Source: an optimization exercise on an open RTL-to-GDS flow (aim: small area, a short achievable clock period and few clock cycles per item). Production flows keep margins and buffers that such runs may drop.
In this exercise RTL edits were held to simulation tests only and were not proved equivalent to the original.
Some runs may be left out. An edit can pass the tests and still lose a function that they never use.

## flow/design.v in outline (module list and top-level ports)
// module sqrt_fa: 4 lines
// module sqrt_ha: 4 lines
// module sqrt_s1: 445 lines
// module sqrt_s2: 9 lines
// module sqrt_s3: 1339 lines
// module sqrt_s4: 338 lines
// module SquareRoot: 104 lines
module SquareRoot(
    input clk,
    input rst,
    input in_valid,
    input [31:0] floating_point_in,
    output out_valid,
    output [31:0] result
);
  // ...
==> flow/run.sh <==
#!/bin/bash
# synth_recipe.tcl (not shown) runs the flow's synth.tcl, then flattens the netlist and writes it again
# the make line also repeats each setting of config.mk as NAME=value (left out here)
make -C /OpenROAD-flow-scripts/flow DESIGN_CONFIG=/design/flow/config.mk WORK_HOME=/design/flow/orfs CLKGATE_MAP_FILE= SYNTH_SCRIPT=/design/flow/synth_recipe.tcl finish
==> flow/config.mk <==
export PLATFORM = sky130hd
export DESIGN_NAME = SquareRoot
export DESIGN_NICKNAME = SquareRoot
export VERILOG_FILES = /design/flow/design.v
export SDC_FILE = /design/flow/constraint.sdc
export NUM_CORES = 4
export LEC_CHECK = 0
export CAP_MARGIN = 20
export CORE_MARGIN = 2
export CORE_UTILIZATION = 40
export SLEW_MARGIN = 20
export SYNTH_HIERARCHICAL = 1
export SYNTH_MINIMUM_KEEP_SIZE = 0
==> flow/constraint.sdc <==
create_clock -name core_clock -period 35.0 [get_ports {clk}]
set_input_delay 7.0000 -clock core_clock [delete_from_list [all_inputs] [get_ports {clk}]]
set_output_delay 7.0000 -clock core_clock [all_outputs]
set_load 0.01 [all_outputs]
run_1/layout.png
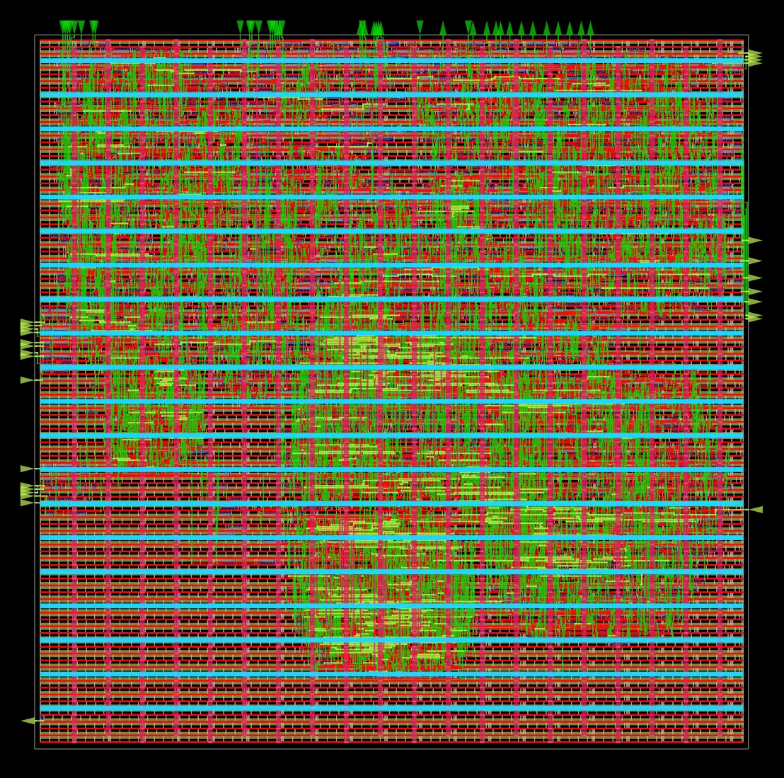
I/O pin cnt: 68
vertical die dimension: 285 microns

run_1/flops_by_reg.png
Scale: 1.5 px per micron. Other sequential cells in the stronger gray, the rest of the logic in the fainter gray.
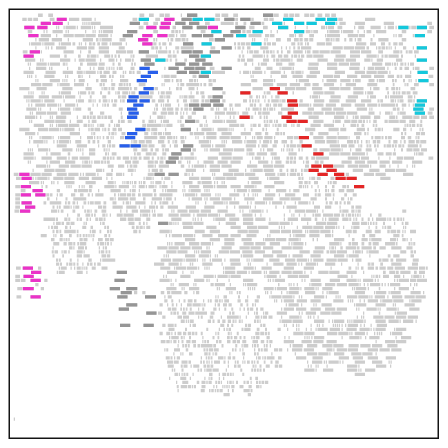
res_o_q: shown in cyan, flops 31. ar_a_q: shown in blue, flops 18. x_x_q: shown in magenta, flops 32. g_c_q: shown in red, flops 22.

run_1/detail.png
Window x 51 to 91, y 194 to 234 microns. Cells in gray, sequential cells in the stronger gray; small squares are vias.
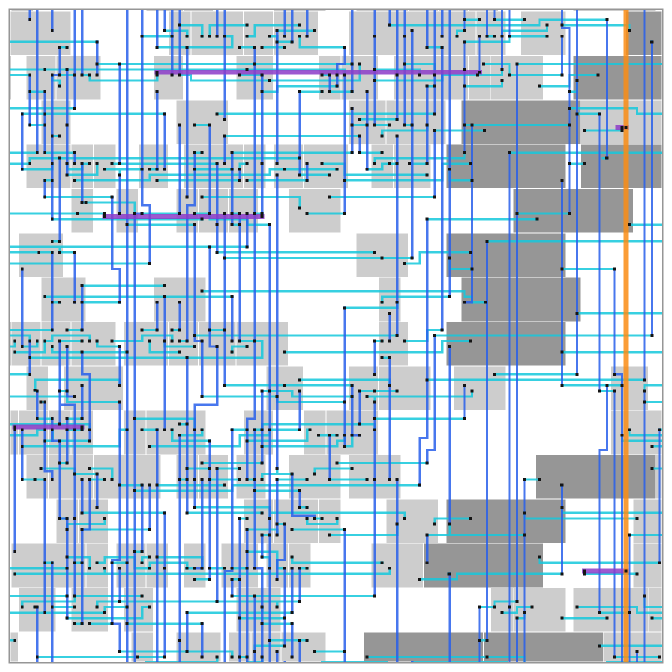
metal 4: shown in orange. metal 3: shown in purple. metal 2: shown in blue. metal 1: shown in cyan.
Sequential cells in the window: 13. 117 logic cells have their middle in the window. Most frequent: dfxtp_1 (13), a21oi_1 (12), nor2_1 (12).

run_1/metal_density.png
Scale: 1.5 px per micron. The die is cut into 29 by 29 equal tiles; dark purple is low, yellow is high, scaled to the fullest tile. Values are wire area over tile area, all layers added.
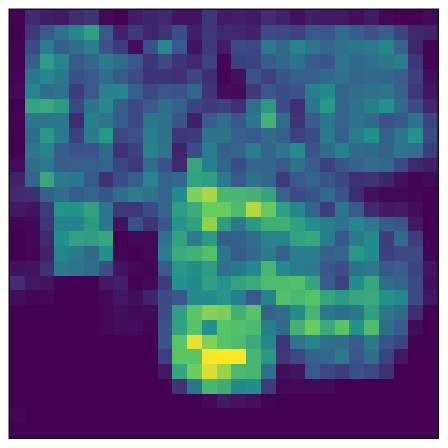
The mean over all tiles is 0.17. The fullest tile reaches 0.66. 23% of the tiles are nearly empty. The densest ninth of the die: center. 14% of the tiles are over half the peak.

==> impl_results.html, run 1 <==
<table>
<tr><th>Metric</th><th>Value</th></tr>
<tr><th colspan="2">Placed design</th></tr>
<tr><td>Port Buffers</td><td>66</td></tr>
<tr><th colspan="2">Yosys</th></tr>
<tr><td>Most common cell in the netlist</td><td>sky130_fd_sc_hd__nand2_1</td></tr>
<tr><td>Cell type with the largest total area after synthesis</td><td>sky130_fd_sc_hd__fa_1</td></tr>
<tr><td>Post-Synthesis Cells</td><td>3374</td></tr>
<tr><td>Post-Synthesis Cell Area</td><td>between 0.03 and 0.04 sq mm</td></tr>
<tr><td>Main flop type after synthesis</td><td>sky130_fd_sc_hd__dfxtp_1</td></tr>
<tr><td>Top cell type's share of synthesized area</td><td>0.414</td></tr>
<tr><td>Post-synthesis area per instance</td><td>approximately 9.4 sq um</td></tr>
<tr><td>Leading cell types by count after synthesis</td><td>699 x sky130_fd_sc_hd__nand2_1, 654 x sky130_fd_sc_hd__fa_1, 250 x sky130_fd_sc_hd__inv_1</td></tr>
<tr><td>Netlist cell types</td><td>between 100 and 150</td></tr>
<tr><td>Seq/Total Area, Yosys</td><td>0.108</td></tr>
<tr><th colspan="2">Critical path</th></tr>
<tr><td>Cell occurring most often along the worst timing path</td><td>sky130_fd_sc_hd__fa_1</td></tr>
<tr><td>Number of stages on the worst setup path</td><td>41</td></tr>
<tr><td>CP Class</td><td>flip-flop to flip-flop</td></tr>
<tr><td>CP Max Fanout</td><td>25</td></tr>
<tr><td>Data required time at the worst endpoint</td><td>between 30 and 40 ns</td></tr>
<tr><td>Kind of end point of the critical path</td><td>flip-flop</td></tr>
<tr><td>Largest delay share family, worst path</td><td>adder cells</td></tr>
<tr><td>CP Buf/Inv Count</td><td>3</td></tr>
<tr><td>Reg2Reg Depth</td><td>41</td></tr>
<tr><td>Minimum setup slack among reg-to-reg paths</td><td>19.63 ns</td></tr>
<tr><td>Peak per-stage delay on the critical path</td><td>roughly 0.93 ns</td></tr>
<tr><td>Arrival time at the worst endpoint</td><td>15.77 ns</td></tr>
<tr><td>Type of element launching the critical path</td><td>flip-flop</td></tr>
<tr><th colspan="2">Clocking</th></tr>
<tr><td>Number of buffers on the longest clock path</td><td>2</td></tr>
<tr><td>Total number of clock tree sinks</td><td>171</td></tr>
<tr><td>Clock transition at path regs</td><td>about 0.080 ns</td></tr>
<tr><td>CTS-repair resized insts</td><td>0</td></tr>
<tr><td>Buffer type at the clock tree root</td><td>sky130_fd_sc_hd__clkbuf_16</td></tr>
<tr><td>Clock buffer count from CTS</td><td>17</td></tr>
<tr><td>Number of H-tree levels</td><td>4</td></tr>
<tr><td>TritonCTS clock tree</td><td>yes</td></tr>
<tr><th colspan="2">STA</th></tr>
<tr><td>Total negative slack for setup checks</td><td>0 ns</td></tr>
<tr><td>Tightest Pin Transition</td><td>roughly 0.90 ns</td></tr>
<tr><td>Max Clk Rate</td><td>about 0.065 GHz</td></tr>
<tr><td>Final Setup Violations</td><td>0</td></tr>
<tr><td>Remaining max-slew budget at the tightest pin</td><td>0.398</td></tr>
<tr><td>Final hold violations</td><td>0</td></tr>
<tr><td>Final Max Tran Viols</td><td>0</td></tr>
<tr><td>Final Skew</td><td>about 0.025 ns</td></tr>
<tr><th colspan="2">Floorplan</th></tr>
<tr><td>Count of standard-cell rows</td><td>between 100 and 150</td></tr>
<tr><td>Starting utilization of the core area</td><td>0.402</td></tr>
<tr><td>Area of the core</td><td>0.0786 sq mm</td></tr>
<tr><td>Die area</td><td>~0.081 sq mm</td></tr>
<tr><th colspan="2">GRT</th></tr>
<tr><td>Number of antenna violations at the first check in global routing</td><td>0</td></tr>
<tr><td>Pin count of the biggest net entering global routing</td><td>between 80 and 90</td></tr>
<tr><td>GRT Residual Overflow</td><td>0</td></tr>
<tr><td>Global-route usage over all layers</td><td>0.217</td></tr>
<tr><th colspan="2">Finish</th></tr>
<tr><td>Commonest non-fill, non-tap cell in the layout</td><td>sky130_fd_sc_hd__nand2_1</td></tr>
<tr><td>Synth-to-layout area growth</td><td>6.61%</td></tr>
<tr><td>Count of inserted antenna diode cells</td><td>0</td></tr>
<tr><td>Post-layout nets</td><td>around 4200</td></tr>
<tr><th colspan="2">Drt</th></tr>
<tr><td>DRT iter0 DRCs</td><td>~1800</td></tr>
<tr><td>Total via count after detailed routing</td><td>about 24000</td></tr>
<tr><td># DRC</td><td>0</td></tr>
<tr><td>Routed len/inst</td><td>19.5 microns</td></tr>
<tr><td>Number of vias per cell after detailed routing</td><td>5.51</td></tr>
<tr><th colspan="2">Hold path</th></tr>
<tr><td>Min-delay worst type</td><td>flip-flop to flip-flop</td></tr>
<tr><td>Cells on Worst Hold Path</td><td>0</td></tr>
<tr><th colspan="2">Run</th></tr>
<tr><td>Max-cap check violation count</td><td>0</td></tr>
<tr><th colspan="2">Run status</th></tr>
<tr><td>Run status</td><td>timing/DRC/antenna clean</td></tr>
</table>
Testbench counts for the RTL of run 1, summed over its fixed seeds: cycles 16,040, items 16,000.
[run 1: metrics by stage]
stage | instances | setup slack, ns | util | cell area, sq um
detailed placement | 4349 | 19.79 | 0.421 | 33100
floorplan | 3374 | 21.13 | - | 31600
global placement | 4349 | 19.92 | 0.421 | 33100
global route | 4379 | 19.03 | 0.428 | 33700
CTS | 4379 | 19.75 | 0.428 | 33700
finish | 4379 | 19.63 | 0.428 | 33700
[run 1: layout make-up]
type / count / area, sq um
well taps: 1050 / 1310
repair buffers: 127 / 1120
flip-flops and latches: 171 / 3430
clock buffers: 20 / 457
clock inverters: 10 / 101
fillers: 7696 / 44900
multi-input cells: 2747 / 26300
inverters: 254 / 953
[run 1: routing by layer]
| layer | global-route usage | share of wire | up-vias |
|---|---|---|---|
| met3 | 0.0316 | 0.059 | 126 |
| met2 | 0.370 | 0.49 | 840 |
| met4 | 0.0593 | 0.024 | 0 |
| li1 | - | - | 10986 |
| met5 | 0 | 0 | - |
| met1 | 0.288 | 0.43 | 12169 |
[run 1: cells by family (layout without fill, tap and decap cells)]
| group | after synthesis | in the layout | synth area share |
|---|---|---|---|
| xor+xnor | 97 | 97 | 0.0269 |
| compound gates | 585 | 585 | 0.125 |
| other cells | 1 | 1 | 0.000119 |
| buf+inv | 456 | 411 | 0.0596 |
| flops | 171 | 171 | 0.108 |
| fa+ha+maj | 894 | 894 | 0.509 |
| simple gates | 1134 | 1134 | 0.157 |
| mux | 36 | 36 | 0.0138 |
run_1/layer_met3.png
Scale: 2 px per micron. Cells faint in the background.
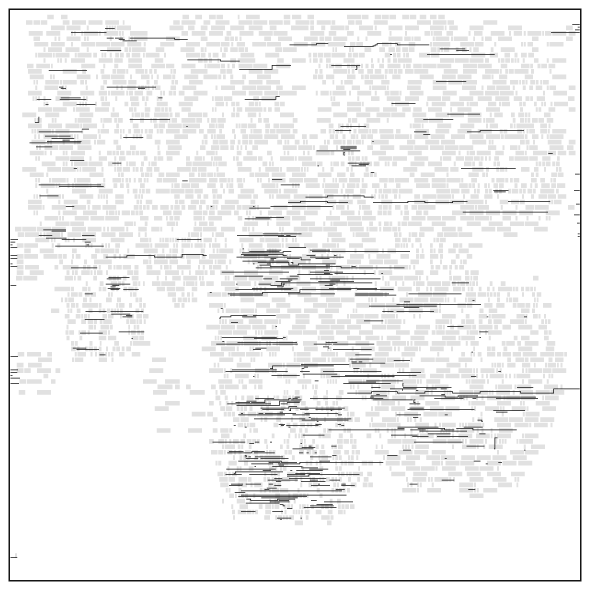

==> run 2: too many edits to list; what changed since run 1 <==
flow/design.v: 2245 -> 3006 lines; modules unchanged: 2
  sqrt_gc: new, 3 lines
  sqrt_bc: new, 4 lines
  sqrt_s1: edited, 445 -> 520 lines
  sqrt_s2: edited, 9 -> 216 lines
  sqrt_mpt: new, 54 lines
  sqrt_s3: edited, 1339 -> 1507 lines
  sqrt_s4: edited, 338 -> 586 lines
  SquareRoot: edited, 104 -> 106 lines
==> module sqrt_gc as of run 2 <==
module sqrt_gc(input gh, input ph, input gl, output g);
    assign g = gh | (ph & gl);
endmodule
==> module sqrt_s2 as of run 2 <==
module sqrt_s2(input [17:0] ar, output [17:0] d);
wire neg = ar[17];
wire az = (ar[8:0] == 9'd0);
wire [6:0] a2 = (ar[15:9] ^ {7{neg}}) + {6'd0, neg & az};
wire [5:0] t3;
wire sq_0_1 = a2[0] & a2[1];
wire sq_0_2 = a2[0] & a2[2];
wire sq_0_3 = a2[0] & a2[3];
wire sq_0_4 = a2[0] & a2[4];
wire sq_0_5 = a2[0] & a2[5];
wire sq_0_6 = a2[0] & a2[6];
wire sq_1_2 = a2[1] & a2[2];
wire sq_1_3 = a2[1] & a2[3];
wire sq_1_4 = a2[1] & a2[4];
wire sq_1_5 = a2[1] & a2[5];
wire sq_1_6 = a2[1] & a2[6];
wire sq_2_3 = a2[2] & a2[3];
wire sq_2_4 = a2[2] & a2[4];
wire sq_2_5 = a2[2] & a2[5];
wire sq_2_6 = a2[2] & a2[6];
wire sq_3_4 = a2[3] & a2[4];
wire sq_3_5 = a2[3] & a2[5];
wire sq_3_6 = a2[3] & a2[6];
wire sq_4_5 = a2[4] & a2[5];
wire sq_4_6 = a2[4] & a2[6];
wire sq_5_6 = a2[5] & a2[6];
wire t2q_1, t2q_2;
sqrt_ha t2q_1_c(.a(sq_0_5), .b(sq_1_4), .s(t2q_1), .co(t2q_2));
wire t2q_3, t2q_4;
sqrt_ha t2q_3_c(.a(sq_0_6), .b(sq_1_5), .s(t2q_3), .co(t2q_4));
wire t2q_5, t2q_6;
sqrt_fa t2q_5_c(.a(sq_1_6), .b(sq_2_5), .c(sq_3_4), .s(t2q_5), .co(t2q_6));
wire t2q_7, t2q_8;
sqrt_ha t2q_7_c(.a(sq_0_3), .b(sq_1_2), .s(t2q_7), .co(t2q_8));
wire t2q_9, t2q_10;
sqrt_ha t2q_9_c(.a(sq_0_4), .b(sq_1_3), .s(t2q_9), .co(t2q_10));
wire t2q_11, t2q_12;
sqrt_fa t2q_11_c(.a(sq_2_3), .b(a2[3]), .c(t2q_1), .s(t2q_11), .co(t2q_12));
wire t2q_13, t2q_14;
sqrt_fa t2q_13_c(.a(sq_2_4), .b(t2q_3), .c(t2q_2), .s(t2q_13), .co(t2q_14));
wire t2q_15, t2q_16;
sqrt_fa t2q_15_c(.a(a2[4]), .b(t2q_5), .c(t2q_4), .s(t2q_15), .co(t2q_16));
wire t2q_17, t2q_18;
sqrt_fa t2q_17_c(.a(sq_2_6), .b(sq_3_5), .c(t2q_6), .s(t2q_17), .co(t2q_18));
wire t2q_19, t2q_20;
sqrt_fa t2q_19_c(.a(sq_3_6), .b(sq_4_5), .c(a2[5]), .s(t2q_19), .co(t2q_20));
wire t2q_p0 = a2[0] ^ 1'b0;
wire t2q_g0 = a2[0] & 1'b0;
wire t2q_p1 = 1'b0 ^ 1'b0;
wire t2q_g1 = 1'b0 & 1'b0;
wire t2q_p2 = sq_0_1 ^ a2[1];
wire t2q_g2 = sq_0_1 & a2[1];
wire t2q_p3 = sq_0_2 ^ 1'b0;
wire t2q_g3 = sq_0_2 & 1'b0;
wire t2q_p4 = a2[2] ^ t2q_7;
wire t2q_g4 = a2[2] & t2q_7;
wire t2q_p5 = t2q_9 ^ t2q_8;
wire t2q_g5 = t2q_9 & t2q_8;
wire t2q_p6 = t2q_11 ^ t2q_10;
wire t2q_g6 = t2q_11 & t2q_10;
wire t2q_p7 = t2q_13 ^ t2q_12;
wire t2q_g7 = t2q_13 & t2q_12;
wire t2q_p8 = t2q_15 ^ t2q_14;
wire t2q_g8 = t2q_15 & t2q_14;
wire t2q_p9 = t2q_17 ^ t2q_16;
wire t2q_g9 = t2q_17 & t2q_16;
wire t2q_p10 = t2q_19 ^ t2q_18;
wire t2q_g10 = t2q_19 & t2q_18;
wire t2q_p11 = sq_4_6 ^ t2q_20;
wire t2q_g11 = sq_4_6 & t2q_20;
wire t2q_p12 = sq_5_6 ^ a2[6];
wire t2q_g12 = sq_5_6 & a2[6];
wire t2q_p13 = 1'b0 ^ 1'b0;
wire t2q_21;
sqrt_gc t2q_21_c(.gh(t2q_g1), .ph(t2q_p1), .gl(t2q_g0), .g(t2q_21));
wire t2q_22, t2q_23;
sqrt_bc t2q_22_c(.gh(t2q_g3), .ph(t2q_p3), .gl(t2q_g2), .pl(t2q_p2), .g(t2q_22), .p(t2q_23));
wire t2q_24, t2q_25;
sqrt_bc t2q_24_c(.gh(t2q_g5), .ph(t2q_p5), .gl(t2q_g4), .pl(t2q_p4), .g(t2q_24), .p(t2q_25));
wire t2q_26, t2q_27;
sqrt_bc t2q_26_c(.gh(t2q_g7), .ph(t2q_p7), .gl(t2q_g6), .pl(t2q_p6), .g(t2q_26), .p(t2q_27));
wire t2q_28, t2q_29;
sqrt_bc t2q_28_c(.gh(t2q_g9), .ph(t2q_p9), .gl(t2q_g8), .pl(t2q_p8), .g(t2q_28), .p(t2q_29));
wire t2q_30, t2q_31;
sqrt_bc t2q_30_c(.gh(t2q_g11), .ph(t2q_p11), .gl(t2q_g10), .pl(t2q_p10), .g(t2q_30), .p(t2q_31));
wire t2q_32;
sqrt_gc t2q_32_c(.gh(t2q_22), .ph(t2q_23), .gl(t2q_21), .g(t2q_32));
wire t2q_33, t2q_34;
sqrt_bc t2q_33_c(.gh(t2q_26), .ph(t2q_27), .gl(t2q_24), .pl(t2q_25), .g(t2q_33), .p(t2q_34));
wire t2q_35, t2q_36;
sqrt_bc t2q_35_c(.gh(t2q_30), .ph(t2q_31), .gl(t2q_28), .pl(t2q_29), .g(t2q_35), .p(t2q_36));
wire t2q_37;
sqrt_gc t2q_37_c(.gh(t2q_33), .ph(t2q_34), .gl(t2q_32), .g(t2q_37));
wire t2q_38;
sqrt_gc t2q_38_c(.gh(t2q_35), .ph(t2q_36), .gl(t2q_37), .g(t2q_38));
wire t2q_39;
sqrt_gc t2q_39_c(.gh(t2q_24), .ph(t2q_25), .gl(t2q_32), .g(t2q_39));
wire t2q_40;
sqrt_gc t2q_40_c(.gh(t2q_28), .ph(t2q_29), .gl(t2q_37), .g(t2q_40));
wire t2q_41;
sqrt_gc t2q_41_c(.gh(t2q_g2), .ph(t2q_p2), .gl(t2q_21), .g(t2q_41));
wire t2q_42;
sqrt_gc t2q_42_c(.gh(t2q_g4), .ph(t2q_p4), .gl(t2q_32), .g(t2q_42));
wire t2q_43;
sqrt_gc t2q_43_c(.gh(t2q_g6), .ph(t2q_p6), .gl(t2q_39), .g(t2q_43));
wire t2q_44;
sqrt_gc t2q_44_c(.gh(t2q_g8), .ph(t2q_p8), .gl(t2q_37), .g(t2q_44));
wire t2q_45;
sqrt_gc t2q_45_c(.gh(t2q_g10), .ph(t2q_p10), .gl(t2q_40), .g(t2q_45));
wire t2q_46;
sqrt_gc t2q_46_c(.gh(t2q_g12), .ph(t2q_p12), .gl(t2q_38), .g(t2q_46));
assign t3 = {(t2q_p13 ^ t2q_46), (t2q_p12 ^ t2q_38), (t2q_p11 ^ t2q_45), (t2q_p10 ^ t2q_40), (t2q_p9 ^ t2q_44), (t2q_p8 ^ t2q_37)};
wire nb = neg & ar[0];
wire t2d_1, t2d_2;
sqrt_ha t2d_1_c(.a(ar[1]), .b(nb), .s(t2d_1), .co(t2d_2));
wire t2d_3, t2d_4;
sqrt_fa t2d_3_c(.a(ar[2]), .b(~t3[1]), .c(t2d_2), .s(t2d_3), .co(t2d_4));
wire t2d_5, t2d_6;
sqrt_ha t2d_5_c(.a(ar[3]), .b(~t3[2]), .s(t2d_5), .co(t2d_6));
wire t2d_7, t2d_8;
sqrt_ha t2d_7_c(.a(ar[4]), .b(~t3[3]), .s(t2d_7), .co(t2d_8));
wire t2d_9, t2d_10;
sqrt_ha t2d_9_c(.a(ar[5]), .b(~t3[4]), .s(t2d_9), .co(t2d_10));
wire t2d_11, t2d_12;
sqrt_ha t2d_11_c(.a(ar[6]), .b(~t3[5]), .s(t2d_11), .co(t2d_12));
wire t2d_p0 = t2d_1 ^ t3[0];
wire t2d_g0 = t2d_1 & t3[0];
wire t2d_p1 = t2d_3 ^ ~t3[0];
wire t2d_g1 = t2d_3 & ~t3[0];
wire t2d_p2 = t2d_5 ^ t2d_4;
wire t2d_g2 = t2d_5 & t2d_4;
wire t2d_p3 = t2d_7 ^ t2d_6;
wire t2d_g3 = t2d_7 & t2d_6;
wire t2d_p4 = t2d_9 ^ t2d_8;
wire t2d_g4 = t2d_9 & t2d_8;
wire t2d_p5 = t2d_11 ^ t2d_10;
wire t2d_g5 = t2d_11 & t2d_10;
wire t2d_p6 = ~ar[7] ^ t2d_12;
wire t2d_g6 = ~ar[7] & t2d_12;
wire t2d_p7 = ~ar[8] ^ ar[7];
wire t2d_g7 = ~ar[8] & ar[7];
wire t2d_p8 = ~ar[9] ^ ar[8];
wire t2d_g8 = ~ar[9] & ar[8];
wire t2d_p9 = ~ar[10] ^ ar[9];
wire t2d_g9 = ~ar[10] & ar[9];
wire t2d_p10 = ~ar[11] ^ ar[10];
wire t2d_g10 = ~ar[11] & ar[10];
wire t2d_p11 = ~ar[12] ^ ar[11];
wire t2d_g11 = ~ar[12] & ar[11];
wire t2d_p12 = ~ar[13] ^ ar[12];
wire t2d_g12 = ~ar[13] & ar[12];
wire t2d_p13 = ~ar[14] ^ ar[13];
wire t2d_g13 = ~ar[14] & ar[13];
wire t2d_p14 = ~ar[15] ^ ar[14];
wire t2d_g14 = ~ar[15] & ar[14];
wire t2d_p15 = ~ar[16] ^ ar[15];
wire t2d_g15 = ~ar[16] & ar[15];
wire t2d_p16 = ~ar[17] ^ ar[16];
wire t2d_g16 = ~ar[17] & ar[16];
wire t2d_p17 = ~ar[17] ^ ar[17];
wire t2d_13;
sqrt_gc t2d_13_c(.gh(t2d_g1), .ph(t2d_p1), .gl(t2d_g0), .g(t2d_13));
wire t2d_14, t2d_15;
sqrt_bc t2d_14_c(.gh(t2d_g3), .ph(t2d_p3), .gl(t2d_g2), .pl(t2d_p2), .g(t2d_14), .p(t2d_15));
wire t2d_16, t2d_17;
sqrt_bc t2d_16_c(.gh(t2d_g5), .ph(t2d_p5), .gl(t2d_g4), .pl(t2d_p4), .g(t2d_16), .p(t2d_17));
wire t2d_18, t2d_19;
sqrt_bc t2d_18_c(.gh(t2d_g7), .ph(t2d_p7), .gl(t2d_g6), .pl(t2d_p6), .g(t2d_18), .p(t2d_19));
wire t2d_20, t2d_21;
sqrt_bc t2d_20_c(.gh(t2d_g9), .ph(t2d_p9), .gl(t2d_g8), .pl(t2d_p8), .g(t2d_20), .p(t2d_21));
wire t2d_22, t2d_23;
sqrt_bc t2d_22_c(.gh(t2d_g11), .ph(t2d_p11), .gl(t2d_g10), .pl(t2d_p10), .g(t2d_22), .p(t2d_23));
wire t2d_24, t2d_25;
sqrt_bc t2d_24_c(.gh(t2d_g13), .ph(t2d_p13), .gl(t2d_g12), .pl(t2d_p12), .g(t2d_24), .p(t2d_25));
wire t2d_26, t2d_27;
sqrt_bc t2d_26_c(.gh(t2d_g15), .ph(t2d_p15), .gl(t2d_g14), .pl(t2d_p14), .g(t2d_26), .p(t2d_27));
wire t2d_28;
sqrt_gc t2d_28_c(.gh(t2d_14), .ph(t2d_15), .gl(t2d_13), .g(t2d_28));
wire t2d_29, t2d_30;
sqrt_bc t2d_29_c(.gh(t2d_18), .ph(t2d_19), .gl(t2d_16), .pl(t2d_17), .g(t2d_29), .p(t2d_30));
wire t2d_31, t2d_32;
sqrt_bc t2d_31_c(.gh(t2d_22), .ph(t2d_23), .gl(t2d_20), .pl(t2d_21), .g(t2d_31), .p(t2d_32));
wire t2d_33, t2d_34;
sqrt_bc t2d_33_c(.gh(t2d_26), .ph(t2d_27), .gl(t2d_24), .pl(t2d_25), .g(t2d_33), .p(t2d_34));
wire t2d_35;
sqrt_gc t2d_35_c(.gh(t2d_29), .ph(t2d_30), .gl(t2d_28), .g(t2d_35));
wire t2d_36, t2d_37;
sqrt_bc t2d_36_c(.gh(t2d_33), .ph(t2d_34), .gl(t2d_31), .pl(t2d_32), .g(t2d_36), .p(t2d_37));
wire t2d_38;
sqrt_gc t2d_38_c(.gh(t2d_36), .ph(t2d_37), .gl(t2d_35), .g(t2d_38));
wire t2d_39;
sqrt_gc t2d_39_c(.gh(t2d_31), .ph(t2d_32), .gl(t2d_35), .g(t2d_39));
wire t2d_40;
sqrt_gc t2d_40_c(.gh(t2d_16), .ph(t2d_17), .gl(t2d_28), .g(t2d_40));
wire t2d_41;
sqrt_gc t2d_41_c(.gh(t2d_20), .ph(t2d_21), .gl(t2d_35), .g(t2d_41));
wire t2d_42;
sqrt_gc t2d_42_c(.gh(t2d_24), .ph(t2d_25), .gl(t2d_39), .g(t2d_42));
wire t2d_43;
sqrt_gc t2d_43_c(.gh(t2d_g2), .ph(t2d_p2), .gl(t2d_13), .g(t2d_43));
wire t2d_44;
sqrt_gc t2d_44_c(.gh(t2d_g4), .ph(t2d_p4), .gl(t2d_28), .g(t2d_44));
wire t2d_45;
sqrt_gc t2d_45_c(.gh(t2d_g6), .ph(t2d_p6), .gl(t2d_40), .g(t2d_45));
wire t2d_46;
sqrt_gc t2d_46_c(.gh(t2d_g8), .ph(t2d_p8), .gl(t2d_35), .g(t2d_46));
wire t2d_47;
sqrt_gc t2d_47_c(.gh(t2d_g10), .ph(t2d_p10), .gl(t2d_41), .g(t2d_47));
wire t2d_48;
sqrt_gc t2d_48_c(.gh(t2d_g12), .ph(t2d_p12), .gl(t2d_39), .g(t2d_48));
wire t2d_49;
sqrt_gc t2d_49_c(.gh(t2d_g14), .ph(t2d_p14), .gl(t2d_42), .g(t2d_49));
wire t2d_50;
sqrt_gc t2d_50_c(.gh(t2d_g16), .ph(t2d_p16), .gl(t2d_38), .g(t2d_50));
assign d = {(t2d_p17 ^ t2d_50), (t2d_p16 ^ t2d_38), (t2d_p15 ^ t2d_49), (t2d_p14 ^ t2d_42), (t2d_p13 ^ t2d_48), (t2d_p12 ^ t2d_39), (t2d_p11 ^ t2d_47), (t2d_p10 ^ t2d_41), (t2d_p9 ^ t2d_46), (t2d_p8 ^ t2d_35), (t2d_p7 ^ t2d_45), (t2d_p6 ^ t2d_40), (t2d_p5 ^ t2d_44), (t2d_p4 ^ t2d_28), (t2d_p3 ^ t2d_43), (t2d_p2 ^ t2d_13), (t2d_p1 ^ t2d_g0), t2d_p0};
endmodule
==> module sqrt_mpt as of run 2 <==
module sqrt_mpt(input [5:0] idx, output [25:0] mp);
wire [63:0] mp_t0 = 64'h759127edc0059950;
assign mp[0] = mp_t0[idx];
wire [63:0] mp_t1 = 64'h55338e8866fee782;
assign mp[1] = mp_t1[idx];
wire [63:0] mp_t2 = 64'h62e45319adc6a5e4;
assign mp[2] = mp_t2[idx];
wire [63:0] mp_t3 = 64'h165ab53fec818888;
assign mp[3] = mp_t3[idx];
wire [63:0] mp_t4 = 64'h7d58f05de5d87f58;
assign mp[4] = mp_t4[idx];
wire [63:0] mp_t5 = 64'h03d7b2de4e366be6;
assign mp[5] = mp_t5[idx];
wire [63:0] mp_t6 = 64'h86286db59e0277d0;
assign mp[6] = mp_t6[idx];
wire [63:0] mp_t7 = 64'hd866a9c55d7ce42a;
assign mp[7] = mp_t7[idx];
wire [63:0] mp_t8 = 64'hc5c055e6a868230c;
assign mp[8] = mp_t8[idx];
wire [63:0] mp_t9 = 64'h90a77bb261a83730;
assign mp[9] = mp_t9[idx];
wire [63:0] mp_t10 = 64'hb1e93438044e4e44;
assign mp[10] = mp_t10[idx];
wire [63:0] mp_t11 = 64'h8e82b3eea5cf80d0;
assign mp[11] = mp_t11[idx];
wire [63:0] mp_t12 = 64'h7f1c303b32fd4c42;
assign mp[12] = mp_t12[idx];
wire [63:0] mp_t13 = 64'h6667a9ad6f414792;
assign mp[13] = mp_t13[idx];
wire [63:0] mp_t14 = 64'h696920282ca41b0c;
assign mp[14] = mp_t14[idx];
wire [63:0] mp_t15 = 64'h659bd6dca7beb1ac;
assign mp[15] = mp_t15[idx];
wire [63:0] mp_t16 = 64'hc9f96b0522c2ca18;
assign mp[16] = mp_t16[idx];
wire [63:0] mp_t17 = 64'h2493b3fc8b1d3950;
assign mp[17] = mp_t17[idx];
wire [63:0] mp_t18 = 64'hb6ddc3fc66a9c740;
assign mp[18] = mp_t18[idx];
wire [63:0] mp_t19 = 64'h6d8a9a601e783f40;
assign mp[19] = mp_t19[idx];
wire [63:0] mp_t20 = 64'h492d2f4954ad55ea;
assign mp[20] = mp_t20[idx];
wire [63:0] mp_t21 = 64'h71ce338e6731998c;
assign mp[21] = mp_t21[idx];
wire [63:0] mp_t22 = 64'h81f03c0f87c1e1f0;
assign mp[22] = mp_t22[idx];
wire [63:0] mp_t23 = 64'h01ffc00ff801fe00;
assign mp[23] = mp_t23[idx];
wire [63:0] mp_t24 = 64'hfe00000ffffe0000;
assign mp[24] = mp_t24[idx];
wire [63:0] mp_t25 = 64'hfffffff000000000;
assign mp[25] = mp_t25[idx];
endmodule
==> module sqrt_bc as of run 2 <==
module sqrt_bc(input gh, input ph, input gl, input pl, output g, output p);
    assign g = gh | (ph & gl);
    assign p = ph & pl;
endmodule
run_2/layer_met3.png
Scale: 2 px per micron. Cells faint in the background.
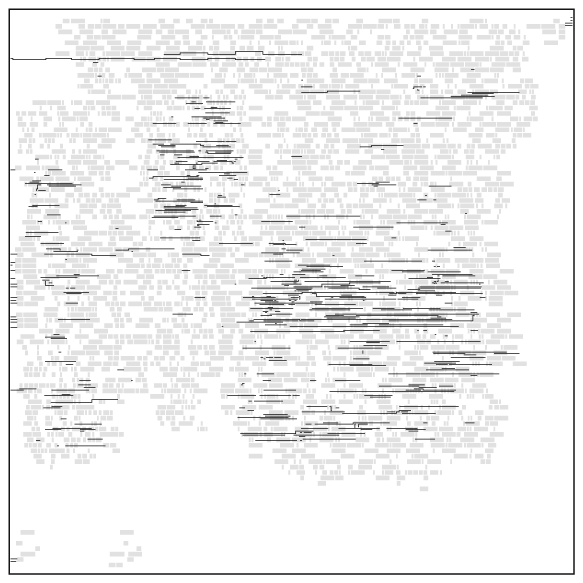
The layer carries 5070 microns of wire. The longest straight run is 84.2 microns. 262 nets have wire on it. The layer holds 6.4% of the routed length.

run_2/metal_density.png
Scale: 1.5 px per micron. The die is cut into 28 by 28 equal tiles; dark purple is low, yellow is high, scaled to the fullest tile. Values are wire area over tile area, all layers added.
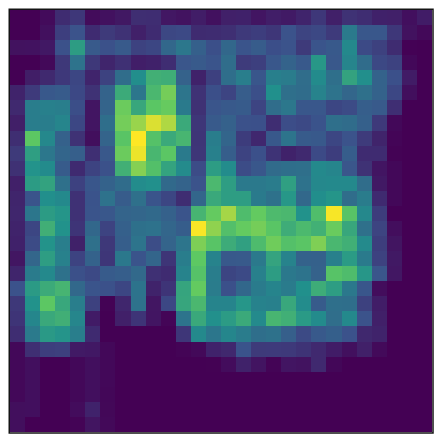
The emptiest ninth of the die: south-east. 23% of the tiles are nearly empty. The mean over all tiles is 0.16. The densest ninth of the die: center. The fullest tile reaches 0.64. 15% of the tiles are over half the peak.

==> impl_results.html, run 2 <==
<table>
<tr><th>Metric</th><th>Value</th></tr>
<tr><th colspan="2">Run status</th></tr>
<tr><td>Run status</td><td>timing/DRC/antenna clean</td></tr>
<tr><th colspan="2">Critical path</th></tr>
<tr><td>Data required time at the worst endpoint</td><td>about 28 ns</td></tr>
<tr><td>Minimum setup slack among reg-to-reg paths</td><td>between 20 and 30 ns</td></tr>
<tr><td>Largest delay share family, worst path</td><td>buffers and inverters</td></tr>
<tr><td>Type of element launching the critical path</td><td>flip-flop</td></tr>
<tr><td>CP Max Fanout</td><td>1</td></tr>
<tr><td>Peak per-stage delay on the critical path</td><td>~0.54 ns</td></tr>
<tr><td>Number of stages on the worst setup path</td><td>1</td></tr>
<tr><td>CP Buf/Inv Count</td><td>1</td></tr>
<tr><td>CP Class</td><td>flip-flop to output port</td></tr>
<tr><td>Kind of end point of the critical path</td><td>output port</td></tr>
<tr><td>Arrival time at the worst endpoint</td><td>~1.4 ns</td></tr>
<tr><th colspan="2">Yosys</th></tr>
<tr><td>Seq/Total Area, Yosys</td><td>0.124</td></tr>
<tr><td>Post-Synthesis Cell Area</td><td>between 0.03 and 0.04 sq mm</td></tr>
<tr><td>Leading cell types by count after synthesis</td><td>632 x sky130_fd_sc_hd__fa_1, 531 x sky130_fd_sc_hd__nand2_1, 320 x sky130_fd_sc_hd__inv_1</td></tr>
<tr><td>EDFF count, synth</td><td>0</td></tr>
<tr><td>Main flop type after synthesis</td><td>sky130_fd_sc_hd__dfxtp_1</td></tr>
<tr><td>Netlist cell types</td><td>96</td></tr>
<tr><td>Cell type with the largest total area after synthesis</td><td>sky130_fd_sc_hd__fa_1</td></tr>
<tr><td>Most common cell in the netlist</td><td>sky130_fd_sc_hd__fa_1</td></tr>
<tr><td>Post-synthesis area per instance</td><td>roughly 10 sq um</td></tr>
<tr><td>Share of synthesized registers carrying an async set or reset</td><td>0</td></tr>
<tr><td>Post-Synthesis Cells</td><td>3131</td></tr>
<tr><td>Top cell type's share of synthesized area</td><td>0.411</td></tr>
<tr><th colspan="2">STA</th></tr>
<tr><td>Remaining max-slew budget at the tightest pin</td><td>0.235</td></tr>
<tr><td>Final Skew</td><td>around 0.023 ns</td></tr>
<tr><td>Max Clk Rate</td><td>between 0.1 and 0.15 GHz</td></tr>
<tr><td>Final critical delay including setup and external delays</td><td>~8.4 ns</td></tr>
<tr><td>Least setup slack across all paths after layout</td><td>26.64 ns</td></tr>
<tr><td>Final Setup Violations</td><td>0</td></tr>
<tr><td>Final hold violations</td><td>0</td></tr>
<tr><td>Final Max Tran Viols</td><td>0</td></tr>
<tr><td>Tightest Pin Transition</td><td>approximately 1.1 ns</td></tr>
<tr><th colspan="2">Clocking</th></tr>
<tr><td>CTS-repair resized insts</td><td>0</td></tr>
<tr><td>Clock transition at path regs</td><td>~0.1 ns</td></tr>
<tr><td>Worst-skew pair later-pin latency</td><td>a little under 0.5 ns</td></tr>
<tr><td>Number of buffers on the longest clock path</td><td>2</td></tr>
<tr><td>Total number of clock tree sinks</td><td>about 190</td></tr>
<tr><td>Buffer type at the clock tree root</td><td>sky130_fd_sc_hd__clkbuf_16</td></tr>
<tr><td>Post CTS Setup Buffer Count</td><td>0</td></tr>
<tr><td>Number of H-tree levels</td><td>4</td></tr>
<tr><td>TritonCTS clock tree</td><td>yes</td></tr>
<tr><td>Clock buffer count from CTS</td><td>17</td></tr>
<tr><th colspan="2">Floorplan</th></tr>
<tr><td>I/O pin cnt</td><td>68</td></tr>
<tr><td>Area of the core</td><td>0.0761 sq mm</td></tr>
<tr><td>Starting utilization of the core area</td><td>0.405</td></tr>
<tr><td>Vertical die dimension</td><td>roughly 280 microns</td></tr>
<tr><td>Count of standard-cell rows</td><td>between 100 and 150</td></tr>
<tr><td>Floorplan die width</td><td>282 microns</td></tr>
<tr><th colspan="2">GRT</th></tr>
<tr><td>Number of antenna violations at the first check in global routing</td><td>0</td></tr>
<tr><td>Pin count of the biggest net entering global routing</td><td>78</td></tr>
<tr><td>Global-route usage over all layers</td><td>0.207</td></tr>
<tr><th colspan="2">Placed design</th></tr>
<tr><td>Worst Setup Slack post-DPL</td><td>between 20 and 30 ns</td></tr>
<tr><td>Port Buffers</td><td>66</td></tr>
<tr><th colspan="2">Finish</th></tr>
<tr><td>Count of inserted antenna diode cells</td><td>0</td></tr>
<tr><td>Area of all sequential standard cells</td><td>0.00383 sq mm</td></tr>
<tr><td>Commonest non-fill, non-tap cell in the layout</td><td>sky130_fd_sc_hd__fa_1</td></tr>
<tr><td>Filler instances</td><td>between 7000 and 8000</td></tr>
<tr><td>Synth-to-layout area growth</td><td>6.39%</td></tr>
<tr><td>Combined area of the multi-input logic cells</td><td>around 0.025 sq mm</td></tr>
<tr><td>Post-layout nets</td><td>around 4000</td></tr>
<tr><th colspan="2">Drt</th></tr>
<tr><td>Routed len/inst</td><td>between 15 and 20 microns</td></tr>
<tr><td>Length of routed met2 wiring</td><td>between 30000 and 40000 microns</td></tr>
<tr><td># DRC</td><td>0</td></tr>
<tr><td>Total via count after detailed routing</td><td>22085</td></tr>
<tr><td>DRT iter0 DRCs</td><td>1643</td></tr>
<tr><td>Met3 wirelength from detailed routing</td><td>5070 microns</td></tr>
<tr><td>Initial DRT Pass Iterations</td><td>6</td></tr>
<tr><td>Number of vias per cell after detailed routing</td><td>between 5 and 6</td></tr>
<tr><td>Post-Route M1 WL</td><td>33700 microns</td></tr>
<tr><td>Highest metal used</td><td>met4</td></tr>
<tr><th colspan="2">Hold path</th></tr>
<tr><td>Cells on Worst Hold Path</td><td>0</td></tr>
<tr><td>Min-delay worst type</td><td>flip-flop to flip-flop</td></tr>
<tr><th colspan="2">Run</th></tr>
<tr><td>Max-cap check violation count</td><td>0</td></tr>
</table>
Testbench counts for the RTL of run 2, summed over its fixed seeds: cycles 16,040, items 16,000.
run_2/layout.png
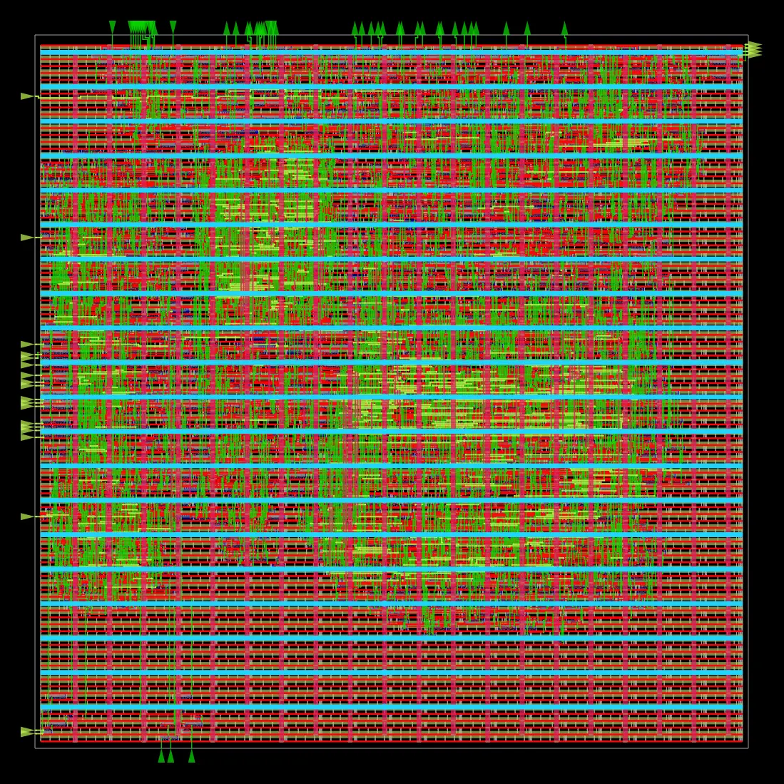
Layout Utilization: 0.431
die area: 0.0793 sq mm
non-filler cells, final: 4124

run_2/flops_by_reg.png
Scale: 1.5 px per micron. Other sequential cells in the stronger gray, the rest of the logic in the fainter gray.
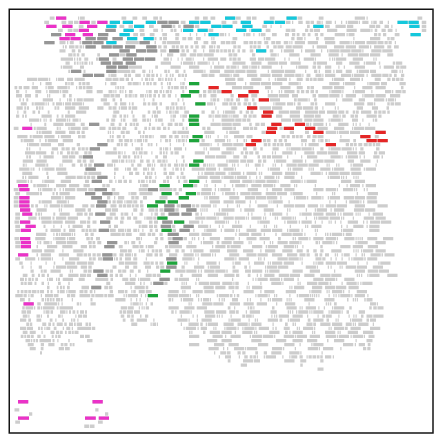
g_c_q: shown in red, flops 22. res_o_q: shown in cyan, flops 31, where a band across the top. x_x_q: shown in magenta, flops 32, where a vertical strip on the left. mp_b_q: shown in green, flops 26.
Another 80 sequential cells are not colored.

[run 2: changes by cell type in the layout (fill, tap and decap cells not counted), moves of 70 or more]
cell                      before  now
sky130_fd_sc_hd__and2_1       49  148
sky130_fd_sc_hd__a21oi_1     191   56
sky130_fd_sc_hd__inv_1       250  320
sky130_fd_sc_hd__nor2_1      166   83
sky130_fd_sc_hd__nand2_1     699  531
sky130_fd_sc_hd__a21o_1       31  209
[run 2: final cells by class]
| cell class | instances | area share |
|---|---|---|
| inverters | 323 | 0.0370 |
| multi-input cells | 2437 | 0.757 |
| repair buffers | 111 | 0.0305 |
| flip-flops and latches | 191 | 0.117 |
| clock buffers | 17 | 0.0130 |
| clock inverters | 15 | 0.00664 |
| well taps | 1030 | 0.0393 |
[run 2: stage by stage]
stage | std cells | utilization | hold WS (ns) | cell area (sq um)
floorplan | 3134 | - | 0.310 | 30800
global placement | 4092 | 0.422 | 0.311 | 32100
detailed placement | 4092 | 0.422 | 0.312 | 32100
CTS | 4124 | 0.431 | 0.319 | 32800
global route | 4124 | 0.431 | 0.334 | 32800
finish | 4124 | 0.431 | 0.324 | 32800
[run 2: cells by family (layout without fill, tap and decap cells)]
group           after synthesis  in the layout  synth area share
flops                       191            191             0.124
buf+inv                     506            466            0.0717
other cells                   3              6          0.000365
simple gates                946            946             0.143
xor+xnor                    104            104            0.0307
compound gates              483            483             0.114
fa+ha+maj                   857            857             0.502
mux                          41             41            0.0151
[run 2: per-layer routing]
metal	up-vias	global-route usage
met4	0	0.0603
met3	144	0.0358
met1	11170	0.281
met5	-	0
li1	9927	-
met2	844	0.339
run_2/detail.png
Window x 50 to 90, y 191 to 231 microns. Cells in gray, sequential cells in the stronger gray; small squares are vias.
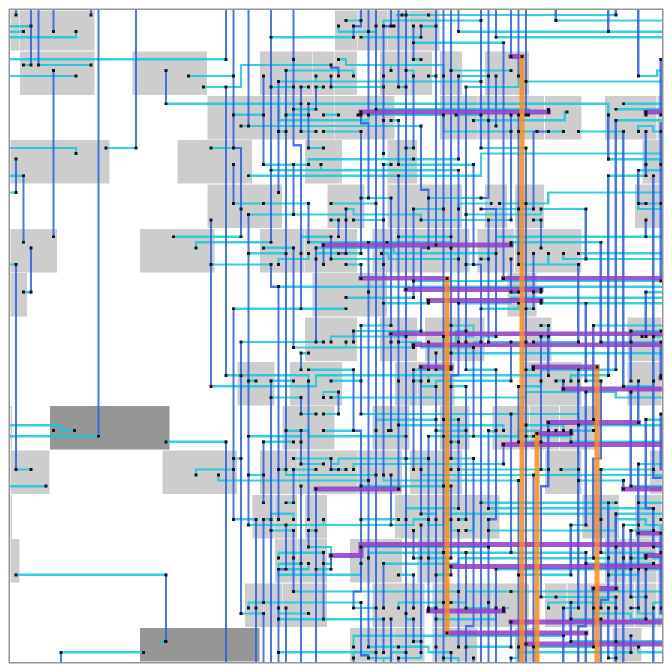

## Run 3: large edit since run 2, in outline
flow/design.v: 3006 -> 2876 lines; modules unchanged: 5
  sqrt_bp: new, 3 lines
  sqrt_s1: edited, 520 -> 505 lines
  sqrt_s2: edited, 216 -> 198 lines
  sqrt_s3: edited, 1507 -> 1472 lines
  sqrt_s4: edited, 586 -> 538 lines
  SquareRoot: edited, 106 -> 89 lines
==> module SquareRoot as of run 3 <==
module SquareRoot(
    input clk,
    input rst,
    input in_valid,
    input [31:0] floating_point_in,
    output out_valid,
    output [31:0] result
);
    reg [4:0] v;
    always @(posedge clk) begin
        if (rst) v <= 5'd0;
        else v <= {v[3:0], in_valid};
    end
    assign out_valid = v[4];
    wire [31:0] x_x = floating_point_in;
    reg [31:0] x_x_q;
    always @(posedge clk) begin
        x_x_q <= x_x;
    end
    wire sign = x_x_q[31];
    wire [7:0] expo = x_x_q[30:23];
    wire [22:0] mant = x_x_q[22:0];
    wire e_ff = (expo == 8'hFF);
    wire m_z = (mant == 23'd0);
    wire e_z = (expo == 8'h00);
    wire is_zero = e_z & m_z;
    wire kill = e_ff | is_zero | sign;
    wire qnan = e_ff ? (~m_z | sign) : ~is_zero;
    wire [8:0] exp_sum = {1'b0, expo} + 9'd127;
    wire [7:0] eo = kill ? (is_zero ? 8'h00 : 8'hFF) : exp_sum[8:1];
    wire [17:0] ar0;
    sqrt_s1 u1(.m(mant), .ar(ar0));
    wire [7:0] eo_a = eo;
    wire [0:0] e0_a = kill ? qnan : expo[0];
    wire [17:0] ar_a = ar0;
    wire [5:0] ix_a = mant[22:17];
    reg [7:0] eo_a_q;
    reg [0:0] e0_a_q;
    reg [17:0] ar_a_q;
    reg [5:0] ix_a_q;
    always @(posedge clk) begin
        eo_a_q <= eo_a;
        e0_a_q <= e0_a;
        ar_a_q <= ar_a;
        ix_a_q <= ix_a;
    end
    wire [17:0] d0;
    sqrt_s2 u2(.ar(ar_a_q), .d(d0));
    wire [25:0] mp0;
    sqrt_mpt ut(.idx(ix_a_q), .mp(mp0));
    wire [7:0] eo_b = eo_a_q;
    wire [0:0] e0_b = e0_a_q;
    wire [17:0] d_b = d0;
    wire [25:0] mp_b = mp0;
    reg [7:0] eo_b_q;
    reg [0:0] e0_b_q;
    reg [17:0] d_b_q;
    reg [25:0] mp_b_q;
    always @(posedge clk) begin
        eo_b_q <= eo_b;
        e0_b_q <= e0_b;
        d_b_q <= d_b;
        mp_b_q <= mp_b;
    end
    wire [21:0] g0;
    sqrt_s3 u3(.mp(mp_b_q), .d(d_b_q), .g(g0));
    wire [7:0] eo_c = eo_b_q;
    wire [0:0] e0_c = e0_b_q;
    wire [21:0] g_c = g0;
    reg [7:0] eo_c_q;
    reg [0:0] e0_c_q;
    reg [21:0] g_c_q;
    always @(posedge clk) begin
        eo_c_q <= eo_c;
        e0_c_q <= e0_c;
        g_c_q <= g_c;
    end
    wire [22:0] me0;
    sqrt_s4 u4(.g(g_c_q), .me(me0));
    wire [22:0] mf = e0_c_q ? {1'b0, g_c_q} : me0;
    wire kf = (eo_c_q == 8'h00) | (eo_c_q == 8'hFF);
    wire [30:0] res0 = {eo_c_q, kf ? {e0_c_q, 22'd0} : mf};
    wire [30:0] res_o = res0;
    reg [30:0] res_o_q;
    always @(posedge clk) begin
        res_o_q <= res_o;
    end
    assign result = {1'b0, res_o_q};
endmodule
==> module sqrt_bp as of run 3 <==
module sqrt_bp(input on, input tw, input ng, input a, input b, output p);
    assign p = ((on & a) | (tw & b)) ^ ng;
endmodule
==> module sqrt_s2 as of run 3 <==
module sqrt_s2(input [17:0] ar, output [17:0] d);
wire neg = ar[17];
wire az = (ar[8:0] == 9'd0);
wire [6:0] a2 = (ar[15:9] ^ {7{neg}}) + {6'd0, neg & az};
wire [5:0] t3;
wire sq_0_1 = a2[0] & a2[1];
wire sq_0_2 = a2[0] & a2[2];
wire sq_0_3 = a2[0] & a2[3];
wire sq_0_4 = a2[0] & a2[4];
wire sq_0_5 = a2[0] & a2[5];
wire sq_0_6 = a2[0] & a2[6];
wire sq_1_2 = a2[1] & a2[2];
wire sq_1_3 = a2[1] & a2[3];
wire sq_1_4 = a2[1] & a2[4];
wire sq_1_5 = a2[1] & a2[5];
wire sq_1_6 = a2[1] & a2[6];
wire sq_2_3 = a2[2] & a2[3];
wire sq_2_4 = a2[2] & a2[4];
wire sq_2_5 = a2[2] & a2[5];
wire sq_2_6 = a2[2] & a2[6];
wire sq_3_4 = a2[3] & a2[4];
wire sq_3_5 = a2[3] & a2[5];
wire sq_3_6 = a2[3] & a2[6];
wire sq_4_5 = a2[4] & a2[5];
wire sq_4_6 = a2[4] & a2[6];
wire sq_5_6 = a2[5] & a2[6];
wire t2q_1, t2q_2;
sqrt_ha t2q_1_c(.a(sq_0_5), .b(sq_1_4), .s(t2q_1), .co(t2q_2));
wire t2q_3, t2q_4;
sqrt_ha t2q_3_c(.a(sq_0_6), .b(sq_1_5), .s(t2q_3), .co(t2q_4));
wire t2q_5, t2q_6;
sqrt_fa t2q_5_c(.a(sq_1_6), .b(sq_2_5), .c(sq_3_4), .s(t2q_5), .co(t2q_6));
wire t2q_7, t2q_8;
sqrt_ha t2q_7_c(.a(sq_0_3), .b(sq_1_2), .s(t2q_7), .co(t2q_8));
wire t2q_9, t2q_10;
sqrt_ha t2q_9_c(.a(sq_0_4), .b(sq_1_3), .s(t2q_9), .co(t2q_10));
wire t2q_11, t2q_12;
sqrt_fa t2q_11_c(.a(sq_2_3), .b(a2[3]), .c(t2q_1), .s(t2q_11), .co(t2q_12));
wire t2q_13, t2q_14;
sqrt_fa t2q_13_c(.a(sq_2_4), .b(t2q_3), .c(t2q_2), .s(t2q_13), .co(t2q_14));
wire t2q_15, t2q_16;
sqrt_fa t2q_15_c(.a(a2[4]), .b(t2q_5), .c(t2q_4), .s(t2q_15), .co(t2q_16));
wire t2q_17, t2q_18;
sqrt_fa t2q_17_c(.a(sq_2_6), .b(sq_3_5), .c(t2q_6), .s(t2q_17), .co(t2q_18));
wire t2q_19, t2q_20;
sqrt_fa t2q_19_c(.a(sq_3_6), .b(sq_4_5), .c(a2[5]), .s(t2q_19), .co(t2q_20));
wire t2q_21 = sq_0_1 & a2[1];
wire t2q_22 = sq_0_1 ^ a2[1];
wire t2q_23 = a2[2] & t2q_7;
wire t2q_24 = a2[2] ^ t2q_7;
wire t2q_25 = t2q_9 & t2q_8;
wire t2q_26 = t2q_9 ^ t2q_8;
wire t2q_27 = t2q_11 & t2q_10;
wire t2q_28 = t2q_11 ^ t2q_10;
wire t2q_29 = t2q_13 & t2q_12;
wire t2q_30 = t2q_13 ^ t2q_12;
wire t2q_31 = t2q_15 & t2q_14;
wire t2q_32 = t2q_15 ^ t2q_14;
wire t2q_33 = t2q_17 & t2q_16;
wire t2q_34 = t2q_17 ^ t2q_16;
wire t2q_35 = t2q_19 & t2q_18;
wire t2q_36 = t2q_19 ^ t2q_18;
wire t2q_37 = sq_4_6 & t2q_20;
wire t2q_38 = sq_4_6 ^ t2q_20;
wire t2q_39 = sq_5_6 & a2[6];
wire t2q_40 = sq_5_6 ^ a2[6];
wire t2q_41 = sq_0_2 & t2q_21;
wire t2q_42 = sq_0_2 & t2q_22;
wire t2q_43, t2q_44;
sqrt_bc t2q_43_c(.gh(t2q_25), .ph(t2q_26), .gl(t2q_23), .pl(t2q_24), .g(t2q_43), .p(t2q_44));
wire t2q_45, t2q_46;
sqrt_bc t2q_45_c(.gh(t2q_29), .ph(t2q_30), .gl(t2q_27), .pl(t2q_28), .g(t2q_45), .p(t2q_46));
wire t2q_47, t2q_48;
sqrt_bc t2q_47_c(.gh(t2q_45), .ph(t2q_46), .gl(t2q_43), .pl(t2q_44), .g(t2q_47), .p(t2q_48));
wire t2q_49;
sqrt_gc t2q_49_c(.gh(t2q_47), .ph(t2q_48), .gl(t2q_41), .g(t2q_49));
wire t2q_50;
sqrt_gc t2q_50_c(.gh(t2q_31), .ph(t2q_32), .gl(t2q_49), .g(t2q_50));
wire t2q_51, t2q_52;
sqrt_bc t2q_51_c(.gh(t2q_35), .ph(t2q_36), .gl(t2q_33), .pl(t2q_34), .g(t2q_51), .p(t2q_52));
wire t2q_53, t2q_54;
sqrt_bc t2q_53_c(.gh(t2q_39), .ph(t2q_40), .gl(t2q_37), .pl(t2q_38), .g(t2q_53), .p(t2q_54));
wire t2q_55;
sqrt_gc t2q_55_c(.gh(t2q_51), .ph(t2q_52), .gl(t2q_50), .g(t2q_55));
wire t2q_56;
sqrt_gc t2q_56_c(.gh(t2q_53), .ph(t2q_54), .gl(t2q_55), .g(t2q_56));
wire t2q_57;
sqrt_gc t2q_57_c(.gh(t2q_33), .ph(t2q_34), .gl(t2q_50), .g(t2q_57));
wire t2q_58;
sqrt_gc t2q_58_c(.gh(t2q_37), .ph(t2q_38), .gl(t2q_55), .g(t2q_58));
assign t3 = {t2q_56, (t2q_40 ^ t2q_58), (t2q_38 ^ t2q_55), (t2q_36 ^ t2q_57), (t2q_34 ^ t2q_50), (t2q_32 ^ t2q_49)};
wire nb = neg & ar[0];
wire t2d_1, t2d_2;
sqrt_ha t2d_1_c(.a(ar[1]), .b(nb), .s(t2d_1), .co(t2d_2));
wire t2d_3, t2d_4;
sqrt_fa t2d_3_c(.a(ar[2]), .b(~t3[1]), .c(t2d_2), .s(t2d_3), .co(t2d_4));
wire t2d_5, t2d_6;
sqrt_ha t2d_5_c(.a(ar[3]), .b(~t3[2]), .s(t2d_5), .co(t2d_6));
wire t2d_7, t2d_8;
sqrt_ha t2d_7_c(.a(ar[4]), .b(~t3[3]), .s(t2d_7), .co(t2d_8));
wire t2d_9, t2d_10;
sqrt_ha t2d_9_c(.a(ar[5]), .b(~t3[4]), .s(t2d_9), .co(t2d_10));
wire t2d_11, t2d_12;
sqrt_ha t2d_11_c(.a(ar[6]), .b(~t3[5]), .s(t2d_11), .co(t2d_12));
wire t2d_13 = t2d_1 & t3[0];
wire t2d_14 = t2d_1 ^ t3[0];
wire t2d_15 = t2d_3 & ~t3[0];
wire t2d_16 = t2d_3 ^ ~t3[0];
wire t2d_17 = t2d_5 & t2d_4;
wire t2d_18 = t2d_5 ^ t2d_4;
wire t2d_19 = t2d_7 & t2d_6;
wire t2d_20 = t2d_7 ^ t2d_6;
wire t2d_21 = t2d_9 & t2d_8;
wire t2d_22 = t2d_9 ^ t2d_8;
wire t2d_23 = t2d_11 & t2d_10;
wire t2d_24 = t2d_11 ^ t2d_10;
wire t2d_25 = ~ar[7] & t2d_12;
wire t2d_26 = ~ar[7] ^ t2d_12;
wire t2d_27 = ~ar[8] & ar[7];
wire t2d_28 = ~ar[8] ^ ar[7];
wire t2d_29 = ~ar[9] & ar[8];
wire t2d_30 = ~ar[9] ^ ar[8];
wire t2d_31 = ~ar[10] & ar[9];
wire t2d_32 = ~ar[10] ^ ar[9];
wire t2d_33 = ~ar[11] & ar[10];
wire t2d_34 = ~ar[11] ^ ar[10];
wire t2d_35 = ~ar[12] & ar[11];
wire t2d_36 = ~ar[12] ^ ar[11];
wire t2d_37 = ~ar[13] & ar[12];
wire t2d_38 = ~ar[13] ^ ar[12];
wire t2d_39 = ~ar[14] & ar[13];
wire t2d_40 = ~ar[14] ^ ar[13];
wire t2d_41 = ~ar[15] & ar[14];
wire t2d_42 = ~ar[15] ^ ar[14];
wire t2d_43 = ~ar[16] & ar[15];
wire t2d_44 = ~ar[16] ^ ar[15];
wire t2d_45 = ~ar[17] & ar[16];
wire t2d_46 = ~ar[17] ^ ar[16];
wire t2d_47 = ~ar[17] & ar[17];
wire t2d_48 = ~ar[17] ^ ar[17];
wire t2d_49, t2d_50;
sqrt_bc t2d_49_c(.gh(t2d_17), .ph(t2d_18), .gl(t2d_15), .pl(t2d_16), .g(t2d_49), .p(t2d_50));
wire t2d_51, t2d_52;
sqrt_bc t2d_51_c(.gh(t2d_21), .ph(t2d_22), .gl(t2d_19), .pl(t2d_20), .g(t2d_51), .p(t2d_52));
wire t2d_53, t2d_54;
sqrt_bc t2d_53_c(.gh(t2d_25), .ph(t2d_26), .gl(t2d_23), .pl(t2d_24), .g(t2d_53), .p(t2d_54));
wire t2d_55, t2d_56;
sqrt_bc t2d_55_c(.gh(t2d_29), .ph(t2d_30), .gl(t2d_27), .pl(t2d_28), .g(t2d_55), .p(t2d_56));
wire t2d_57, t2d_58;
sqrt_bc t2d_57_c(.gh(t2d_33), .ph(t2d_34), .gl(t2d_31), .pl(t2d_32), .g(t2d_57), .p(t2d_58));
wire t2d_59, t2d_60;
sqrt_bc t2d_59_c(.gh(t2d_37), .ph(t2d_38), .gl(t2d_35), .pl(t2d_36), .g(t2d_59), .p(t2d_60));
wire t2d_61, t2d_62;
sqrt_bc t2d_61_c(.gh(t2d_41), .ph(t2d_42), .gl(t2d_39), .pl(t2d_40), .g(t2d_61), .p(t2d_62));
wire t2d_63, t2d_64;
sqrt_bc t2d_63_c(.gh(t2d_45), .ph(t2d_46), .gl(t2d_43), .pl(t2d_44), .g(t2d_63), .p(t2d_64));
wire t2d_65;
sqrt_gc t2d_65_c(.gh(t2d_49), .ph(t2d_50), .gl(t2d_13), .g(t2d_65));
wire t2d_66, t2d_67;
sqrt_bc t2d_66_c(.gh(t2d_53), .ph(t2d_54), .gl(t2d_51), .pl(t2d_52), .g(t2d_66), .p(t2d_67));
wire t2d_68, t2d_69;
sqrt_bc t2d_68_c(.gh(t2d_57), .ph(t2d_58), .gl(t2d_55), .pl(t2d_56), .g(t2d_68), .p(t2d_69));
wire t2d_70, t2d_71;
sqrt_bc t2d_70_c(.gh(t2d_61), .ph(t2d_62), .gl(t2d_59), .pl(t2d_60), .g(t2d_70), .p(t2d_71));
wire t2d_72;
sqrt_gc t2d_72_c(.gh(t2d_66), .ph(t2d_67), .gl(t2d_65), .g(t2d_72));
wire t2d_73, t2d_74;
sqrt_bc t2d_73_c(.gh(t2d_70), .ph(t2d_71), .gl(t2d_68), .pl(t2d_69), .g(t2d_73), .p(t2d_74));
wire t2d_75;
sqrt_gc t2d_75_c(.gh(t2d_73), .ph(t2d_74), .gl(t2d_72), .g(t2d_75));
wire t2d_76;
sqrt_gc t2d_76_c(.gh(t2d_68), .ph(t2d_69), .gl(t2d_72), .g(t2d_76));
wire t2d_77;
sqrt_gc t2d_77_c(.gh(t2d_51), .ph(t2d_52), .gl(t2d_65), .g(t2d_77));
wire t2d_78;
sqrt_gc t2d_78_c(.gh(t2d_55), .ph(t2d_56), .gl(t2d_72), .g(t2d_78));
wire t2d_79;
sqrt_gc t2d_79_c(.gh(t2d_59), .ph(t2d_60), .gl(t2d_76), .g(t2d_79));
wire t2d_80;
sqrt_gc t2d_80_c(.gh(t2d_63), .ph(t2d_64), .gl(t2d_75), .g(t2d_80));
wire t2d_81;
sqrt_gc t2d_81_c(.gh(t2d_15), .ph(t2d_16), .gl(t2d_13), .g(t2d_81));
wire t2d_82;
sqrt_gc t2d_82_c(.gh(t2d_19), .ph(t2d_20), .gl(t2d_65), .g(t2d_82));
wire t2d_83;
sqrt_gc t2d_83_c(.gh(t2d_23), .ph(t2d_24), .gl(t2d_77), .g(t2d_83));
wire t2d_84;
sqrt_gc t2d_84_c(.gh(t2d_27), .ph(t2d_28), .gl(t2d_72), .g(t2d_84));
wire t2d_85;
sqrt_gc t2d_85_c(.gh(t2d_31), .ph(t2d_32), .gl(t2d_78), .g(t2d_85));
wire t2d_86;
sqrt_gc t2d_86_c(.gh(t2d_35), .ph(t2d_36), .gl(t2d_76), .g(t2d_86));
wire t2d_87;
sqrt_gc t2d_87_c(.gh(t2d_39), .ph(t2d_40), .gl(t2d_79), .g(t2d_87));
wire t2d_88;
sqrt_gc t2d_88_c(.gh(t2d_43), .ph(t2d_44), .gl(t2d_75), .g(t2d_88));
assign d = {(t2d_48 ^ t2d_80), (t2d_46 ^ t2d_88), (t2d_44 ^ t2d_75), (t2d_42 ^ t2d_87), (t2d_40 ^ t2d_79), (t2d_38 ^ t2d_86), (t2d_36 ^ t2d_76), (t2d_34 ^ t2d_85), (t2d_32 ^ t2d_78), (t2d_30 ^ t2d_84), (t2d_28 ^ t2d_72), (t2d_26 ^ t2d_83), (t2d_24 ^ t2d_77), (t2d_22 ^ t2d_82), (t2d_20 ^ t2d_65), (t2d_18 ^ t2d_81), (t2d_16 ^ t2d_13), t2d_14};
endmodule
==> flow/flow/run.sh (new file) <==
#!/bin/bash
# The standard layout, except that the port buffers use buf_1 instead of the
# clkdlybuf4s50_1 that buffer_ports picks by default (smaller and faster).
set -euo pipefail
export BUFFER_PORTS_ARGS="-buffer_cell sky130_fd_sc_hd__buf_1"
bash standard.sh synth > synth.log 2>&1
bash standard.sh > layout.log 2>&1
==> flow/standard.sh (new file) <==
#!/bin/bash
# synth_recipe.tcl (not shown) runs the flow's synth.tcl, then flattens the netlist and writes it again
# the make line also repeats each setting of config.mk as NAME=value (left out here)
make -C /OpenROAD-flow-scripts/flow DESIGN_CONFIG=/design/flow/config.mk WORK_HOME=/design/flow/orfs CLKGATE_MAP_FILE= SYNTH_SCRIPT=/design/flow/synth_recipe.tcl "${@:-finish}"
removed: flow/run.sh
run_3/detail.png
Window x 50 to 90, y 190 to 230 microns. Cells in gray, sequential cells in the stronger gray; small squares are vias.
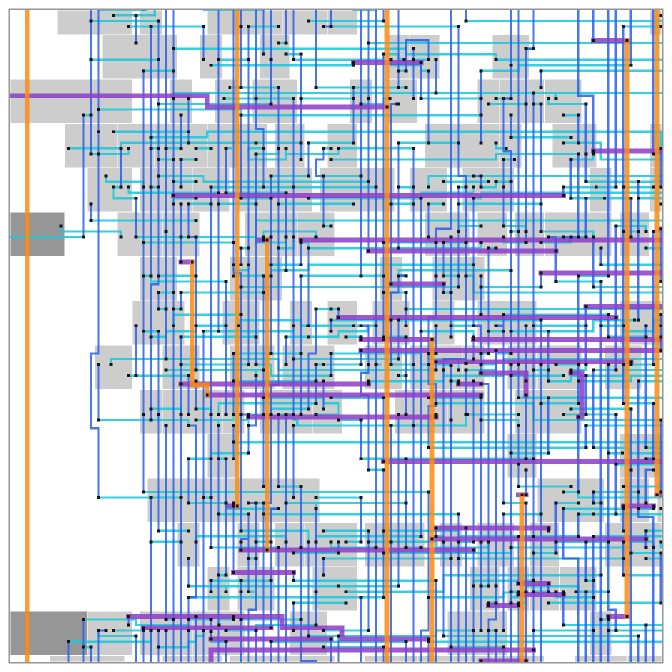
metal 2: shown in blue. metal 3: shown in purple. metal 1: shown in cyan. metal 4: shown in orange.
111 logic cells have their middle in the window. Sequential cells in the window: 1. Most frequent: nand2_1 (16).

run_3/metal_density.png
Scale: 1.5 px per micron. The die is cut into 28 by 28 equal tiles; dark purple is low, yellow is high, scaled to the fullest tile. Values are wire area over tile area, all layers added.
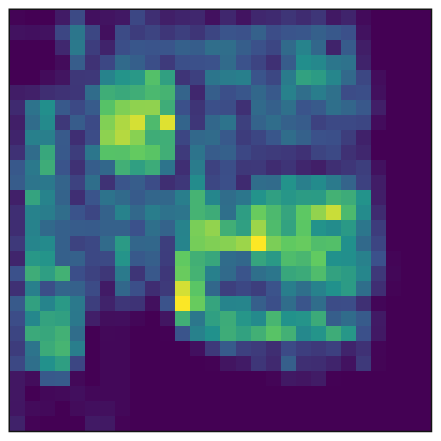
17% of the tiles are over half the peak. The densest ninth of the die: center. 25% of the tiles are nearly empty. The fullest tile reaches 0.63. The emptiest ninth of the die: south-east.

==> impl_results.html, run 3 <==
<table>
<tr><th>Metric</th><th>Value</th></tr>
<tr><th colspan="2">Run status</th></tr>
<tr><td>Run status</td><td>timing/DRC/antenna clean</td></tr>
<tr><th colspan="2">STA</th></tr>
<tr><td>Final Max Tran Viols</td><td>0</td></tr>
<tr><td>Total negative slack for setup checks</td><td>0 ns</td></tr>
<tr><td>Least setup slack across all paths after layout</td><td>between 20 and 30 ns</td></tr>
<tr><td>Max Clk Rate</td><td>about 0.13 GHz</td></tr>
<tr><td>Remaining max-slew budget at the tightest pin</td><td>0.276</td></tr>
<tr><td>Tightest Pin Transition</td><td>1.08 ns</td></tr>
<tr><td>Final Skew</td><td>0.0211 ns</td></tr>
<tr><td>Setup repair after global routing missed its margin</td><td>no</td></tr>
<tr><td>Post-route fraction of the period consumed by the critical path</td><td>0.228</td></tr>
<tr><td>Final Setup Violations</td><td>0</td></tr>
<tr><td>Final hold violations</td><td>0</td></tr>
<tr><td>Final critical delay including setup and external delays</td><td>7.97 ns</td></tr>
<tr><td>Hold slack</td><td>between 0.3 and 0.4 ns</td></tr>
<tr><th colspan="2">Clocking</th></tr>
<tr><td>Clock buffer count from CTS</td><td>17</td></tr>
<tr><td>Total number of clock tree sinks</td><td>between 150 and 200</td></tr>
<tr><td>TritonCTS clock tree</td><td>yes</td></tr>
<tr><td>CTS-repair resized insts</td><td>0</td></tr>
<tr><td>Buffer type at the clock tree root</td><td>sky130_fd_sc_hd__clkbuf_16</td></tr>
<tr><td>Number of buffers inserted by hold repair at cts</td><td>0</td></tr>
<tr><td>Worst-skew pair later-pin latency</td><td>0.50 ns</td></tr>
<tr><td>Number of H-tree levels</td><td>4</td></tr>
<tr><td>Clock transition at path regs</td><td>0.09 ns</td></tr>
<tr><td>Number of buffers on the longest clock path</td><td>2</td></tr>
<tr><td>Post CTS Setup Buffer Count</td><td>0</td></tr>
<tr><th colspan="2">Yosys</th></tr>
<tr><td>Netlist cell types</td><td>just under 100</td></tr>
<tr><td>Main flop type after synthesis</td><td>sky130_fd_sc_hd__dfxtp_1</td></tr>
<tr><td>Cell type with the largest total area after synthesis</td><td>sky130_fd_sc_hd__fa_1</td></tr>
<tr><td>Syn. warnings</td><td>7</td></tr>
<tr><td>Leading cell types by count after synthesis</td><td>632 x sky130_fd_sc_hd__fa_1, 522 x sky130_fd_sc_hd__nand2_1, 322 x sky130_fd_sc_hd__inv_1</td></tr>
<tr><td>Register bit total from synthesis</td><td>185</td></tr>
<tr><td>Post-synthesis area per instance</td><td>approximately 9.9 sq um</td></tr>
<tr><td>Seq/Total Area, Yosys</td><td>0.121</td></tr>
<tr><td>EDFF count, synth</td><td>0</td></tr>
<tr><td>Share of synthesized registers carrying an async set or reset</td><td>0</td></tr>
<tr><td>Post-Synthesis Cell Area</td><td>just over 0.03 sq mm</td></tr>
<tr><td>Top cell type's share of synthesized area</td><td>0.414</td></tr>
<tr><td>Post-Synthesis Cells</td><td>roughly 3100</td></tr>
<tr><td>Area contributors post-synth</td><td>sky130_fd_sc_hd__fa_1 41%, sky130_fd_sc_hd__dfxtp_1 12%, sky130_fd_sc_hd__ha_1 9.3%, sky130_fd_sc_hd__nand2_1 6.4%, sky130_fd_sc_hd__a21o_1 4.7%</td></tr>
<tr><td>Most common cell in the netlist</td><td>sky130_fd_sc_hd__fa_1</td></tr>
<tr><th colspan="2">Finish</th></tr>
<tr><td>Logic inverters</td><td>about 320</td></tr>
<tr><td>Seq/total area</td><td>0.116</td></tr>
<tr><td>Fraction of layout instances using a drive strength above 1</td><td>0.0408</td></tr>
<tr><td>Combined area of the multi-input logic cells</td><td>between 0.02 and 0.025 sq mm</td></tr>
<tr><td>Non-CTS buffers</td><td>between 100 and 150</td></tr>
<tr><td>Non-clock buffers, area share</td><td>0.0208</td></tr>
<tr><td>Area of all sequential standard cells</td><td>~0.0037 sq mm</td></tr>
<tr><td>Filler instances</td><td>7377</td></tr>
<tr><td>Fraction of area in multi-input gates</td><td>0.767</td></tr>
<tr><td>Non-filler cells, final</td><td>about 4000</td></tr>
<tr><td>Synth-to-layout area growth</td><td>4.97%</td></tr>
<tr><td>Clock buffer cells</td><td>17</td></tr>
<tr><td>Count of inserted antenna diode cells</td><td>0</td></tr>
<tr><td>Clock buffer and inverter area fraction after layout</td><td>0.0207</td></tr>
<tr><td>Most used cells in the layout excluding fill and tap cells</td><td>632 x sky130_fd_sc_hd__fa_1, 522 x sky130_fd_sc_hd__nand2_1, 322 x sky130_fd_sc_hd__inv_1</td></tr>
<tr><td>Final Instance Area</td><td>0.0321 sq mm</td></tr>
<tr><td>Number of flip-flops under the largest register name</td><td>32</td></tr>
<tr><td>Largest cell class by area</td><td>multi-input gates</td></tr>
<tr><td>Post-layout nets</td><td>approximately 4000</td></tr>
<tr><td>Multi-Input Combinational</td><td>2399</td></tr>
<tr><td>Sequential cell count</td><td>between 150 and 200</td></tr>
<tr><td>Commonest non-fill, non-tap cell in the layout</td><td>sky130_fd_sc_hd__fa_1</td></tr>
<tr><th colspan="2">Placed design</th></tr>
<tr><td>Routability congestion estimate</td><td>around 0.91</td></tr>
<tr><td>Worst Setup Slack post-DPL</td><td>about 28 ns</td></tr>
<tr><td>Cell area after placement</td><td>around 0.031 sq mm</td></tr>
<tr><td>Port Buffers</td><td>66</td></tr>
<tr><td>Count of placed standard cells including taps</td><td>4008</td></tr>
<tr><td>Hpwl dp</td><td>approximately 55000 microns</td></tr>
<tr><th colspan="2">Critical path</th></tr>
<tr><td>Largest delay share family, worst path</td><td>flip-flops</td></tr>
<tr><td>Arrival time at the worst endpoint</td><td>0.97 ns</td></tr>
<tr><td>Slowest CP cell</td><td>sky130_fd_sc_hd__dfxtp_1</td></tr>
<tr><td>Number of stages on the worst setup path</td><td>1</td></tr>
<tr><td>Minimum setup slack among reg-to-reg paths</td><td>~28 ns</td></tr>
<tr><td>Kind of end point of the critical path</td><td>output port</td></tr>
<tr><td>Peak per-stage delay on the critical path</td><td>0.32 ns</td></tr>
<tr><td>CP Class</td><td>flip-flop to output port</td></tr>
<tr><td>CP Buf/Inv Count</td><td>1</td></tr>
<tr><td>Reg2Reg Depth</td><td>23</td></tr>
<tr><td>Data required time at the worst endpoint</td><td>about 28 ns</td></tr>
<tr><td>Type of element launching the critical path</td><td>flip-flop</td></tr>
<tr><td>Cells traversed along the worst timing path</td><td>buf_1</td></tr>
<tr><td>CP Max Fanout</td><td>1</td></tr>
<tr><th colspan="2">Hold path</th></tr>
<tr><td>Min-delay worst type</td><td>flip-flop to flip-flop</td></tr>
<tr><td>Cells on Worst Hold Path</td><td>0</td></tr>
<tr><th colspan="2">GRT</th></tr>
<tr><td>Layer with the highest usage after global routing</td><td>met2</td></tr>
<tr><td>First-pass GRT wire length</td><td>roughly 130000 microns</td></tr>
<tr><td>Global-route usage over all layers</td><td>0.205</td></tr>
<tr><td>Met2 Track Usage GR</td><td>0.343</td></tr>
<tr><td>Met3 demand-to-capacity share in global routing</td><td>0.0367</td></tr>
<tr><td>GRT Residual Overflow</td><td>0</td></tr>
<tr><td>Global routing met1 resource utilization</td><td>0.269</td></tr>
<tr><td>Pin count of the biggest net entering global routing</td><td>84</td></tr>
<tr><td>Number of antenna violations at the first check in global routing</td><td>0</td></tr>
<tr><td>Via count of the first global-routing pass</td><td>between 20000 and 25000</td></tr>
<tr><th colspan="2">Drt</th></tr>
<tr><td>Length of routed met2 wiring</td><td>~37000 microns</td></tr>
<tr><td>Post-detailed-route count of antenna-violating nets</td><td>0</td></tr>
<tr><td>Initial DRT Pass Iterations</td><td>6</td></tr>
<tr><td>DRT iter0 DRCs</td><td>about 1500</td></tr>
<tr><td>Total via count after detailed routing</td><td>approximately 22000</td></tr>
<tr><td>Routed len/inst</td><td>19.0 microns</td></tr>
<tr><td># DRC</td><td>0</td></tr>
<tr><td>Met3 wirelength from detailed routing</td><td>around 5300 microns</td></tr>
<tr><td>Post-Route M1 WL</td><td>approximately 32000 microns</td></tr>
<tr><td>Number of vias per cell after detailed routing</td><td>5.43</td></tr>
<tr><td>Highest metal used</td><td>met4</td></tr>
<tr><th colspan="2">Floorplan</th></tr>
<tr><td>Tap cell count</td><td>978</td></tr>
<tr><td>Starting utilization of the core area</td><td>0.403</td></tr>
<tr><td>I/O pin cnt</td><td>approximately 70</td></tr>
<tr><td>Count of standard-cell rows</td><td>between 100 and 150</td></tr>
<tr><td>Die area</td><td>between 0.07 and 0.08 sq mm</td></tr>
<tr><td>Area of the core</td><td>roughly 0.076 sq mm</td></tr>
<tr><th colspan="2">Run</th></tr>
<tr><td>Max-cap check violation count</td><td>0</td></tr>
</table>
Testbench counts for the RTL of run 3, summed over its fixed seeds: cycles 16,040, items 16,000.
run_3/layout.png
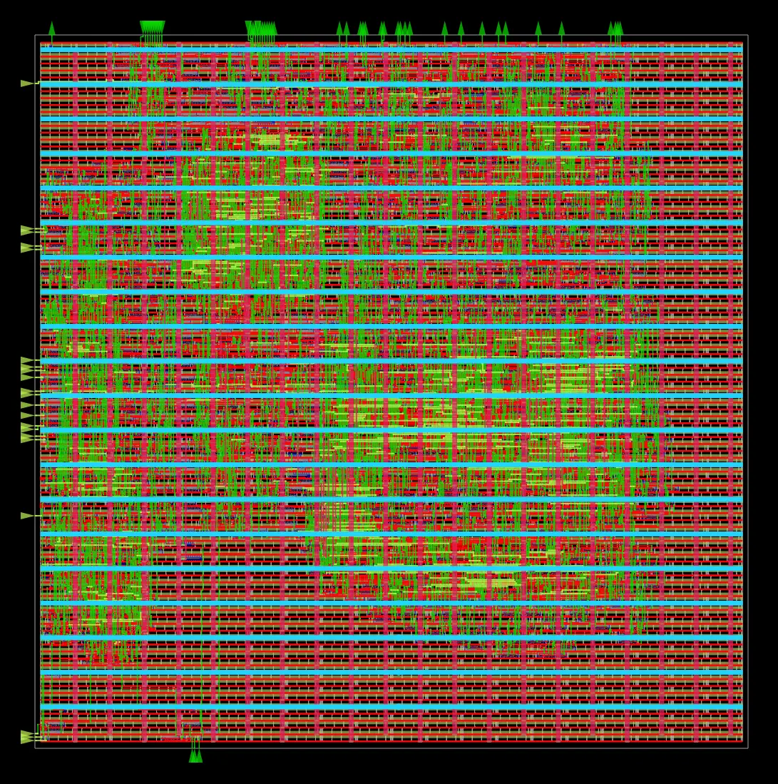
Layout Utilization: 0.423
floorplan die width: 281 microns
vertical die dimension: 281 microns
sum of routed wire length over all layers: 76900 microns

run_3/flops_by_reg.png
Scale: 1.5 px per micron. Other sequential cells in the stronger gray, the rest of the logic in the fainter gray.
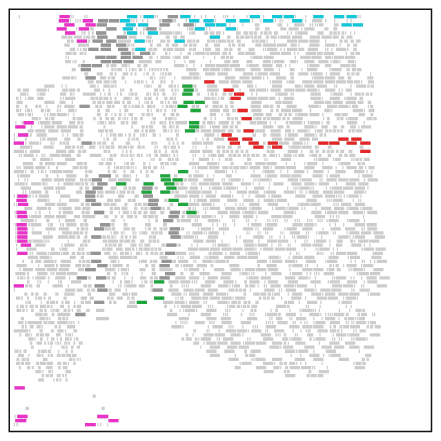
x_x_q: shown in magenta, flops 32, where a vertical strip on the left. g_c_q: shown in red, flops 22. res_o_q: shown in cyan, flops 31. mp_b_q: shown in green, flops 26.
Another 74 sequential cells are not colored.

## run 3: cell count changes after synthesis, moves of 6 or more
cell                       previous run  this run
sky130_fd_sc_hd__o21ai_0             54        38
sky130_fd_sc_hd__o211ai_1            20        36
sky130_fd_sc_hd__a21o_1             209       191
sky130_fd_sc_hd__and2_1             148       136
sky130_fd_sc_hd__o21ai_1             14         5
sky130_fd_sc_hd__dfxtp_1            191       185
sky130_fd_sc_hd__nand2_1            531       522
## run 3: cell families (layout without fill, tap and decap cells)
logic type | Yosys count | after routing | synth area share
AOI/OAI and AO/OA | 472 | 472 | 0.114
xor gates and xnor gates | 104 | 104 | 0.0310
adders and majority gates | 860 | 860 | 0.507
buffers and inverters | 511 | 478 | 0.0739
DFF | 185 | 185 | 0.121
muxes | 36 | 36 | 0.0128
other | 1 | 1 | 0.000123
and+or+nand+nor | 926 | 926 | 0.140
## run 3: worst reg2reg max path, stage by stage (launching register included)
cell	delay [ns]
sky130_fd_sc_hd__dfxtp_1	0.82
sky130_fd_sc_hd__inv_1	0.31
sky130_fd_sc_hd__ha_1	0.59
sky130_fd_sc_hd__inv_1	0.14
sky130_fd_sc_hd__ha_1	0.31
sky130_fd_sc_hd__nand3b_1	0.09
sky130_fd_sc_hd__o41ai_1	0.09
sky130_fd_sc_hd__o2bb2ai_2	0.65
sky130_fd_sc_hd__nand2_1	0.18
sky130_fd_sc_hd__fa_1	0.53
sky130_fd_sc_hd__fa_1	0.44
sky130_fd_sc_hd__fa_1	0.58
sky130_fd_sc_hd__fa_1	0.43
sky130_fd_sc_hd__ha_1	0.30
sky130_fd_sc_hd__and2_1	0.17
sky130_fd_sc_hd__and2_1	0.15
sky130_fd_sc_hd__a21o_1	0.19
sky130_fd_sc_hd__a21o_1	0.19
sky130_fd_sc_hd__a21o_1	0.21
sky130_fd_sc_hd__a21o_1	0.25
sky130_fd_sc_hd__a21o_1	0.22
sky130_fd_sc_hd__a21o_1	0.19
sky130_fd_sc_hd__a21o_1	0.17
sky130_fd_sc_hd__xor2_1	0.13
run_3/layer_met3.png
Scale: 2 px per micron. Cells faint in the background.
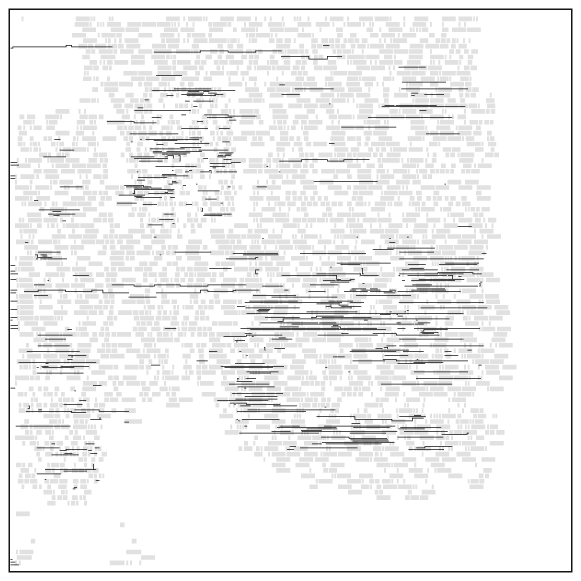

## Run 4: large edit since run 3, in outline
flow/design.v: 2876 -> 2641 lines; modules unchanged: 10
  sqrt_s3: edited, 1472 -> 1237 lines
==> flow/run.sh (new file) <==
#!/bin/bash
# synth_recipe.tcl (not shown) runs the flow's synth.tcl, then flattens the netlist and writes it again
# the make line also repeats each setting of config.mk as NAME=value (left out here)
make -C /OpenROAD-flow-scripts/flow DESIGN_CONFIG=/design/flow/config.mk WORK_HOME=/design/flow/orfs CLKGATE_MAP_FILE= SYNTH_SCRIPT=/design/flow/synth_recipe.tcl finish
removed: flow/flow/run.sh
removed: flow/standard.sh
run_4/layer_met3.png
Scale: 2 px per micron. Cells faint in the background.
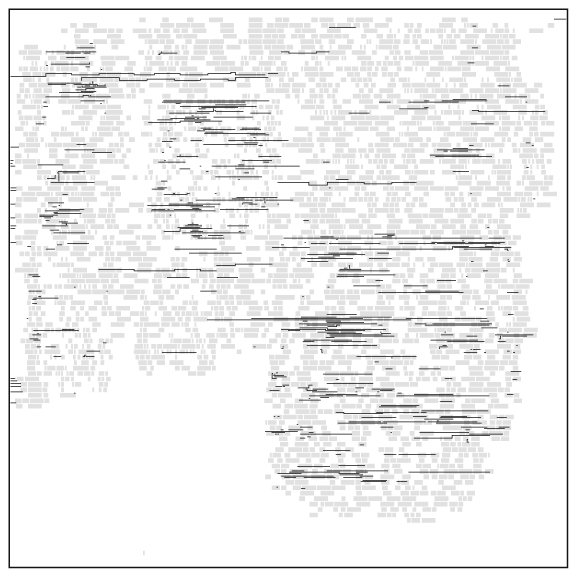
The wires run mostly horizontal. The layer carries 5100 microns of wire. The layer holds 6.1% of the routed length. The longest straight run is 102 microns.

run_4/flops_by_reg.png
Scale: 1.5 px per micron. Other sequential cells in the stronger gray, the rest of the logic in the fainter gray.
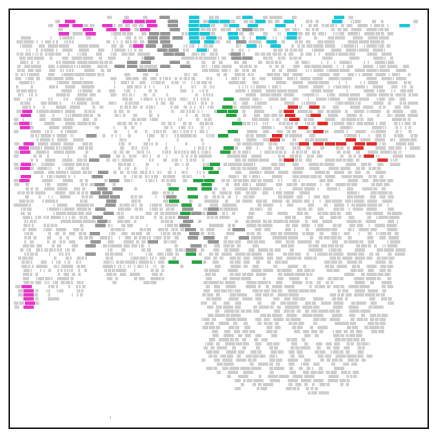
res_o_q: shown in cyan, flops 31, where north. x_x_q: shown in magenta, flops 32. mp_b_q: shown in green, flops 26. g_c_q: shown in red, flops 22.

==> impl_results.html, run 4 <==
<table>
<tr><th>Metric</th><th>Value</th></tr>
<tr><th colspan="2">Yosys</th></tr>
<tr><td>Share of synthesized registers carrying an async set or reset</td><td>0</td></tr>
<tr><td>Syn. warnings</td><td>7</td></tr>
<tr><td>Main flop type after synthesis</td><td>sky130_fd_sc_hd__dfxtp_1</td></tr>
<tr><td>Netlist cell types</td><td>100</td></tr>
<tr><td>Register bit total from synthesis</td><td>approximately 190</td></tr>
<tr><td>Top cell type's share of synthesized area</td><td>0.298</td></tr>
<tr><td>Post-Synthesis Cells</td><td>around 2800</td></tr>
<tr><td>Most common cell in the netlist</td><td>sky130_fd_sc_hd__fa_1</td></tr>
<tr><td>Seq/Total Area, Yosys</td><td>0.123</td></tr>
<tr><td>Leading cell types by count after synthesis</td><td>448 x sky130_fd_sc_hd__fa_1, 259 x sky130_fd_sc_hd__xnor2_1, 248 x sky130_fd_sc_hd__ha_1</td></tr>
<tr><td>EDFF count, synth</td><td>0</td></tr>
<tr><td>Post-Synthesis Cell Area</td><td>approximately 0.03 sq mm</td></tr>
<tr><td>Cell type with the largest total area after synthesis</td><td>sky130_fd_sc_hd__fa_1</td></tr>
<tr><td>Post-synthesis area per instance</td><td>roughly 11 sq um</td></tr>
<tr><td>Area contributors post-synth</td><td>sky130_fd_sc_hd__fa_1 30%, sky130_fd_sc_hd__dfxtp_1 12%, sky130_fd_sc_hd__ha_1 10%, sky130_fd_sc_hd__a22oi_2 10%, sky130_fd_sc_hd__xnor2_1 7.5%</td></tr>
<tr><th colspan="2">Critical path</th></tr>
<tr><td>Number of stages on the worst setup path</td><td>1</td></tr>
<tr><td>CP Max Fanout</td><td>1</td></tr>
<tr><td>Peak per-stage delay on the critical path</td><td>0.55 ns</td></tr>
<tr><td>Cells traversed along the worst timing path</td><td>clkdlybuf4s50_1</td></tr>
<tr><td>Minimum setup slack among reg-to-reg paths</td><td>about 27 ns</td></tr>
<tr><td>CP Buf/Inv Count</td><td>1</td></tr>
<tr><td>Slowest CP cell</td><td>sky130_fd_sc_hd__clkdlybuf4s50_1</td></tr>
<tr><td>Kind of end point of the critical path</td><td>output port</td></tr>
<tr><td>Arrival time at the worst endpoint</td><td>between 1 and 1.5 ns</td></tr>
<tr><td>Type of element launching the critical path</td><td>flip-flop</td></tr>
<tr><td>Largest delay share family, worst path</td><td>buffers and inverters</td></tr>
<tr><td>Data required time at the worst endpoint</td><td>about 28 ns</td></tr>
<tr><td>Reg2Reg Depth</td><td>28</td></tr>
<tr><td>CP Class</td><td>flip-flop to output port</td></tr>
<tr><th colspan="2">Finish</th></tr>
<tr><td>Fraction of layout instances using a drive strength above 1</td><td>0.149</td></tr>
<tr><td>Combined area of the multi-input logic cells</td><td>0.0253 sq mm</td></tr>
<tr><td>Final Instance Area</td><td>~0.033 sq mm</td></tr>
<tr><td>Synth-to-layout area growth</td><td>9.64%</td></tr>
<tr><td>Count of inserted antenna diode cells</td><td>0</td></tr>
<tr><td>Commonest non-fill, non-tap cell in the layout</td><td>sky130_fd_sc_hd__fa_1</td></tr>
<tr><td>Area of all sequential standard cells</td><td>0.00372 sq mm</td></tr>
<tr><td>Number of flip-flops under the largest register name</td><td>32</td></tr>
<tr><td>Filler instances</td><td>around 6900</td></tr>
<tr><td>Post-layout nets</td><td>between 3000 and 4000</td></tr>
<tr><td>Most used cells in the layout excluding fill and tap cells</td><td>448 x sky130_fd_sc_hd__fa_1, 259 x sky130_fd_sc_hd__xnor2_1, 248 x sky130_fd_sc_hd__ha_1</td></tr>
<tr><th colspan="2">STA</th></tr>
<tr><td>Total negative slack for setup checks</td><td>0 ns</td></tr>
<tr><td>Final Setup Violations</td><td>0</td></tr>
<tr><td>Final Max Tran Viols</td><td>0</td></tr>
<tr><td>Post-route fraction of the period consumed by the critical path</td><td>0.238</td></tr>
<tr><td>Final critical delay including setup and external delays</td><td>roughly 8.3 ns</td></tr>
<tr><td>Remaining max-slew budget at the tightest pin</td><td>0.379</td></tr>
<tr><td>Tightest Pin Transition</td><td>a little over 0.9 ns</td></tr>
<tr><td>Final Skew</td><td>around 0.014 ns</td></tr>
<tr><td>Setup repair after global routing missed its margin</td><td>no</td></tr>
<tr><td>Final hold violations</td><td>0</td></tr>
<tr><td>Max Clk Rate</td><td>roughly 0.12 GHz</td></tr>
<tr><th colspan="2">Placed design</th></tr>
<tr><td>Cell area after placement</td><td>between 0.03 and 0.04 sq mm</td></tr>
<tr><td>Port Buffers</td><td>66</td></tr>
<tr><td>Hpwl dp</td><td>roughly 60000 microns</td></tr>
<tr><td>Routability congestion estimate</td><td>between 0.8 and 0.9</td></tr>
<tr><th colspan="2">Clocking</th></tr>
<tr><td>Buffer type at the clock tree root</td><td>sky130_fd_sc_hd__clkbuf_16</td></tr>
<tr><td>TritonCTS clock tree</td><td>yes</td></tr>
<tr><td>Total number of clock tree sinks</td><td>roughly 190</td></tr>
<tr><td>CTS-repair resized insts</td><td>0</td></tr>
<tr><td>Clock buffer count from CTS</td><td>17</td></tr>
<tr><td>Number of buffers on the longest clock path</td><td>2</td></tr>
<tr><td>Worst-skew pair later-pin latency</td><td>around 0.46 ns</td></tr>
<tr><td>Clock transition at path regs</td><td>0.07 ns</td></tr>
<tr><td>Number of buffers inserted by hold repair at cts</td><td>0</td></tr>
<tr><td>Post CTS Setup Buffer Count</td><td>0</td></tr>
<tr><td>Number of H-tree levels</td><td>4</td></tr>
<tr><th colspan="2">Floorplan</th></tr>
<tr><td>Vertical die dimension</td><td>278 microns</td></tr>
<tr><td>Count of standard-cell rows</td><td>100</td></tr>
<tr><td>I/O pin cnt</td><td>between 60 and 70</td></tr>
<tr><td>Starting utilization of the core area</td><td>0.404</td></tr>
<tr><td>Die area</td><td>around 0.077 sq mm</td></tr>
<tr><td>Area of the core</td><td>0.0744 sq mm</td></tr>
<tr><td>Floorplan die width</td><td>278 microns</td></tr>
<tr><th colspan="2">Drt</th></tr>
<tr><td>Number of vias per cell after detailed routing</td><td>5.79</td></tr>
<tr><td>Met3 wirelength from detailed routing</td><td>around 5100 microns</td></tr>
<tr><td>Length of routed met2 wiring</td><td>approximately 40000 microns</td></tr>
<tr><td>Post-detailed-route count of antenna-violating nets</td><td>0</td></tr>
<tr><td>Total via count after detailed routing</td><td>~23000</td></tr>
<tr><td>Routed len/inst</td><td>about 22 microns</td></tr>
<tr><td>DRT iter0 DRCs</td><td>around 1500</td></tr>
<tr><td>Highest metal used</td><td>met5</td></tr>
<tr><td>Initial DRT Pass Iterations</td><td>6</td></tr>
<tr><td>Sum of routed wire length over all layers</td><td>~84000 microns</td></tr>
<tr><td># DRC</td><td>0</td></tr>
<tr><td>Post-Route M1 WL</td><td>between 30000 and 40000 microns</td></tr>
<tr><th colspan="2">GRT</th></tr>
<tr><td>Number of antenna violations at the first check in global routing</td><td>1</td></tr>
<tr><td>First-pass GRT wire length</td><td>~130000 microns</td></tr>
<tr><td>GRT Residual Overflow</td><td>0</td></tr>
<tr><td>Pin count of the biggest net entering global routing</td><td>76</td></tr>
<tr><td>Via count of the first global-routing pass</td><td>~24000</td></tr>
<tr><td>Global-route usage over all layers</td><td>0.219</td></tr>
<tr><th colspan="2">Run status</th></tr>
<tr><td>Run status</td><td>timing/DRC/antenna clean</td></tr>
<tr><th colspan="2">Hold path</th></tr>
<tr><td>Min-delay worst type</td><td>flip-flop to flip-flop</td></tr>
<tr><td>Cells on Worst Hold Path</td><td>0</td></tr>
<tr><th colspan="2">Run</th></tr>
<tr><td>Max-cap check violation count</td><td>0</td></tr>
</table>
Testbench counts for the RTL of run 4, summed over its fixed seeds: cycles 16,040, items 16,000.
run_4/metal_density.png
Scale: 1.5 px per micron. The die is cut into 28 by 28 equal tiles; dark purple is low, yellow is high, scaled to the fullest tile. Values are wire area over tile area, all layers added.
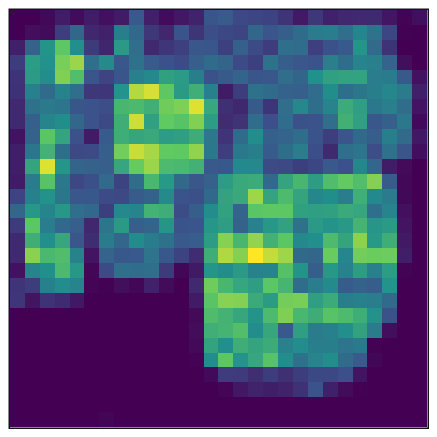
24% of the tiles are nearly empty. The emptiest ninth of the die: south-west. The densest ninth of the die: center. 24% of the tiles are over half the peak. The mean over all tiles is 0.17. The fullest tile reaches 0.57.

run_4/detail.png
Window x 50 to 90, y 189 to 229 microns. Cells in gray, sequential cells in the stronger gray; small squares are vias.
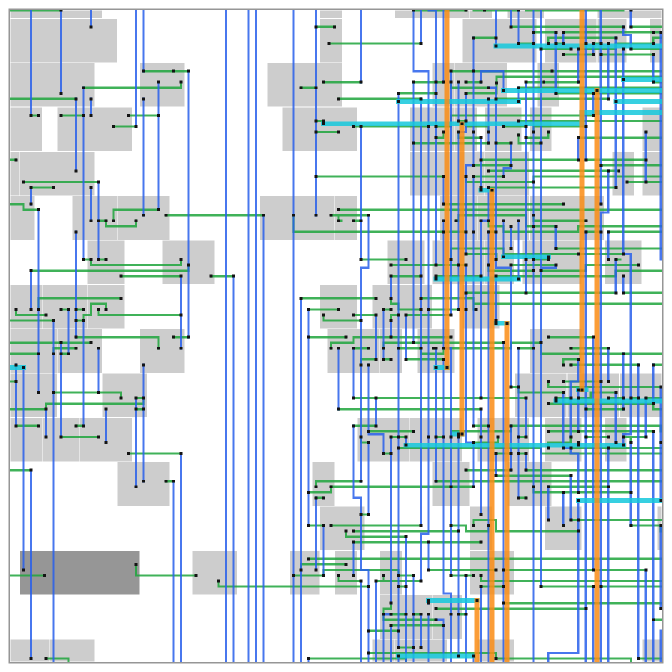
metal 2: shown in blue. metal 4: shown in orange. metal 1: shown in green. metal 3: shown in cyan.
Most frequent: ha_1 (11), a21o_1 (8), nand2_1 (7). Sequential cells in the window: 1. 80 logic cells have their middle in the window.

[run 4: cells by family after synthesis]
family | count (synthesis) | share of synthesized area
other cells | 2 | 0.000250
flops | 185 | 0.123
fa+ha+maj | 696 | 0.401
xor+xnor | 354 | 0.104
buf+inv | 313 | 0.0463
mux | 40 | 0.0160
compound gates | 737 | 0.221
simple gates | 500 | 0.0884
[run 4: per-stage QoR]
step	setup slack [ns]	std cells	hold slack (ns)	util
floorplan	25.61	2844	0.310	-
global placement	27.08	3864	0.311	0.434
detailed placement	26.96	3865	0.312	0.434
CTS	26.63	3897	0.328	0.442
global route	26.60	3900	0.330	0.443
finish	26.67	3900	0.326	0.443
[run 4: layer usage]
metal | vias to the layer above | global-route usage
li1 | 10026 | -
met1 | 11554 | 0.283
met2 | 838 | 0.378
met3 | 151 | 0.0364
met4 | 2 | 0.0597
met5 | - | 0
[run 4: area by class of cell]
class	count	share of cell area
clock buffer	18	0.0130
clock inverter	14	0.00451
inverter	221	0.0251
multi-input combinational	2346	0.767
sequential	185	0.113
tap	969	0.0367
timing repair buffer	147	0.0409
run_4/layout.png
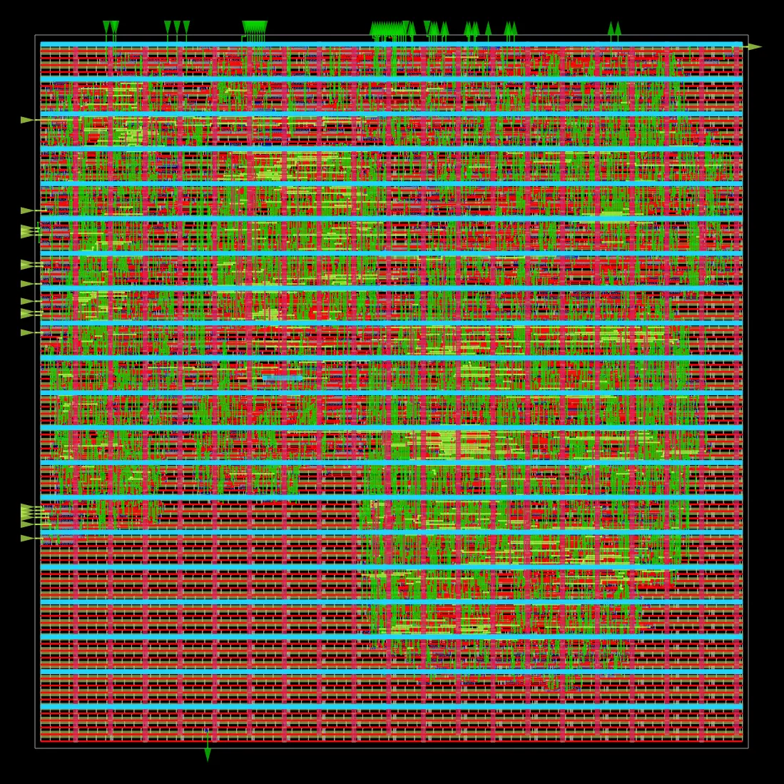

## Run 5: large edit since run 4, in outline
flow/design.v: 2641 -> 2613 lines; modules unchanged: 10
  sqrt_s3: edited, 1237 -> 1209 lines
==> flow/flow/run.sh (new file) <==
#!/bin/bash
# The standard layout, except that the port buffers use buf_1 instead of the
# clkdlybuf4s50_1 that buffer_ports picks by default (smaller and faster).
set -euo pipefail
export BUFFER_PORTS_ARGS="-buffer_cell sky130_fd_sc_hd__buf_1"
bash standard.sh synth > synth.log 2>&1
bash standard.sh > layout.log 2>&1
==> flow/standard.sh (new file) <==
#!/bin/bash
# synth_recipe.tcl (not shown) runs the flow's synth.tcl, then flattens the netlist and writes it again
# the make line also repeats each setting of config.mk as NAME=value (left out here)
make -C /OpenROAD-flow-scripts/flow DESIGN_CONFIG=/design/flow/config.mk WORK_HOME=/design/flow/orfs CLKGATE_MAP_FILE= SYNTH_SCRIPT=/design/flow/synth_recipe.tcl "${@:-finish}"
removed: flow/run.sh
run_5/layout.png
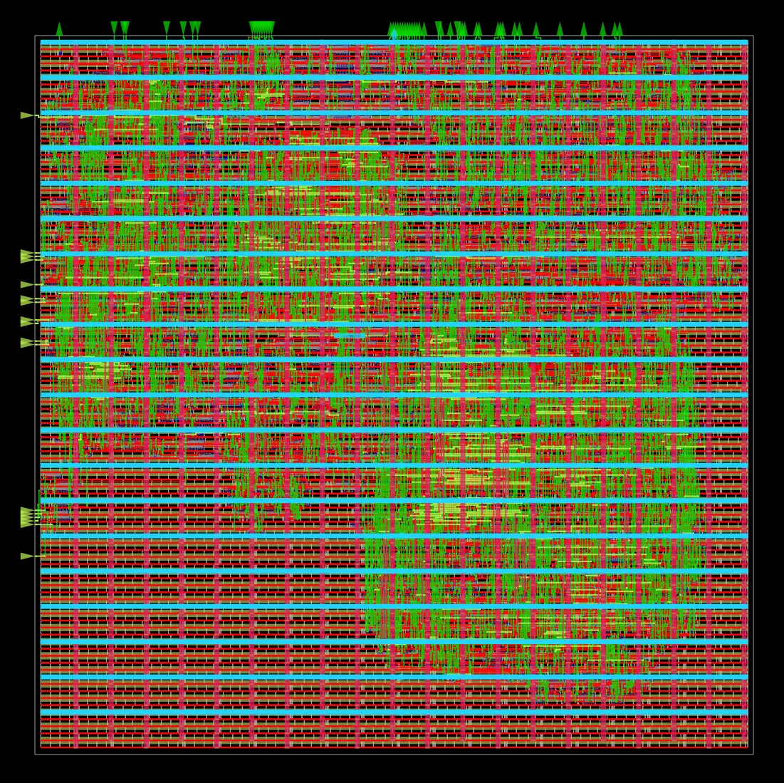
vertical die dimension: 277 microns
die area: 0.0769 sq mm
count of standard-cell rows: 100
non-filler cells, final: 3872
Final Instance Area: 0.0323 sq mm

run_5/detail.png
Window x 49 to 89, y 188 to 228 microns. Cells in gray, sequential cells in the stronger gray; small squares are vias.
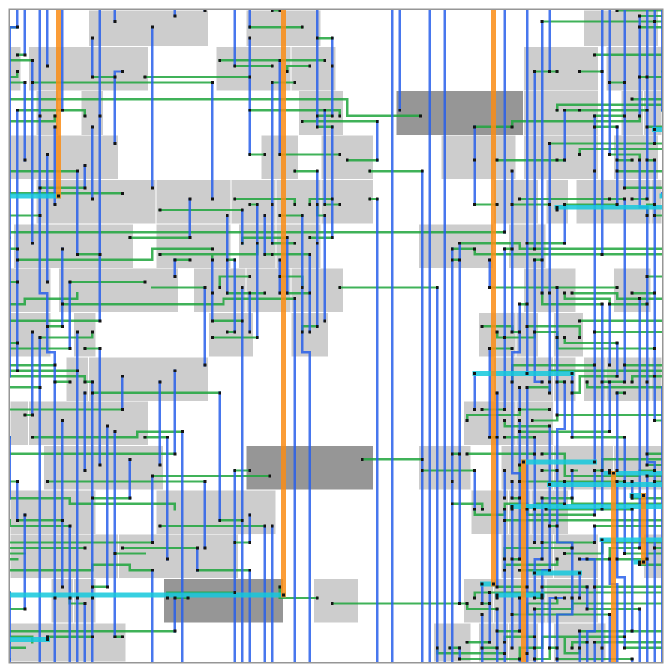
metal 4: shown in orange. metal 2: shown in blue. metal 1: shown in green. metal 3: shown in cyan.
Most frequent: fa_1 (14), ha_1 (12), nand2_1 (11). Sequential cells in the window: 3. 82 logic cells have their middle in the window.

==> impl_results.html, run 5 <==
<table>
<tr><th>Metric</th><th>Value</th></tr>
<tr><th colspan="2">Run status</th></tr>
<tr><td>Run status</td><td>timing/DRC/antenna clean</td></tr>
<tr><th colspan="2">Critical path</th></tr>
<tr><td>Slowest CP cell</td><td>sky130_fd_sc_hd__dfxtp_1</td></tr>
<tr><td>CP Class</td><td>flip-flop to output port</td></tr>
<tr><td>Minimum setup slack among reg-to-reg paths</td><td>27.62 ns</td></tr>
<tr><td>Kind of end point of the critical path</td><td>output port</td></tr>
<tr><td>Reg2Reg Depth</td><td>28</td></tr>
<tr><td>Cells traversed along the worst timing path</td><td>buf_1</td></tr>
<tr><td>Type of element launching the critical path</td><td>flip-flop</td></tr>
<tr><td>Number of stages on the worst setup path</td><td>1</td></tr>
<tr><td>Peak per-stage delay on the critical path</td><td>0.34 ns</td></tr>
<tr><td>CP Buf/Inv Count</td><td>1</td></tr>
<tr><td>CP Max Fanout</td><td>1</td></tr>
<tr><td>Largest delay share family, worst path</td><td>flip-flops</td></tr>
<tr><td>Data required time at the worst endpoint</td><td>about 28 ns</td></tr>
<tr><td>Arrival time at the worst endpoint</td><td>0.95 ns</td></tr>
<tr><th colspan="2">Clocking</th></tr>
<tr><td>Number of buffers inserted by hold repair at cts</td><td>0</td></tr>
<tr><td>Buffer type at the clock tree root</td><td>sky130_fd_sc_hd__clkbuf_16</td></tr>
<tr><td>Post CTS Setup Buffer Count</td><td>0</td></tr>
<tr><td>Total number of clock tree sinks</td><td>185</td></tr>
<tr><td>CTS-repair resized insts</td><td>0</td></tr>
<tr><td>Worst-skew pair later-pin latency</td><td>0.47 ns</td></tr>
<tr><td>Clock transition at path regs</td><td>0.08 ns</td></tr>
<tr><td>Number of H-tree levels</td><td>4</td></tr>
<tr><td>Clock buffer count from CTS</td><td>17</td></tr>
<tr><td>Number of buffers on the longest clock path</td><td>2</td></tr>
<tr><td>TritonCTS clock tree</td><td>yes</td></tr>
<tr><th colspan="2">Hold path</th></tr>
<tr><td>Cells on Worst Hold Path</td><td>0</td></tr>
<tr><td>Min-delay worst type</td><td>flip-flop to flip-flop</td></tr>
<tr><th colspan="2">Drt</th></tr>
<tr><td># DRC</td><td>0</td></tr>
<tr><td>DRT iter0 DRCs</td><td>~1500</td></tr>
<tr><td>Post-detailed-route count of antenna-violating nets</td><td>0</td></tr>
<tr><td>Number of vias per cell after detailed routing</td><td>5.72</td></tr>
<tr><td>Initial DRT Pass Iterations</td><td>5</td></tr>
<tr><td>Total via count after detailed routing</td><td>around 22000</td></tr>
<tr><td>Sum of routed wire length over all layers</td><td>between 80000 and 90000 microns</td></tr>
<tr><td>Routed len/inst</td><td>approximately 22 microns</td></tr>
<tr><th colspan="2">STA</th></tr>
<tr><td>Max Clk Rate</td><td>about 0.13 GHz</td></tr>
<tr><td>Hold slack</td><td>0.331 ns</td></tr>
<tr><td>Final hold violations</td><td>0</td></tr>
<tr><td>Total negative slack for setup checks</td><td>0 ns</td></tr>
<tr><td>Setup repair after global routing missed its margin</td><td>no</td></tr>
<tr><td>Tightest Pin Transition</td><td>slightly above 0.9 ns</td></tr>
<tr><td>Final Skew</td><td>around 0.017 ns</td></tr>
<tr><td>Final Max Tran Viols</td><td>0</td></tr>
<tr><td>Final critical delay including setup and external delays</td><td>7.95 ns</td></tr>
<tr><td>Post-route fraction of the period consumed by the critical path</td><td>0.227</td></tr>
<tr><td>Final Setup Violations</td><td>0</td></tr>
<tr><td>Remaining max-slew budget at the tightest pin</td><td>0.384</td></tr>
<tr><th colspan="2">Finish</th></tr>
<tr><td>Layout Utilization</td><td>0.436</td></tr>
<tr><td>Number of flip-flops under the largest register name</td><td>32</td></tr>
<tr><td>Post-layout nets</td><td>roughly 3600</td></tr>
<tr><td>Most used cells in the layout excluding fill and tap cells</td><td>447 x sky130_fd_sc_hd__fa_1, 253 x sky130_fd_sc_hd__xnor2_1, 244 x sky130_fd_sc_hd__ha_1</td></tr>
<tr><td>Fraction of layout instances using a drive strength above 1</td><td>0.147</td></tr>
<tr><td>Count of inserted antenna diode cells</td><td>0</td></tr>
<tr><td>Synth-to-layout area growth</td><td>8.20%</td></tr>
<tr><td>Commonest non-fill, non-tap cell in the layout</td><td>sky130_fd_sc_hd__fa_1</td></tr>
<tr><th colspan="2">Yosys</th></tr>
<tr><td>Most common cell in the netlist</td><td>sky130_fd_sc_hd__fa_1</td></tr>
<tr><td>XOR/XNOR Fraction of Synth Area</td><td>0.103</td></tr>
<tr><td>Leading cell types by count after synthesis</td><td>447 x sky130_fd_sc_hd__fa_1, 253 x sky130_fd_sc_hd__xnor2_1, 244 x sky130_fd_sc_hd__ha_1</td></tr>
<tr><td>Top cell type's share of synthesized area</td><td>0.300</td></tr>
<tr><td>Post-Synthesis Cell Area</td><td>about 0.030 sq mm</td></tr>
<tr><td>Combinational family with the most area after synthesis</td><td>adder cells</td></tr>
<tr><td>Compound-Gate Fraction of Synth Area</td><td>0.219</td></tr>
<tr><td>Adder and majority gate portion of the synthesized area</td><td>0.402</td></tr>
<tr><td>Main flop type after synthesis</td><td>sky130_fd_sc_hd__dfxtp_1</td></tr>
<tr><td>Seq/Total Area, Yosys</td><td>0.124</td></tr>
<tr><td>Simple-gate share of the synthesized area</td><td>0.0883</td></tr>
<tr><td>Area contributors post-synth</td><td>sky130_fd_sc_hd__fa_1 30%, sky130_fd_sc_hd__dfxtp_1 12%, sky130_fd_sc_hd__ha_1 10%, sky130_fd_sc_hd__a22oi_2 10%, sky130_fd_sc_hd__xnor2_1 7.4%</td></tr>
<tr><td>Portion of netlist area occupied by mux cells</td><td>0.0162</td></tr>
<tr><td>Share of synthesized registers carrying an async set or reset</td><td>0</td></tr>
<tr><td>Netlist cell types</td><td>100</td></tr>
<tr><td>EDFF count, synth</td><td>0</td></tr>
<tr><td>Post-synthesis area per instance</td><td>between 10 and 15 sq um</td></tr>
<tr><td>Post-Synthesis Cells</td><td>roughly 2800</td></tr>
<tr><td>Cell type with the largest total area after synthesis</td><td>sky130_fd_sc_hd__fa_1</td></tr>
<tr><td>Register bit total from synthesis</td><td>about 190</td></tr>
<tr><td>Syn. warnings</td><td>7</td></tr>
<tr><th colspan="2">GRT</th></tr>
<tr><td>Global-route usage over all layers</td><td>0.221</td></tr>
<tr><td>Pin count of the biggest net entering global routing</td><td>76</td></tr>
<tr><td>Via count of the first global-routing pass</td><td>around 24000</td></tr>
<tr><td>Number of antenna violations at the first check in global routing</td><td>1</td></tr>
<tr><td>First-pass GRT wire length</td><td>136000 microns</td></tr>
<tr><td>GRT Residual Overflow</td><td>0</td></tr>
<tr><th colspan="2">Placed design</th></tr>
<tr><td>Routability congestion estimate</td><td>about 0.87</td></tr>
<tr><td>Port Buffers</td><td>66</td></tr>
<tr><td>Hpwl dp</td><td>slightly below 60000 microns</td></tr>
<tr><td>Count of placed standard cells including taps</td><td>3838</td></tr>
<tr><th colspan="2">Floorplan</th></tr>
<tr><td>Starting utilization of the core area</td><td>0.403</td></tr>
<tr><td>Area of the core</td><td>0.0742 sq mm</td></tr>
<tr><td>I/O pin cnt</td><td>68</td></tr>
<tr><td>Floorplan die width</td><td>between 200 and 300 microns</td></tr>
<tr><th colspan="2">Run</th></tr>
<tr><td>Max-cap check violation count</td><td>0</td></tr>
</table>
Testbench counts for the RTL of run 5, summed over its fixed seeds: cycles 16,040, items 16,000.
run_5/metal_density.png
Scale: 1.5 px per micron. The die is cut into 28 by 28 equal tiles; dark purple is low, yellow is high, scaled to the fullest tile. Values are wire area over tile area, all layers added.
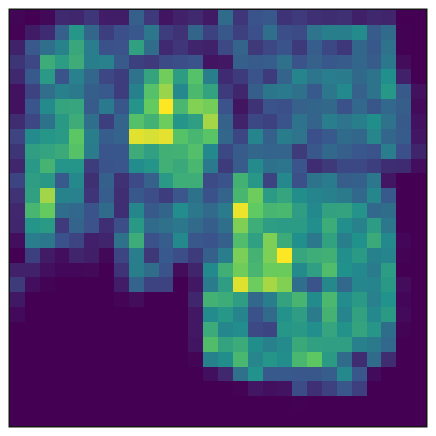
The fullest tile reaches 0.61. The emptiest ninth of the die: south-west. 25% of the tiles are nearly empty.

run_5/layer_met3.png
Scale: 2 px per micron. Cells faint in the background.
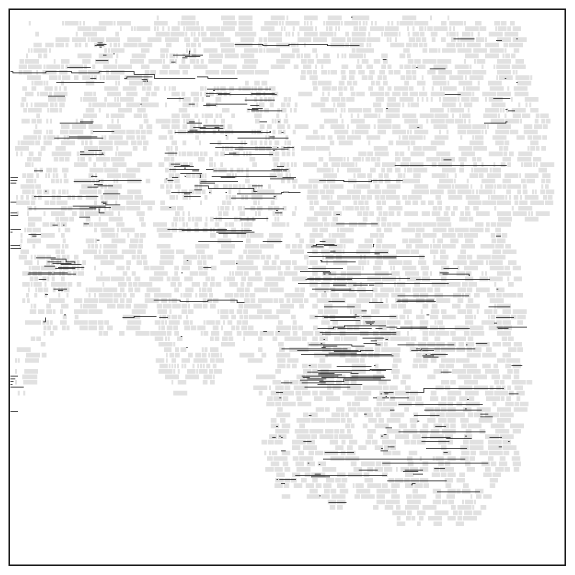
The longest straight run is 75.0 microns. The wires run mostly horizontal. The layer carries 4160 microns of wire. The layer holds 5.0% of the routed length.

[run 5: cell types whose count changed after synthesis, moves of 3 or more]
cell,change
sky130_fd_sc_hd__a22oi_2,-6
sky130_fd_sc_hd__xnor2_1,-6
sky130_fd_sc_hd__inv_1,+4
sky130_fd_sc_hd__and2_1,-3
sky130_fd_sc_hd__ha_1,-4
sky130_fd_sc_hd__a21o_1,-3
[run 5: cell type report]
cell class                 instances  area (sq um)
sequential                       185          3720
tap                              969          1210
clock buffer                      17           425
clock inverter                    15           223
multi-input combinational       2320         25000
timing repair buffer             141           851
inverter                         225           845
fill                            7032         41900
[run 5: kinds of logic (layout without fill, tap and decap cells)]
family                   after synthesis  after routing
AO/OA/AOI/OAI                        728            728
adder cells (fa/ha/maj)              691            691
AND/OR/NAND/NOR                      496            496
XOR/XNOR                             348            348
buffers and inverters                317            398
flip-flops                           185            185
multiplexers                          40             40
other                                  2             17
[run 5: routing by layer]
layer / global-route usage / vias to the layer above / share of wire
li1: - / 9922 / -
met1: 0.282 / 11416 / 0.42
met2: 0.390 / 671 / 0.50
met3: 0.0312 / 150 / 0.050
met4: 0.0648 / 2 / 0.026
met5: 0 / - / 0.00012
[run 5: metrics by stage]
stage / instance area, sq um / setup WS (ns)
2_1_floorplan: 29900 / 25.79
3_3_place_gp: 31600 / 27.41
3_5_place_dp: 31600 / 27.29
4_1_cts: 32300 / 27.01
5_1_grt: 32300 / 26.99
6_report: 32300 / 27.05
run_5/flops_by_reg.png
Scale: 1.5 px per micron. Other sequential cells in the stronger gray, the rest of the logic in the fainter gray.
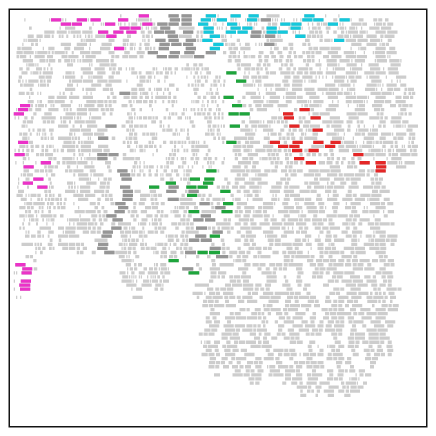

## Run 6: large edit since run 5, in outline
flow/design.v: 2613 -> 2764 lines; modules unchanged: 6
  sqrt_s1: edited, 505 -> 498 lines
  sqrt_s2: edited, 198 -> 192 lines
  sqrt_s3: edited, 1209 -> 1392 lines
  sqrt_s4: edited, 538 -> 519 lines
  SquareRoot: edited, 89 -> 89 lines
run_6/flops_by_reg.png
Scale: 1.5 px per micron. Other sequential cells in the stronger gray, the rest of the logic in the fainter gray.
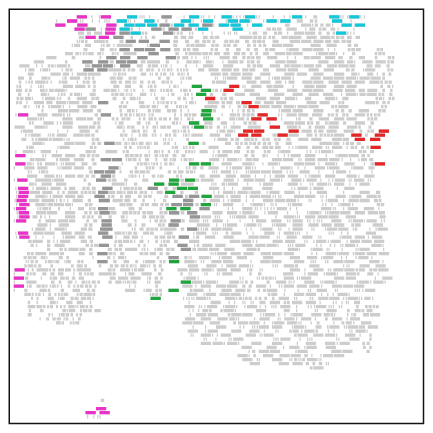
res_o_q: shown in cyan, flops 31. mp_b_q: shown in green, flops 26. g_c_q: shown in red, flops 22. x_x_q: shown in magenta, flops 32, where a vertical strip on the left.
Another 73 sequential cells are not colored.

run_6/layout.png
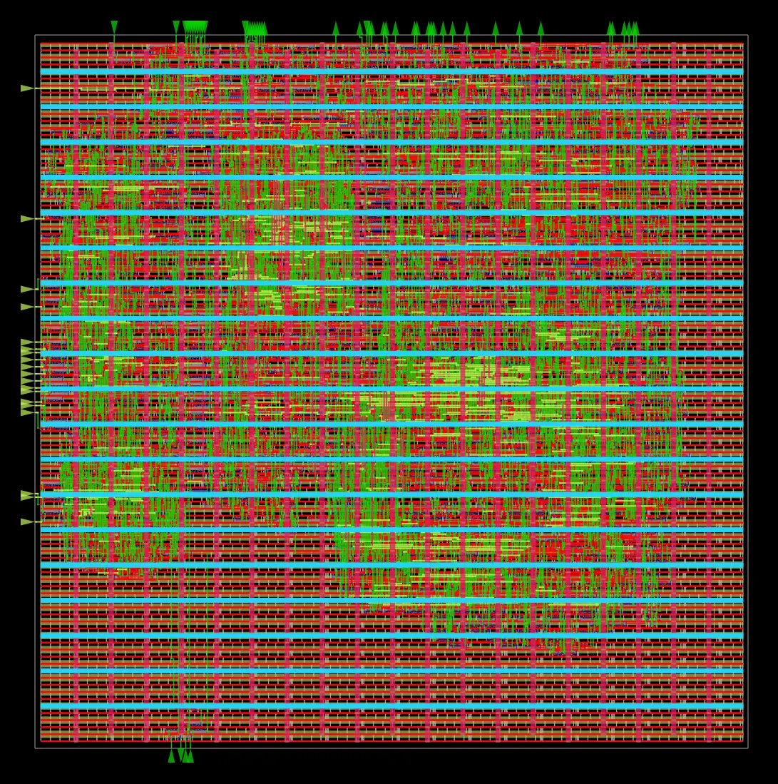
die area: 0.0758 sq mm
vertical die dimension: 275 microns
non-filler cells, final: 3895
Layout Utilization: 0.423

run_6/metal_density.png
Scale: 1.5 px per micron. The die is cut into 28 by 28 equal tiles; dark purple is low, yellow is high, scaled to the fullest tile. Values are wire area over tile area, all layers added.
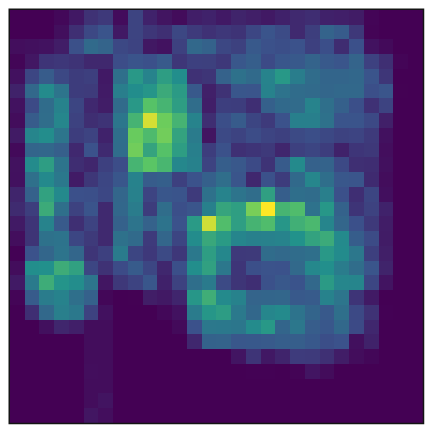
The densest ninth of the die: center. 8.0% of the tiles are over half the peak. The emptiest ninth of the die: south-west. The mean over all tiles is 0.16.

run_6/layer_met3.png
Scale: 2 px per micron. Cells faint in the background.
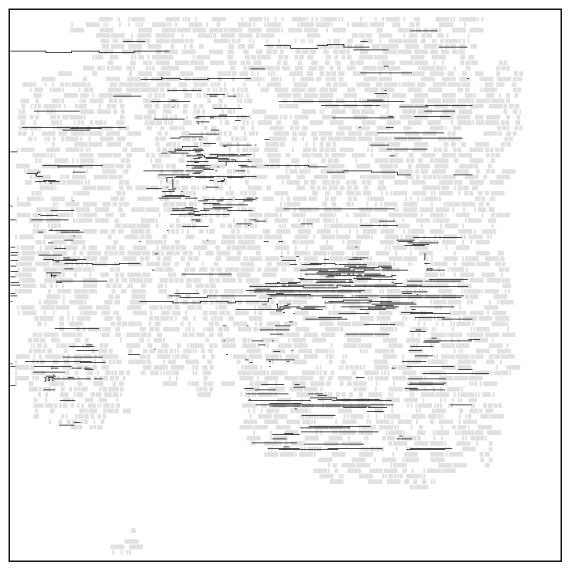
The longest straight run is 68.5 microns. The layer carries 4810 microns of wire. 238 nets have wire on it. The wires run mostly horizontal. The layer holds 6.5% of the routed length.

==> impl_results.html, run 6 <==
<table>
<tr><th>Metric</th><th>Value</th></tr>
<tr><th colspan="2">STA</th></tr>
<tr><td>Hold slack</td><td>~0.33 ns</td></tr>
<tr><td>Final Setup Violations</td><td>0</td></tr>
<tr><td>Final critical delay including setup and external delays</td><td>a little under 8 ns</td></tr>
<tr><th colspan="2">Critical path</th></tr>
<tr><td>Minimum setup slack among reg-to-reg paths</td><td>~28 ns</td></tr>
<tr><td>Slowest CP cell</td><td>sky130_fd_sc_hd__dfxtp_1</td></tr>
<tr><td>Arrival time at the worst endpoint</td><td>approximately 0.93 ns</td></tr>
<tr><td>Peak per-stage delay on the critical path</td><td>0.32 ns</td></tr>
<tr><th colspan="2">Clocking</th></tr>
<tr><td>CTS-repair resized insts</td><td>0</td></tr>
<tr><td>Post CTS Setup Buffer Count</td><td>0</td></tr>
<tr><td>Number of buffers on the longest clock path</td><td>2</td></tr>
<tr><td>Clock transition at path regs</td><td>0.07 ns</td></tr>
<tr><th colspan="2">Drt</th></tr>
<tr><td>Post-detailed-route count of antenna-violating nets</td><td>0</td></tr>
<tr><th colspan="2">Run</th></tr>
<tr><td>Max-cap check violation count</td><td>0</td></tr>
<tr><th colspan="2">GRT</th></tr>
<tr><td>First-pass GRT wire length</td><td>roughly 120000 microns</td></tr>
<tr><td>Via count of the first global-routing pass</td><td>about 23000</td></tr>
<tr><th colspan="2">Finish</th></tr>
<tr><td>Count of inserted antenna diode cells</td><td>0</td></tr>
<tr><td>Most used cells in the layout excluding fill and tap cells</td><td>606 x sky130_fd_sc_hd__fa_1, 516 x sky130_fd_sc_hd__nand2_1, 220 x sky130_fd_sc_hd__inv_1</td></tr>
<tr><th colspan="2">Run status</th></tr>
<tr><td>Run status</td><td>timing/DRC/antenna clean</td></tr>
<tr><th colspan="2">Hold path</th></tr>
<tr><td>Min-delay worst type</td><td>flip-flop to flip-flop</td></tr>
</table>
Testbench counts for the RTL of run 6, summed over its fixed seeds: cycles 16,040, items 16,000.
[run 6: routing by layer]
layer,GRT usage,vias up,part of all wire
met2,0.344,805,0.49
met4,0.0526,0,0.021
met5,0,-,0
met3,0.0350,128,0.065
met1,0.276,10735,0.43
li1,-,9503,-
[run 6: kinds of logic (layout without fill, tap and decap cells)]
family,Yosys count,after routing,synth area share
simple gates,996,996,0.162
compound gates,461,461,0.115
buf+inv,400,370,0.0634
fa+ha+maj,783,783,0.487
other cells,1,1,0.000127
mux,36,36,0.0137
xor+xnor,105,105,0.0325
flops,184,184,0.125
[run 6: cell type report]
type	instances	area, sq um
clock buffers	18	429
repair buffers	113	601
multi-input cells	2382	23900
clock inverters	14	184
fillers	7114	42100
inverters	225	845
well taps	959	1200
flip-flops and latches	184	3690
[run 6: metrics by stage]
step,std cells,util,area [sq um],setup WS (ns)
final,3895,0.423,30800,27.07
after global routing,3895,0.423,30800,26.99
after floorplan,2966,-,29400,27.67
after detailed placement,3863,0.414,30200,27.56
after global placement,3863,0.414,30200,27.56
after CTS,3895,0.423,30800,27.02

-- what the ideal ports hide --
The results above use ideal ports. As a check the final layouts listed here were re-extracted and re-timed, cells and wires unchanged.
Step 1 (the two cells are an assumption about what drives the block):
set clk [get_ports {clk}]
set_driving_cell -lib_cell sky130_fd_sc_hd__clkbuf_16 $clk
set_driving_cell -lib_cell sky130_fd_sc_hd__buf_2 [delete_from_list [all_inputs] $clk]
Step 2 adds t to the input delays and takes it off the output delays; t is the mean of the earliest and latest rising clock arrival at the registers after step 1. Input paths then give back, and output paths get back, about the clock's delay inside the block.
Three values: ideal ports, drivers, drivers and shift; two values: the first two.
| run | t (ns) | setup WS [ns] | slew at the worst register clock pin (ns) | worst data-port slew with drivers (ns) |
|---|---|---|---|---|
| run 1 | 0.548 | 19.631 / 19.631 / 19.631 | 0.08 / 0.08 | 0.04 |
| run 2 | 0.544 | 26.641 / 26.578 / 27.123 | 0.10 / 0.10 | 0.04 |
| run 3 | 0.550 | 27.028 / 26.966 / 27.516 | 0.09 / 0.09 | 0.03 |
| run 4 | 0.513 | 26.674 / 26.614 / 27.127 | 0.08 / 0.08 | 0.04 |
| run 5 | 0.515 | 27.046 / 26.990 / 27.505 | 0.08 / 0.08 | 0.04 |
| run 6 | 0.522 | 27.071 / 27.008 / 27.530 | 0.08 / 0.08 | 0.04 |
After both steps every run listed still meets setup and hold.
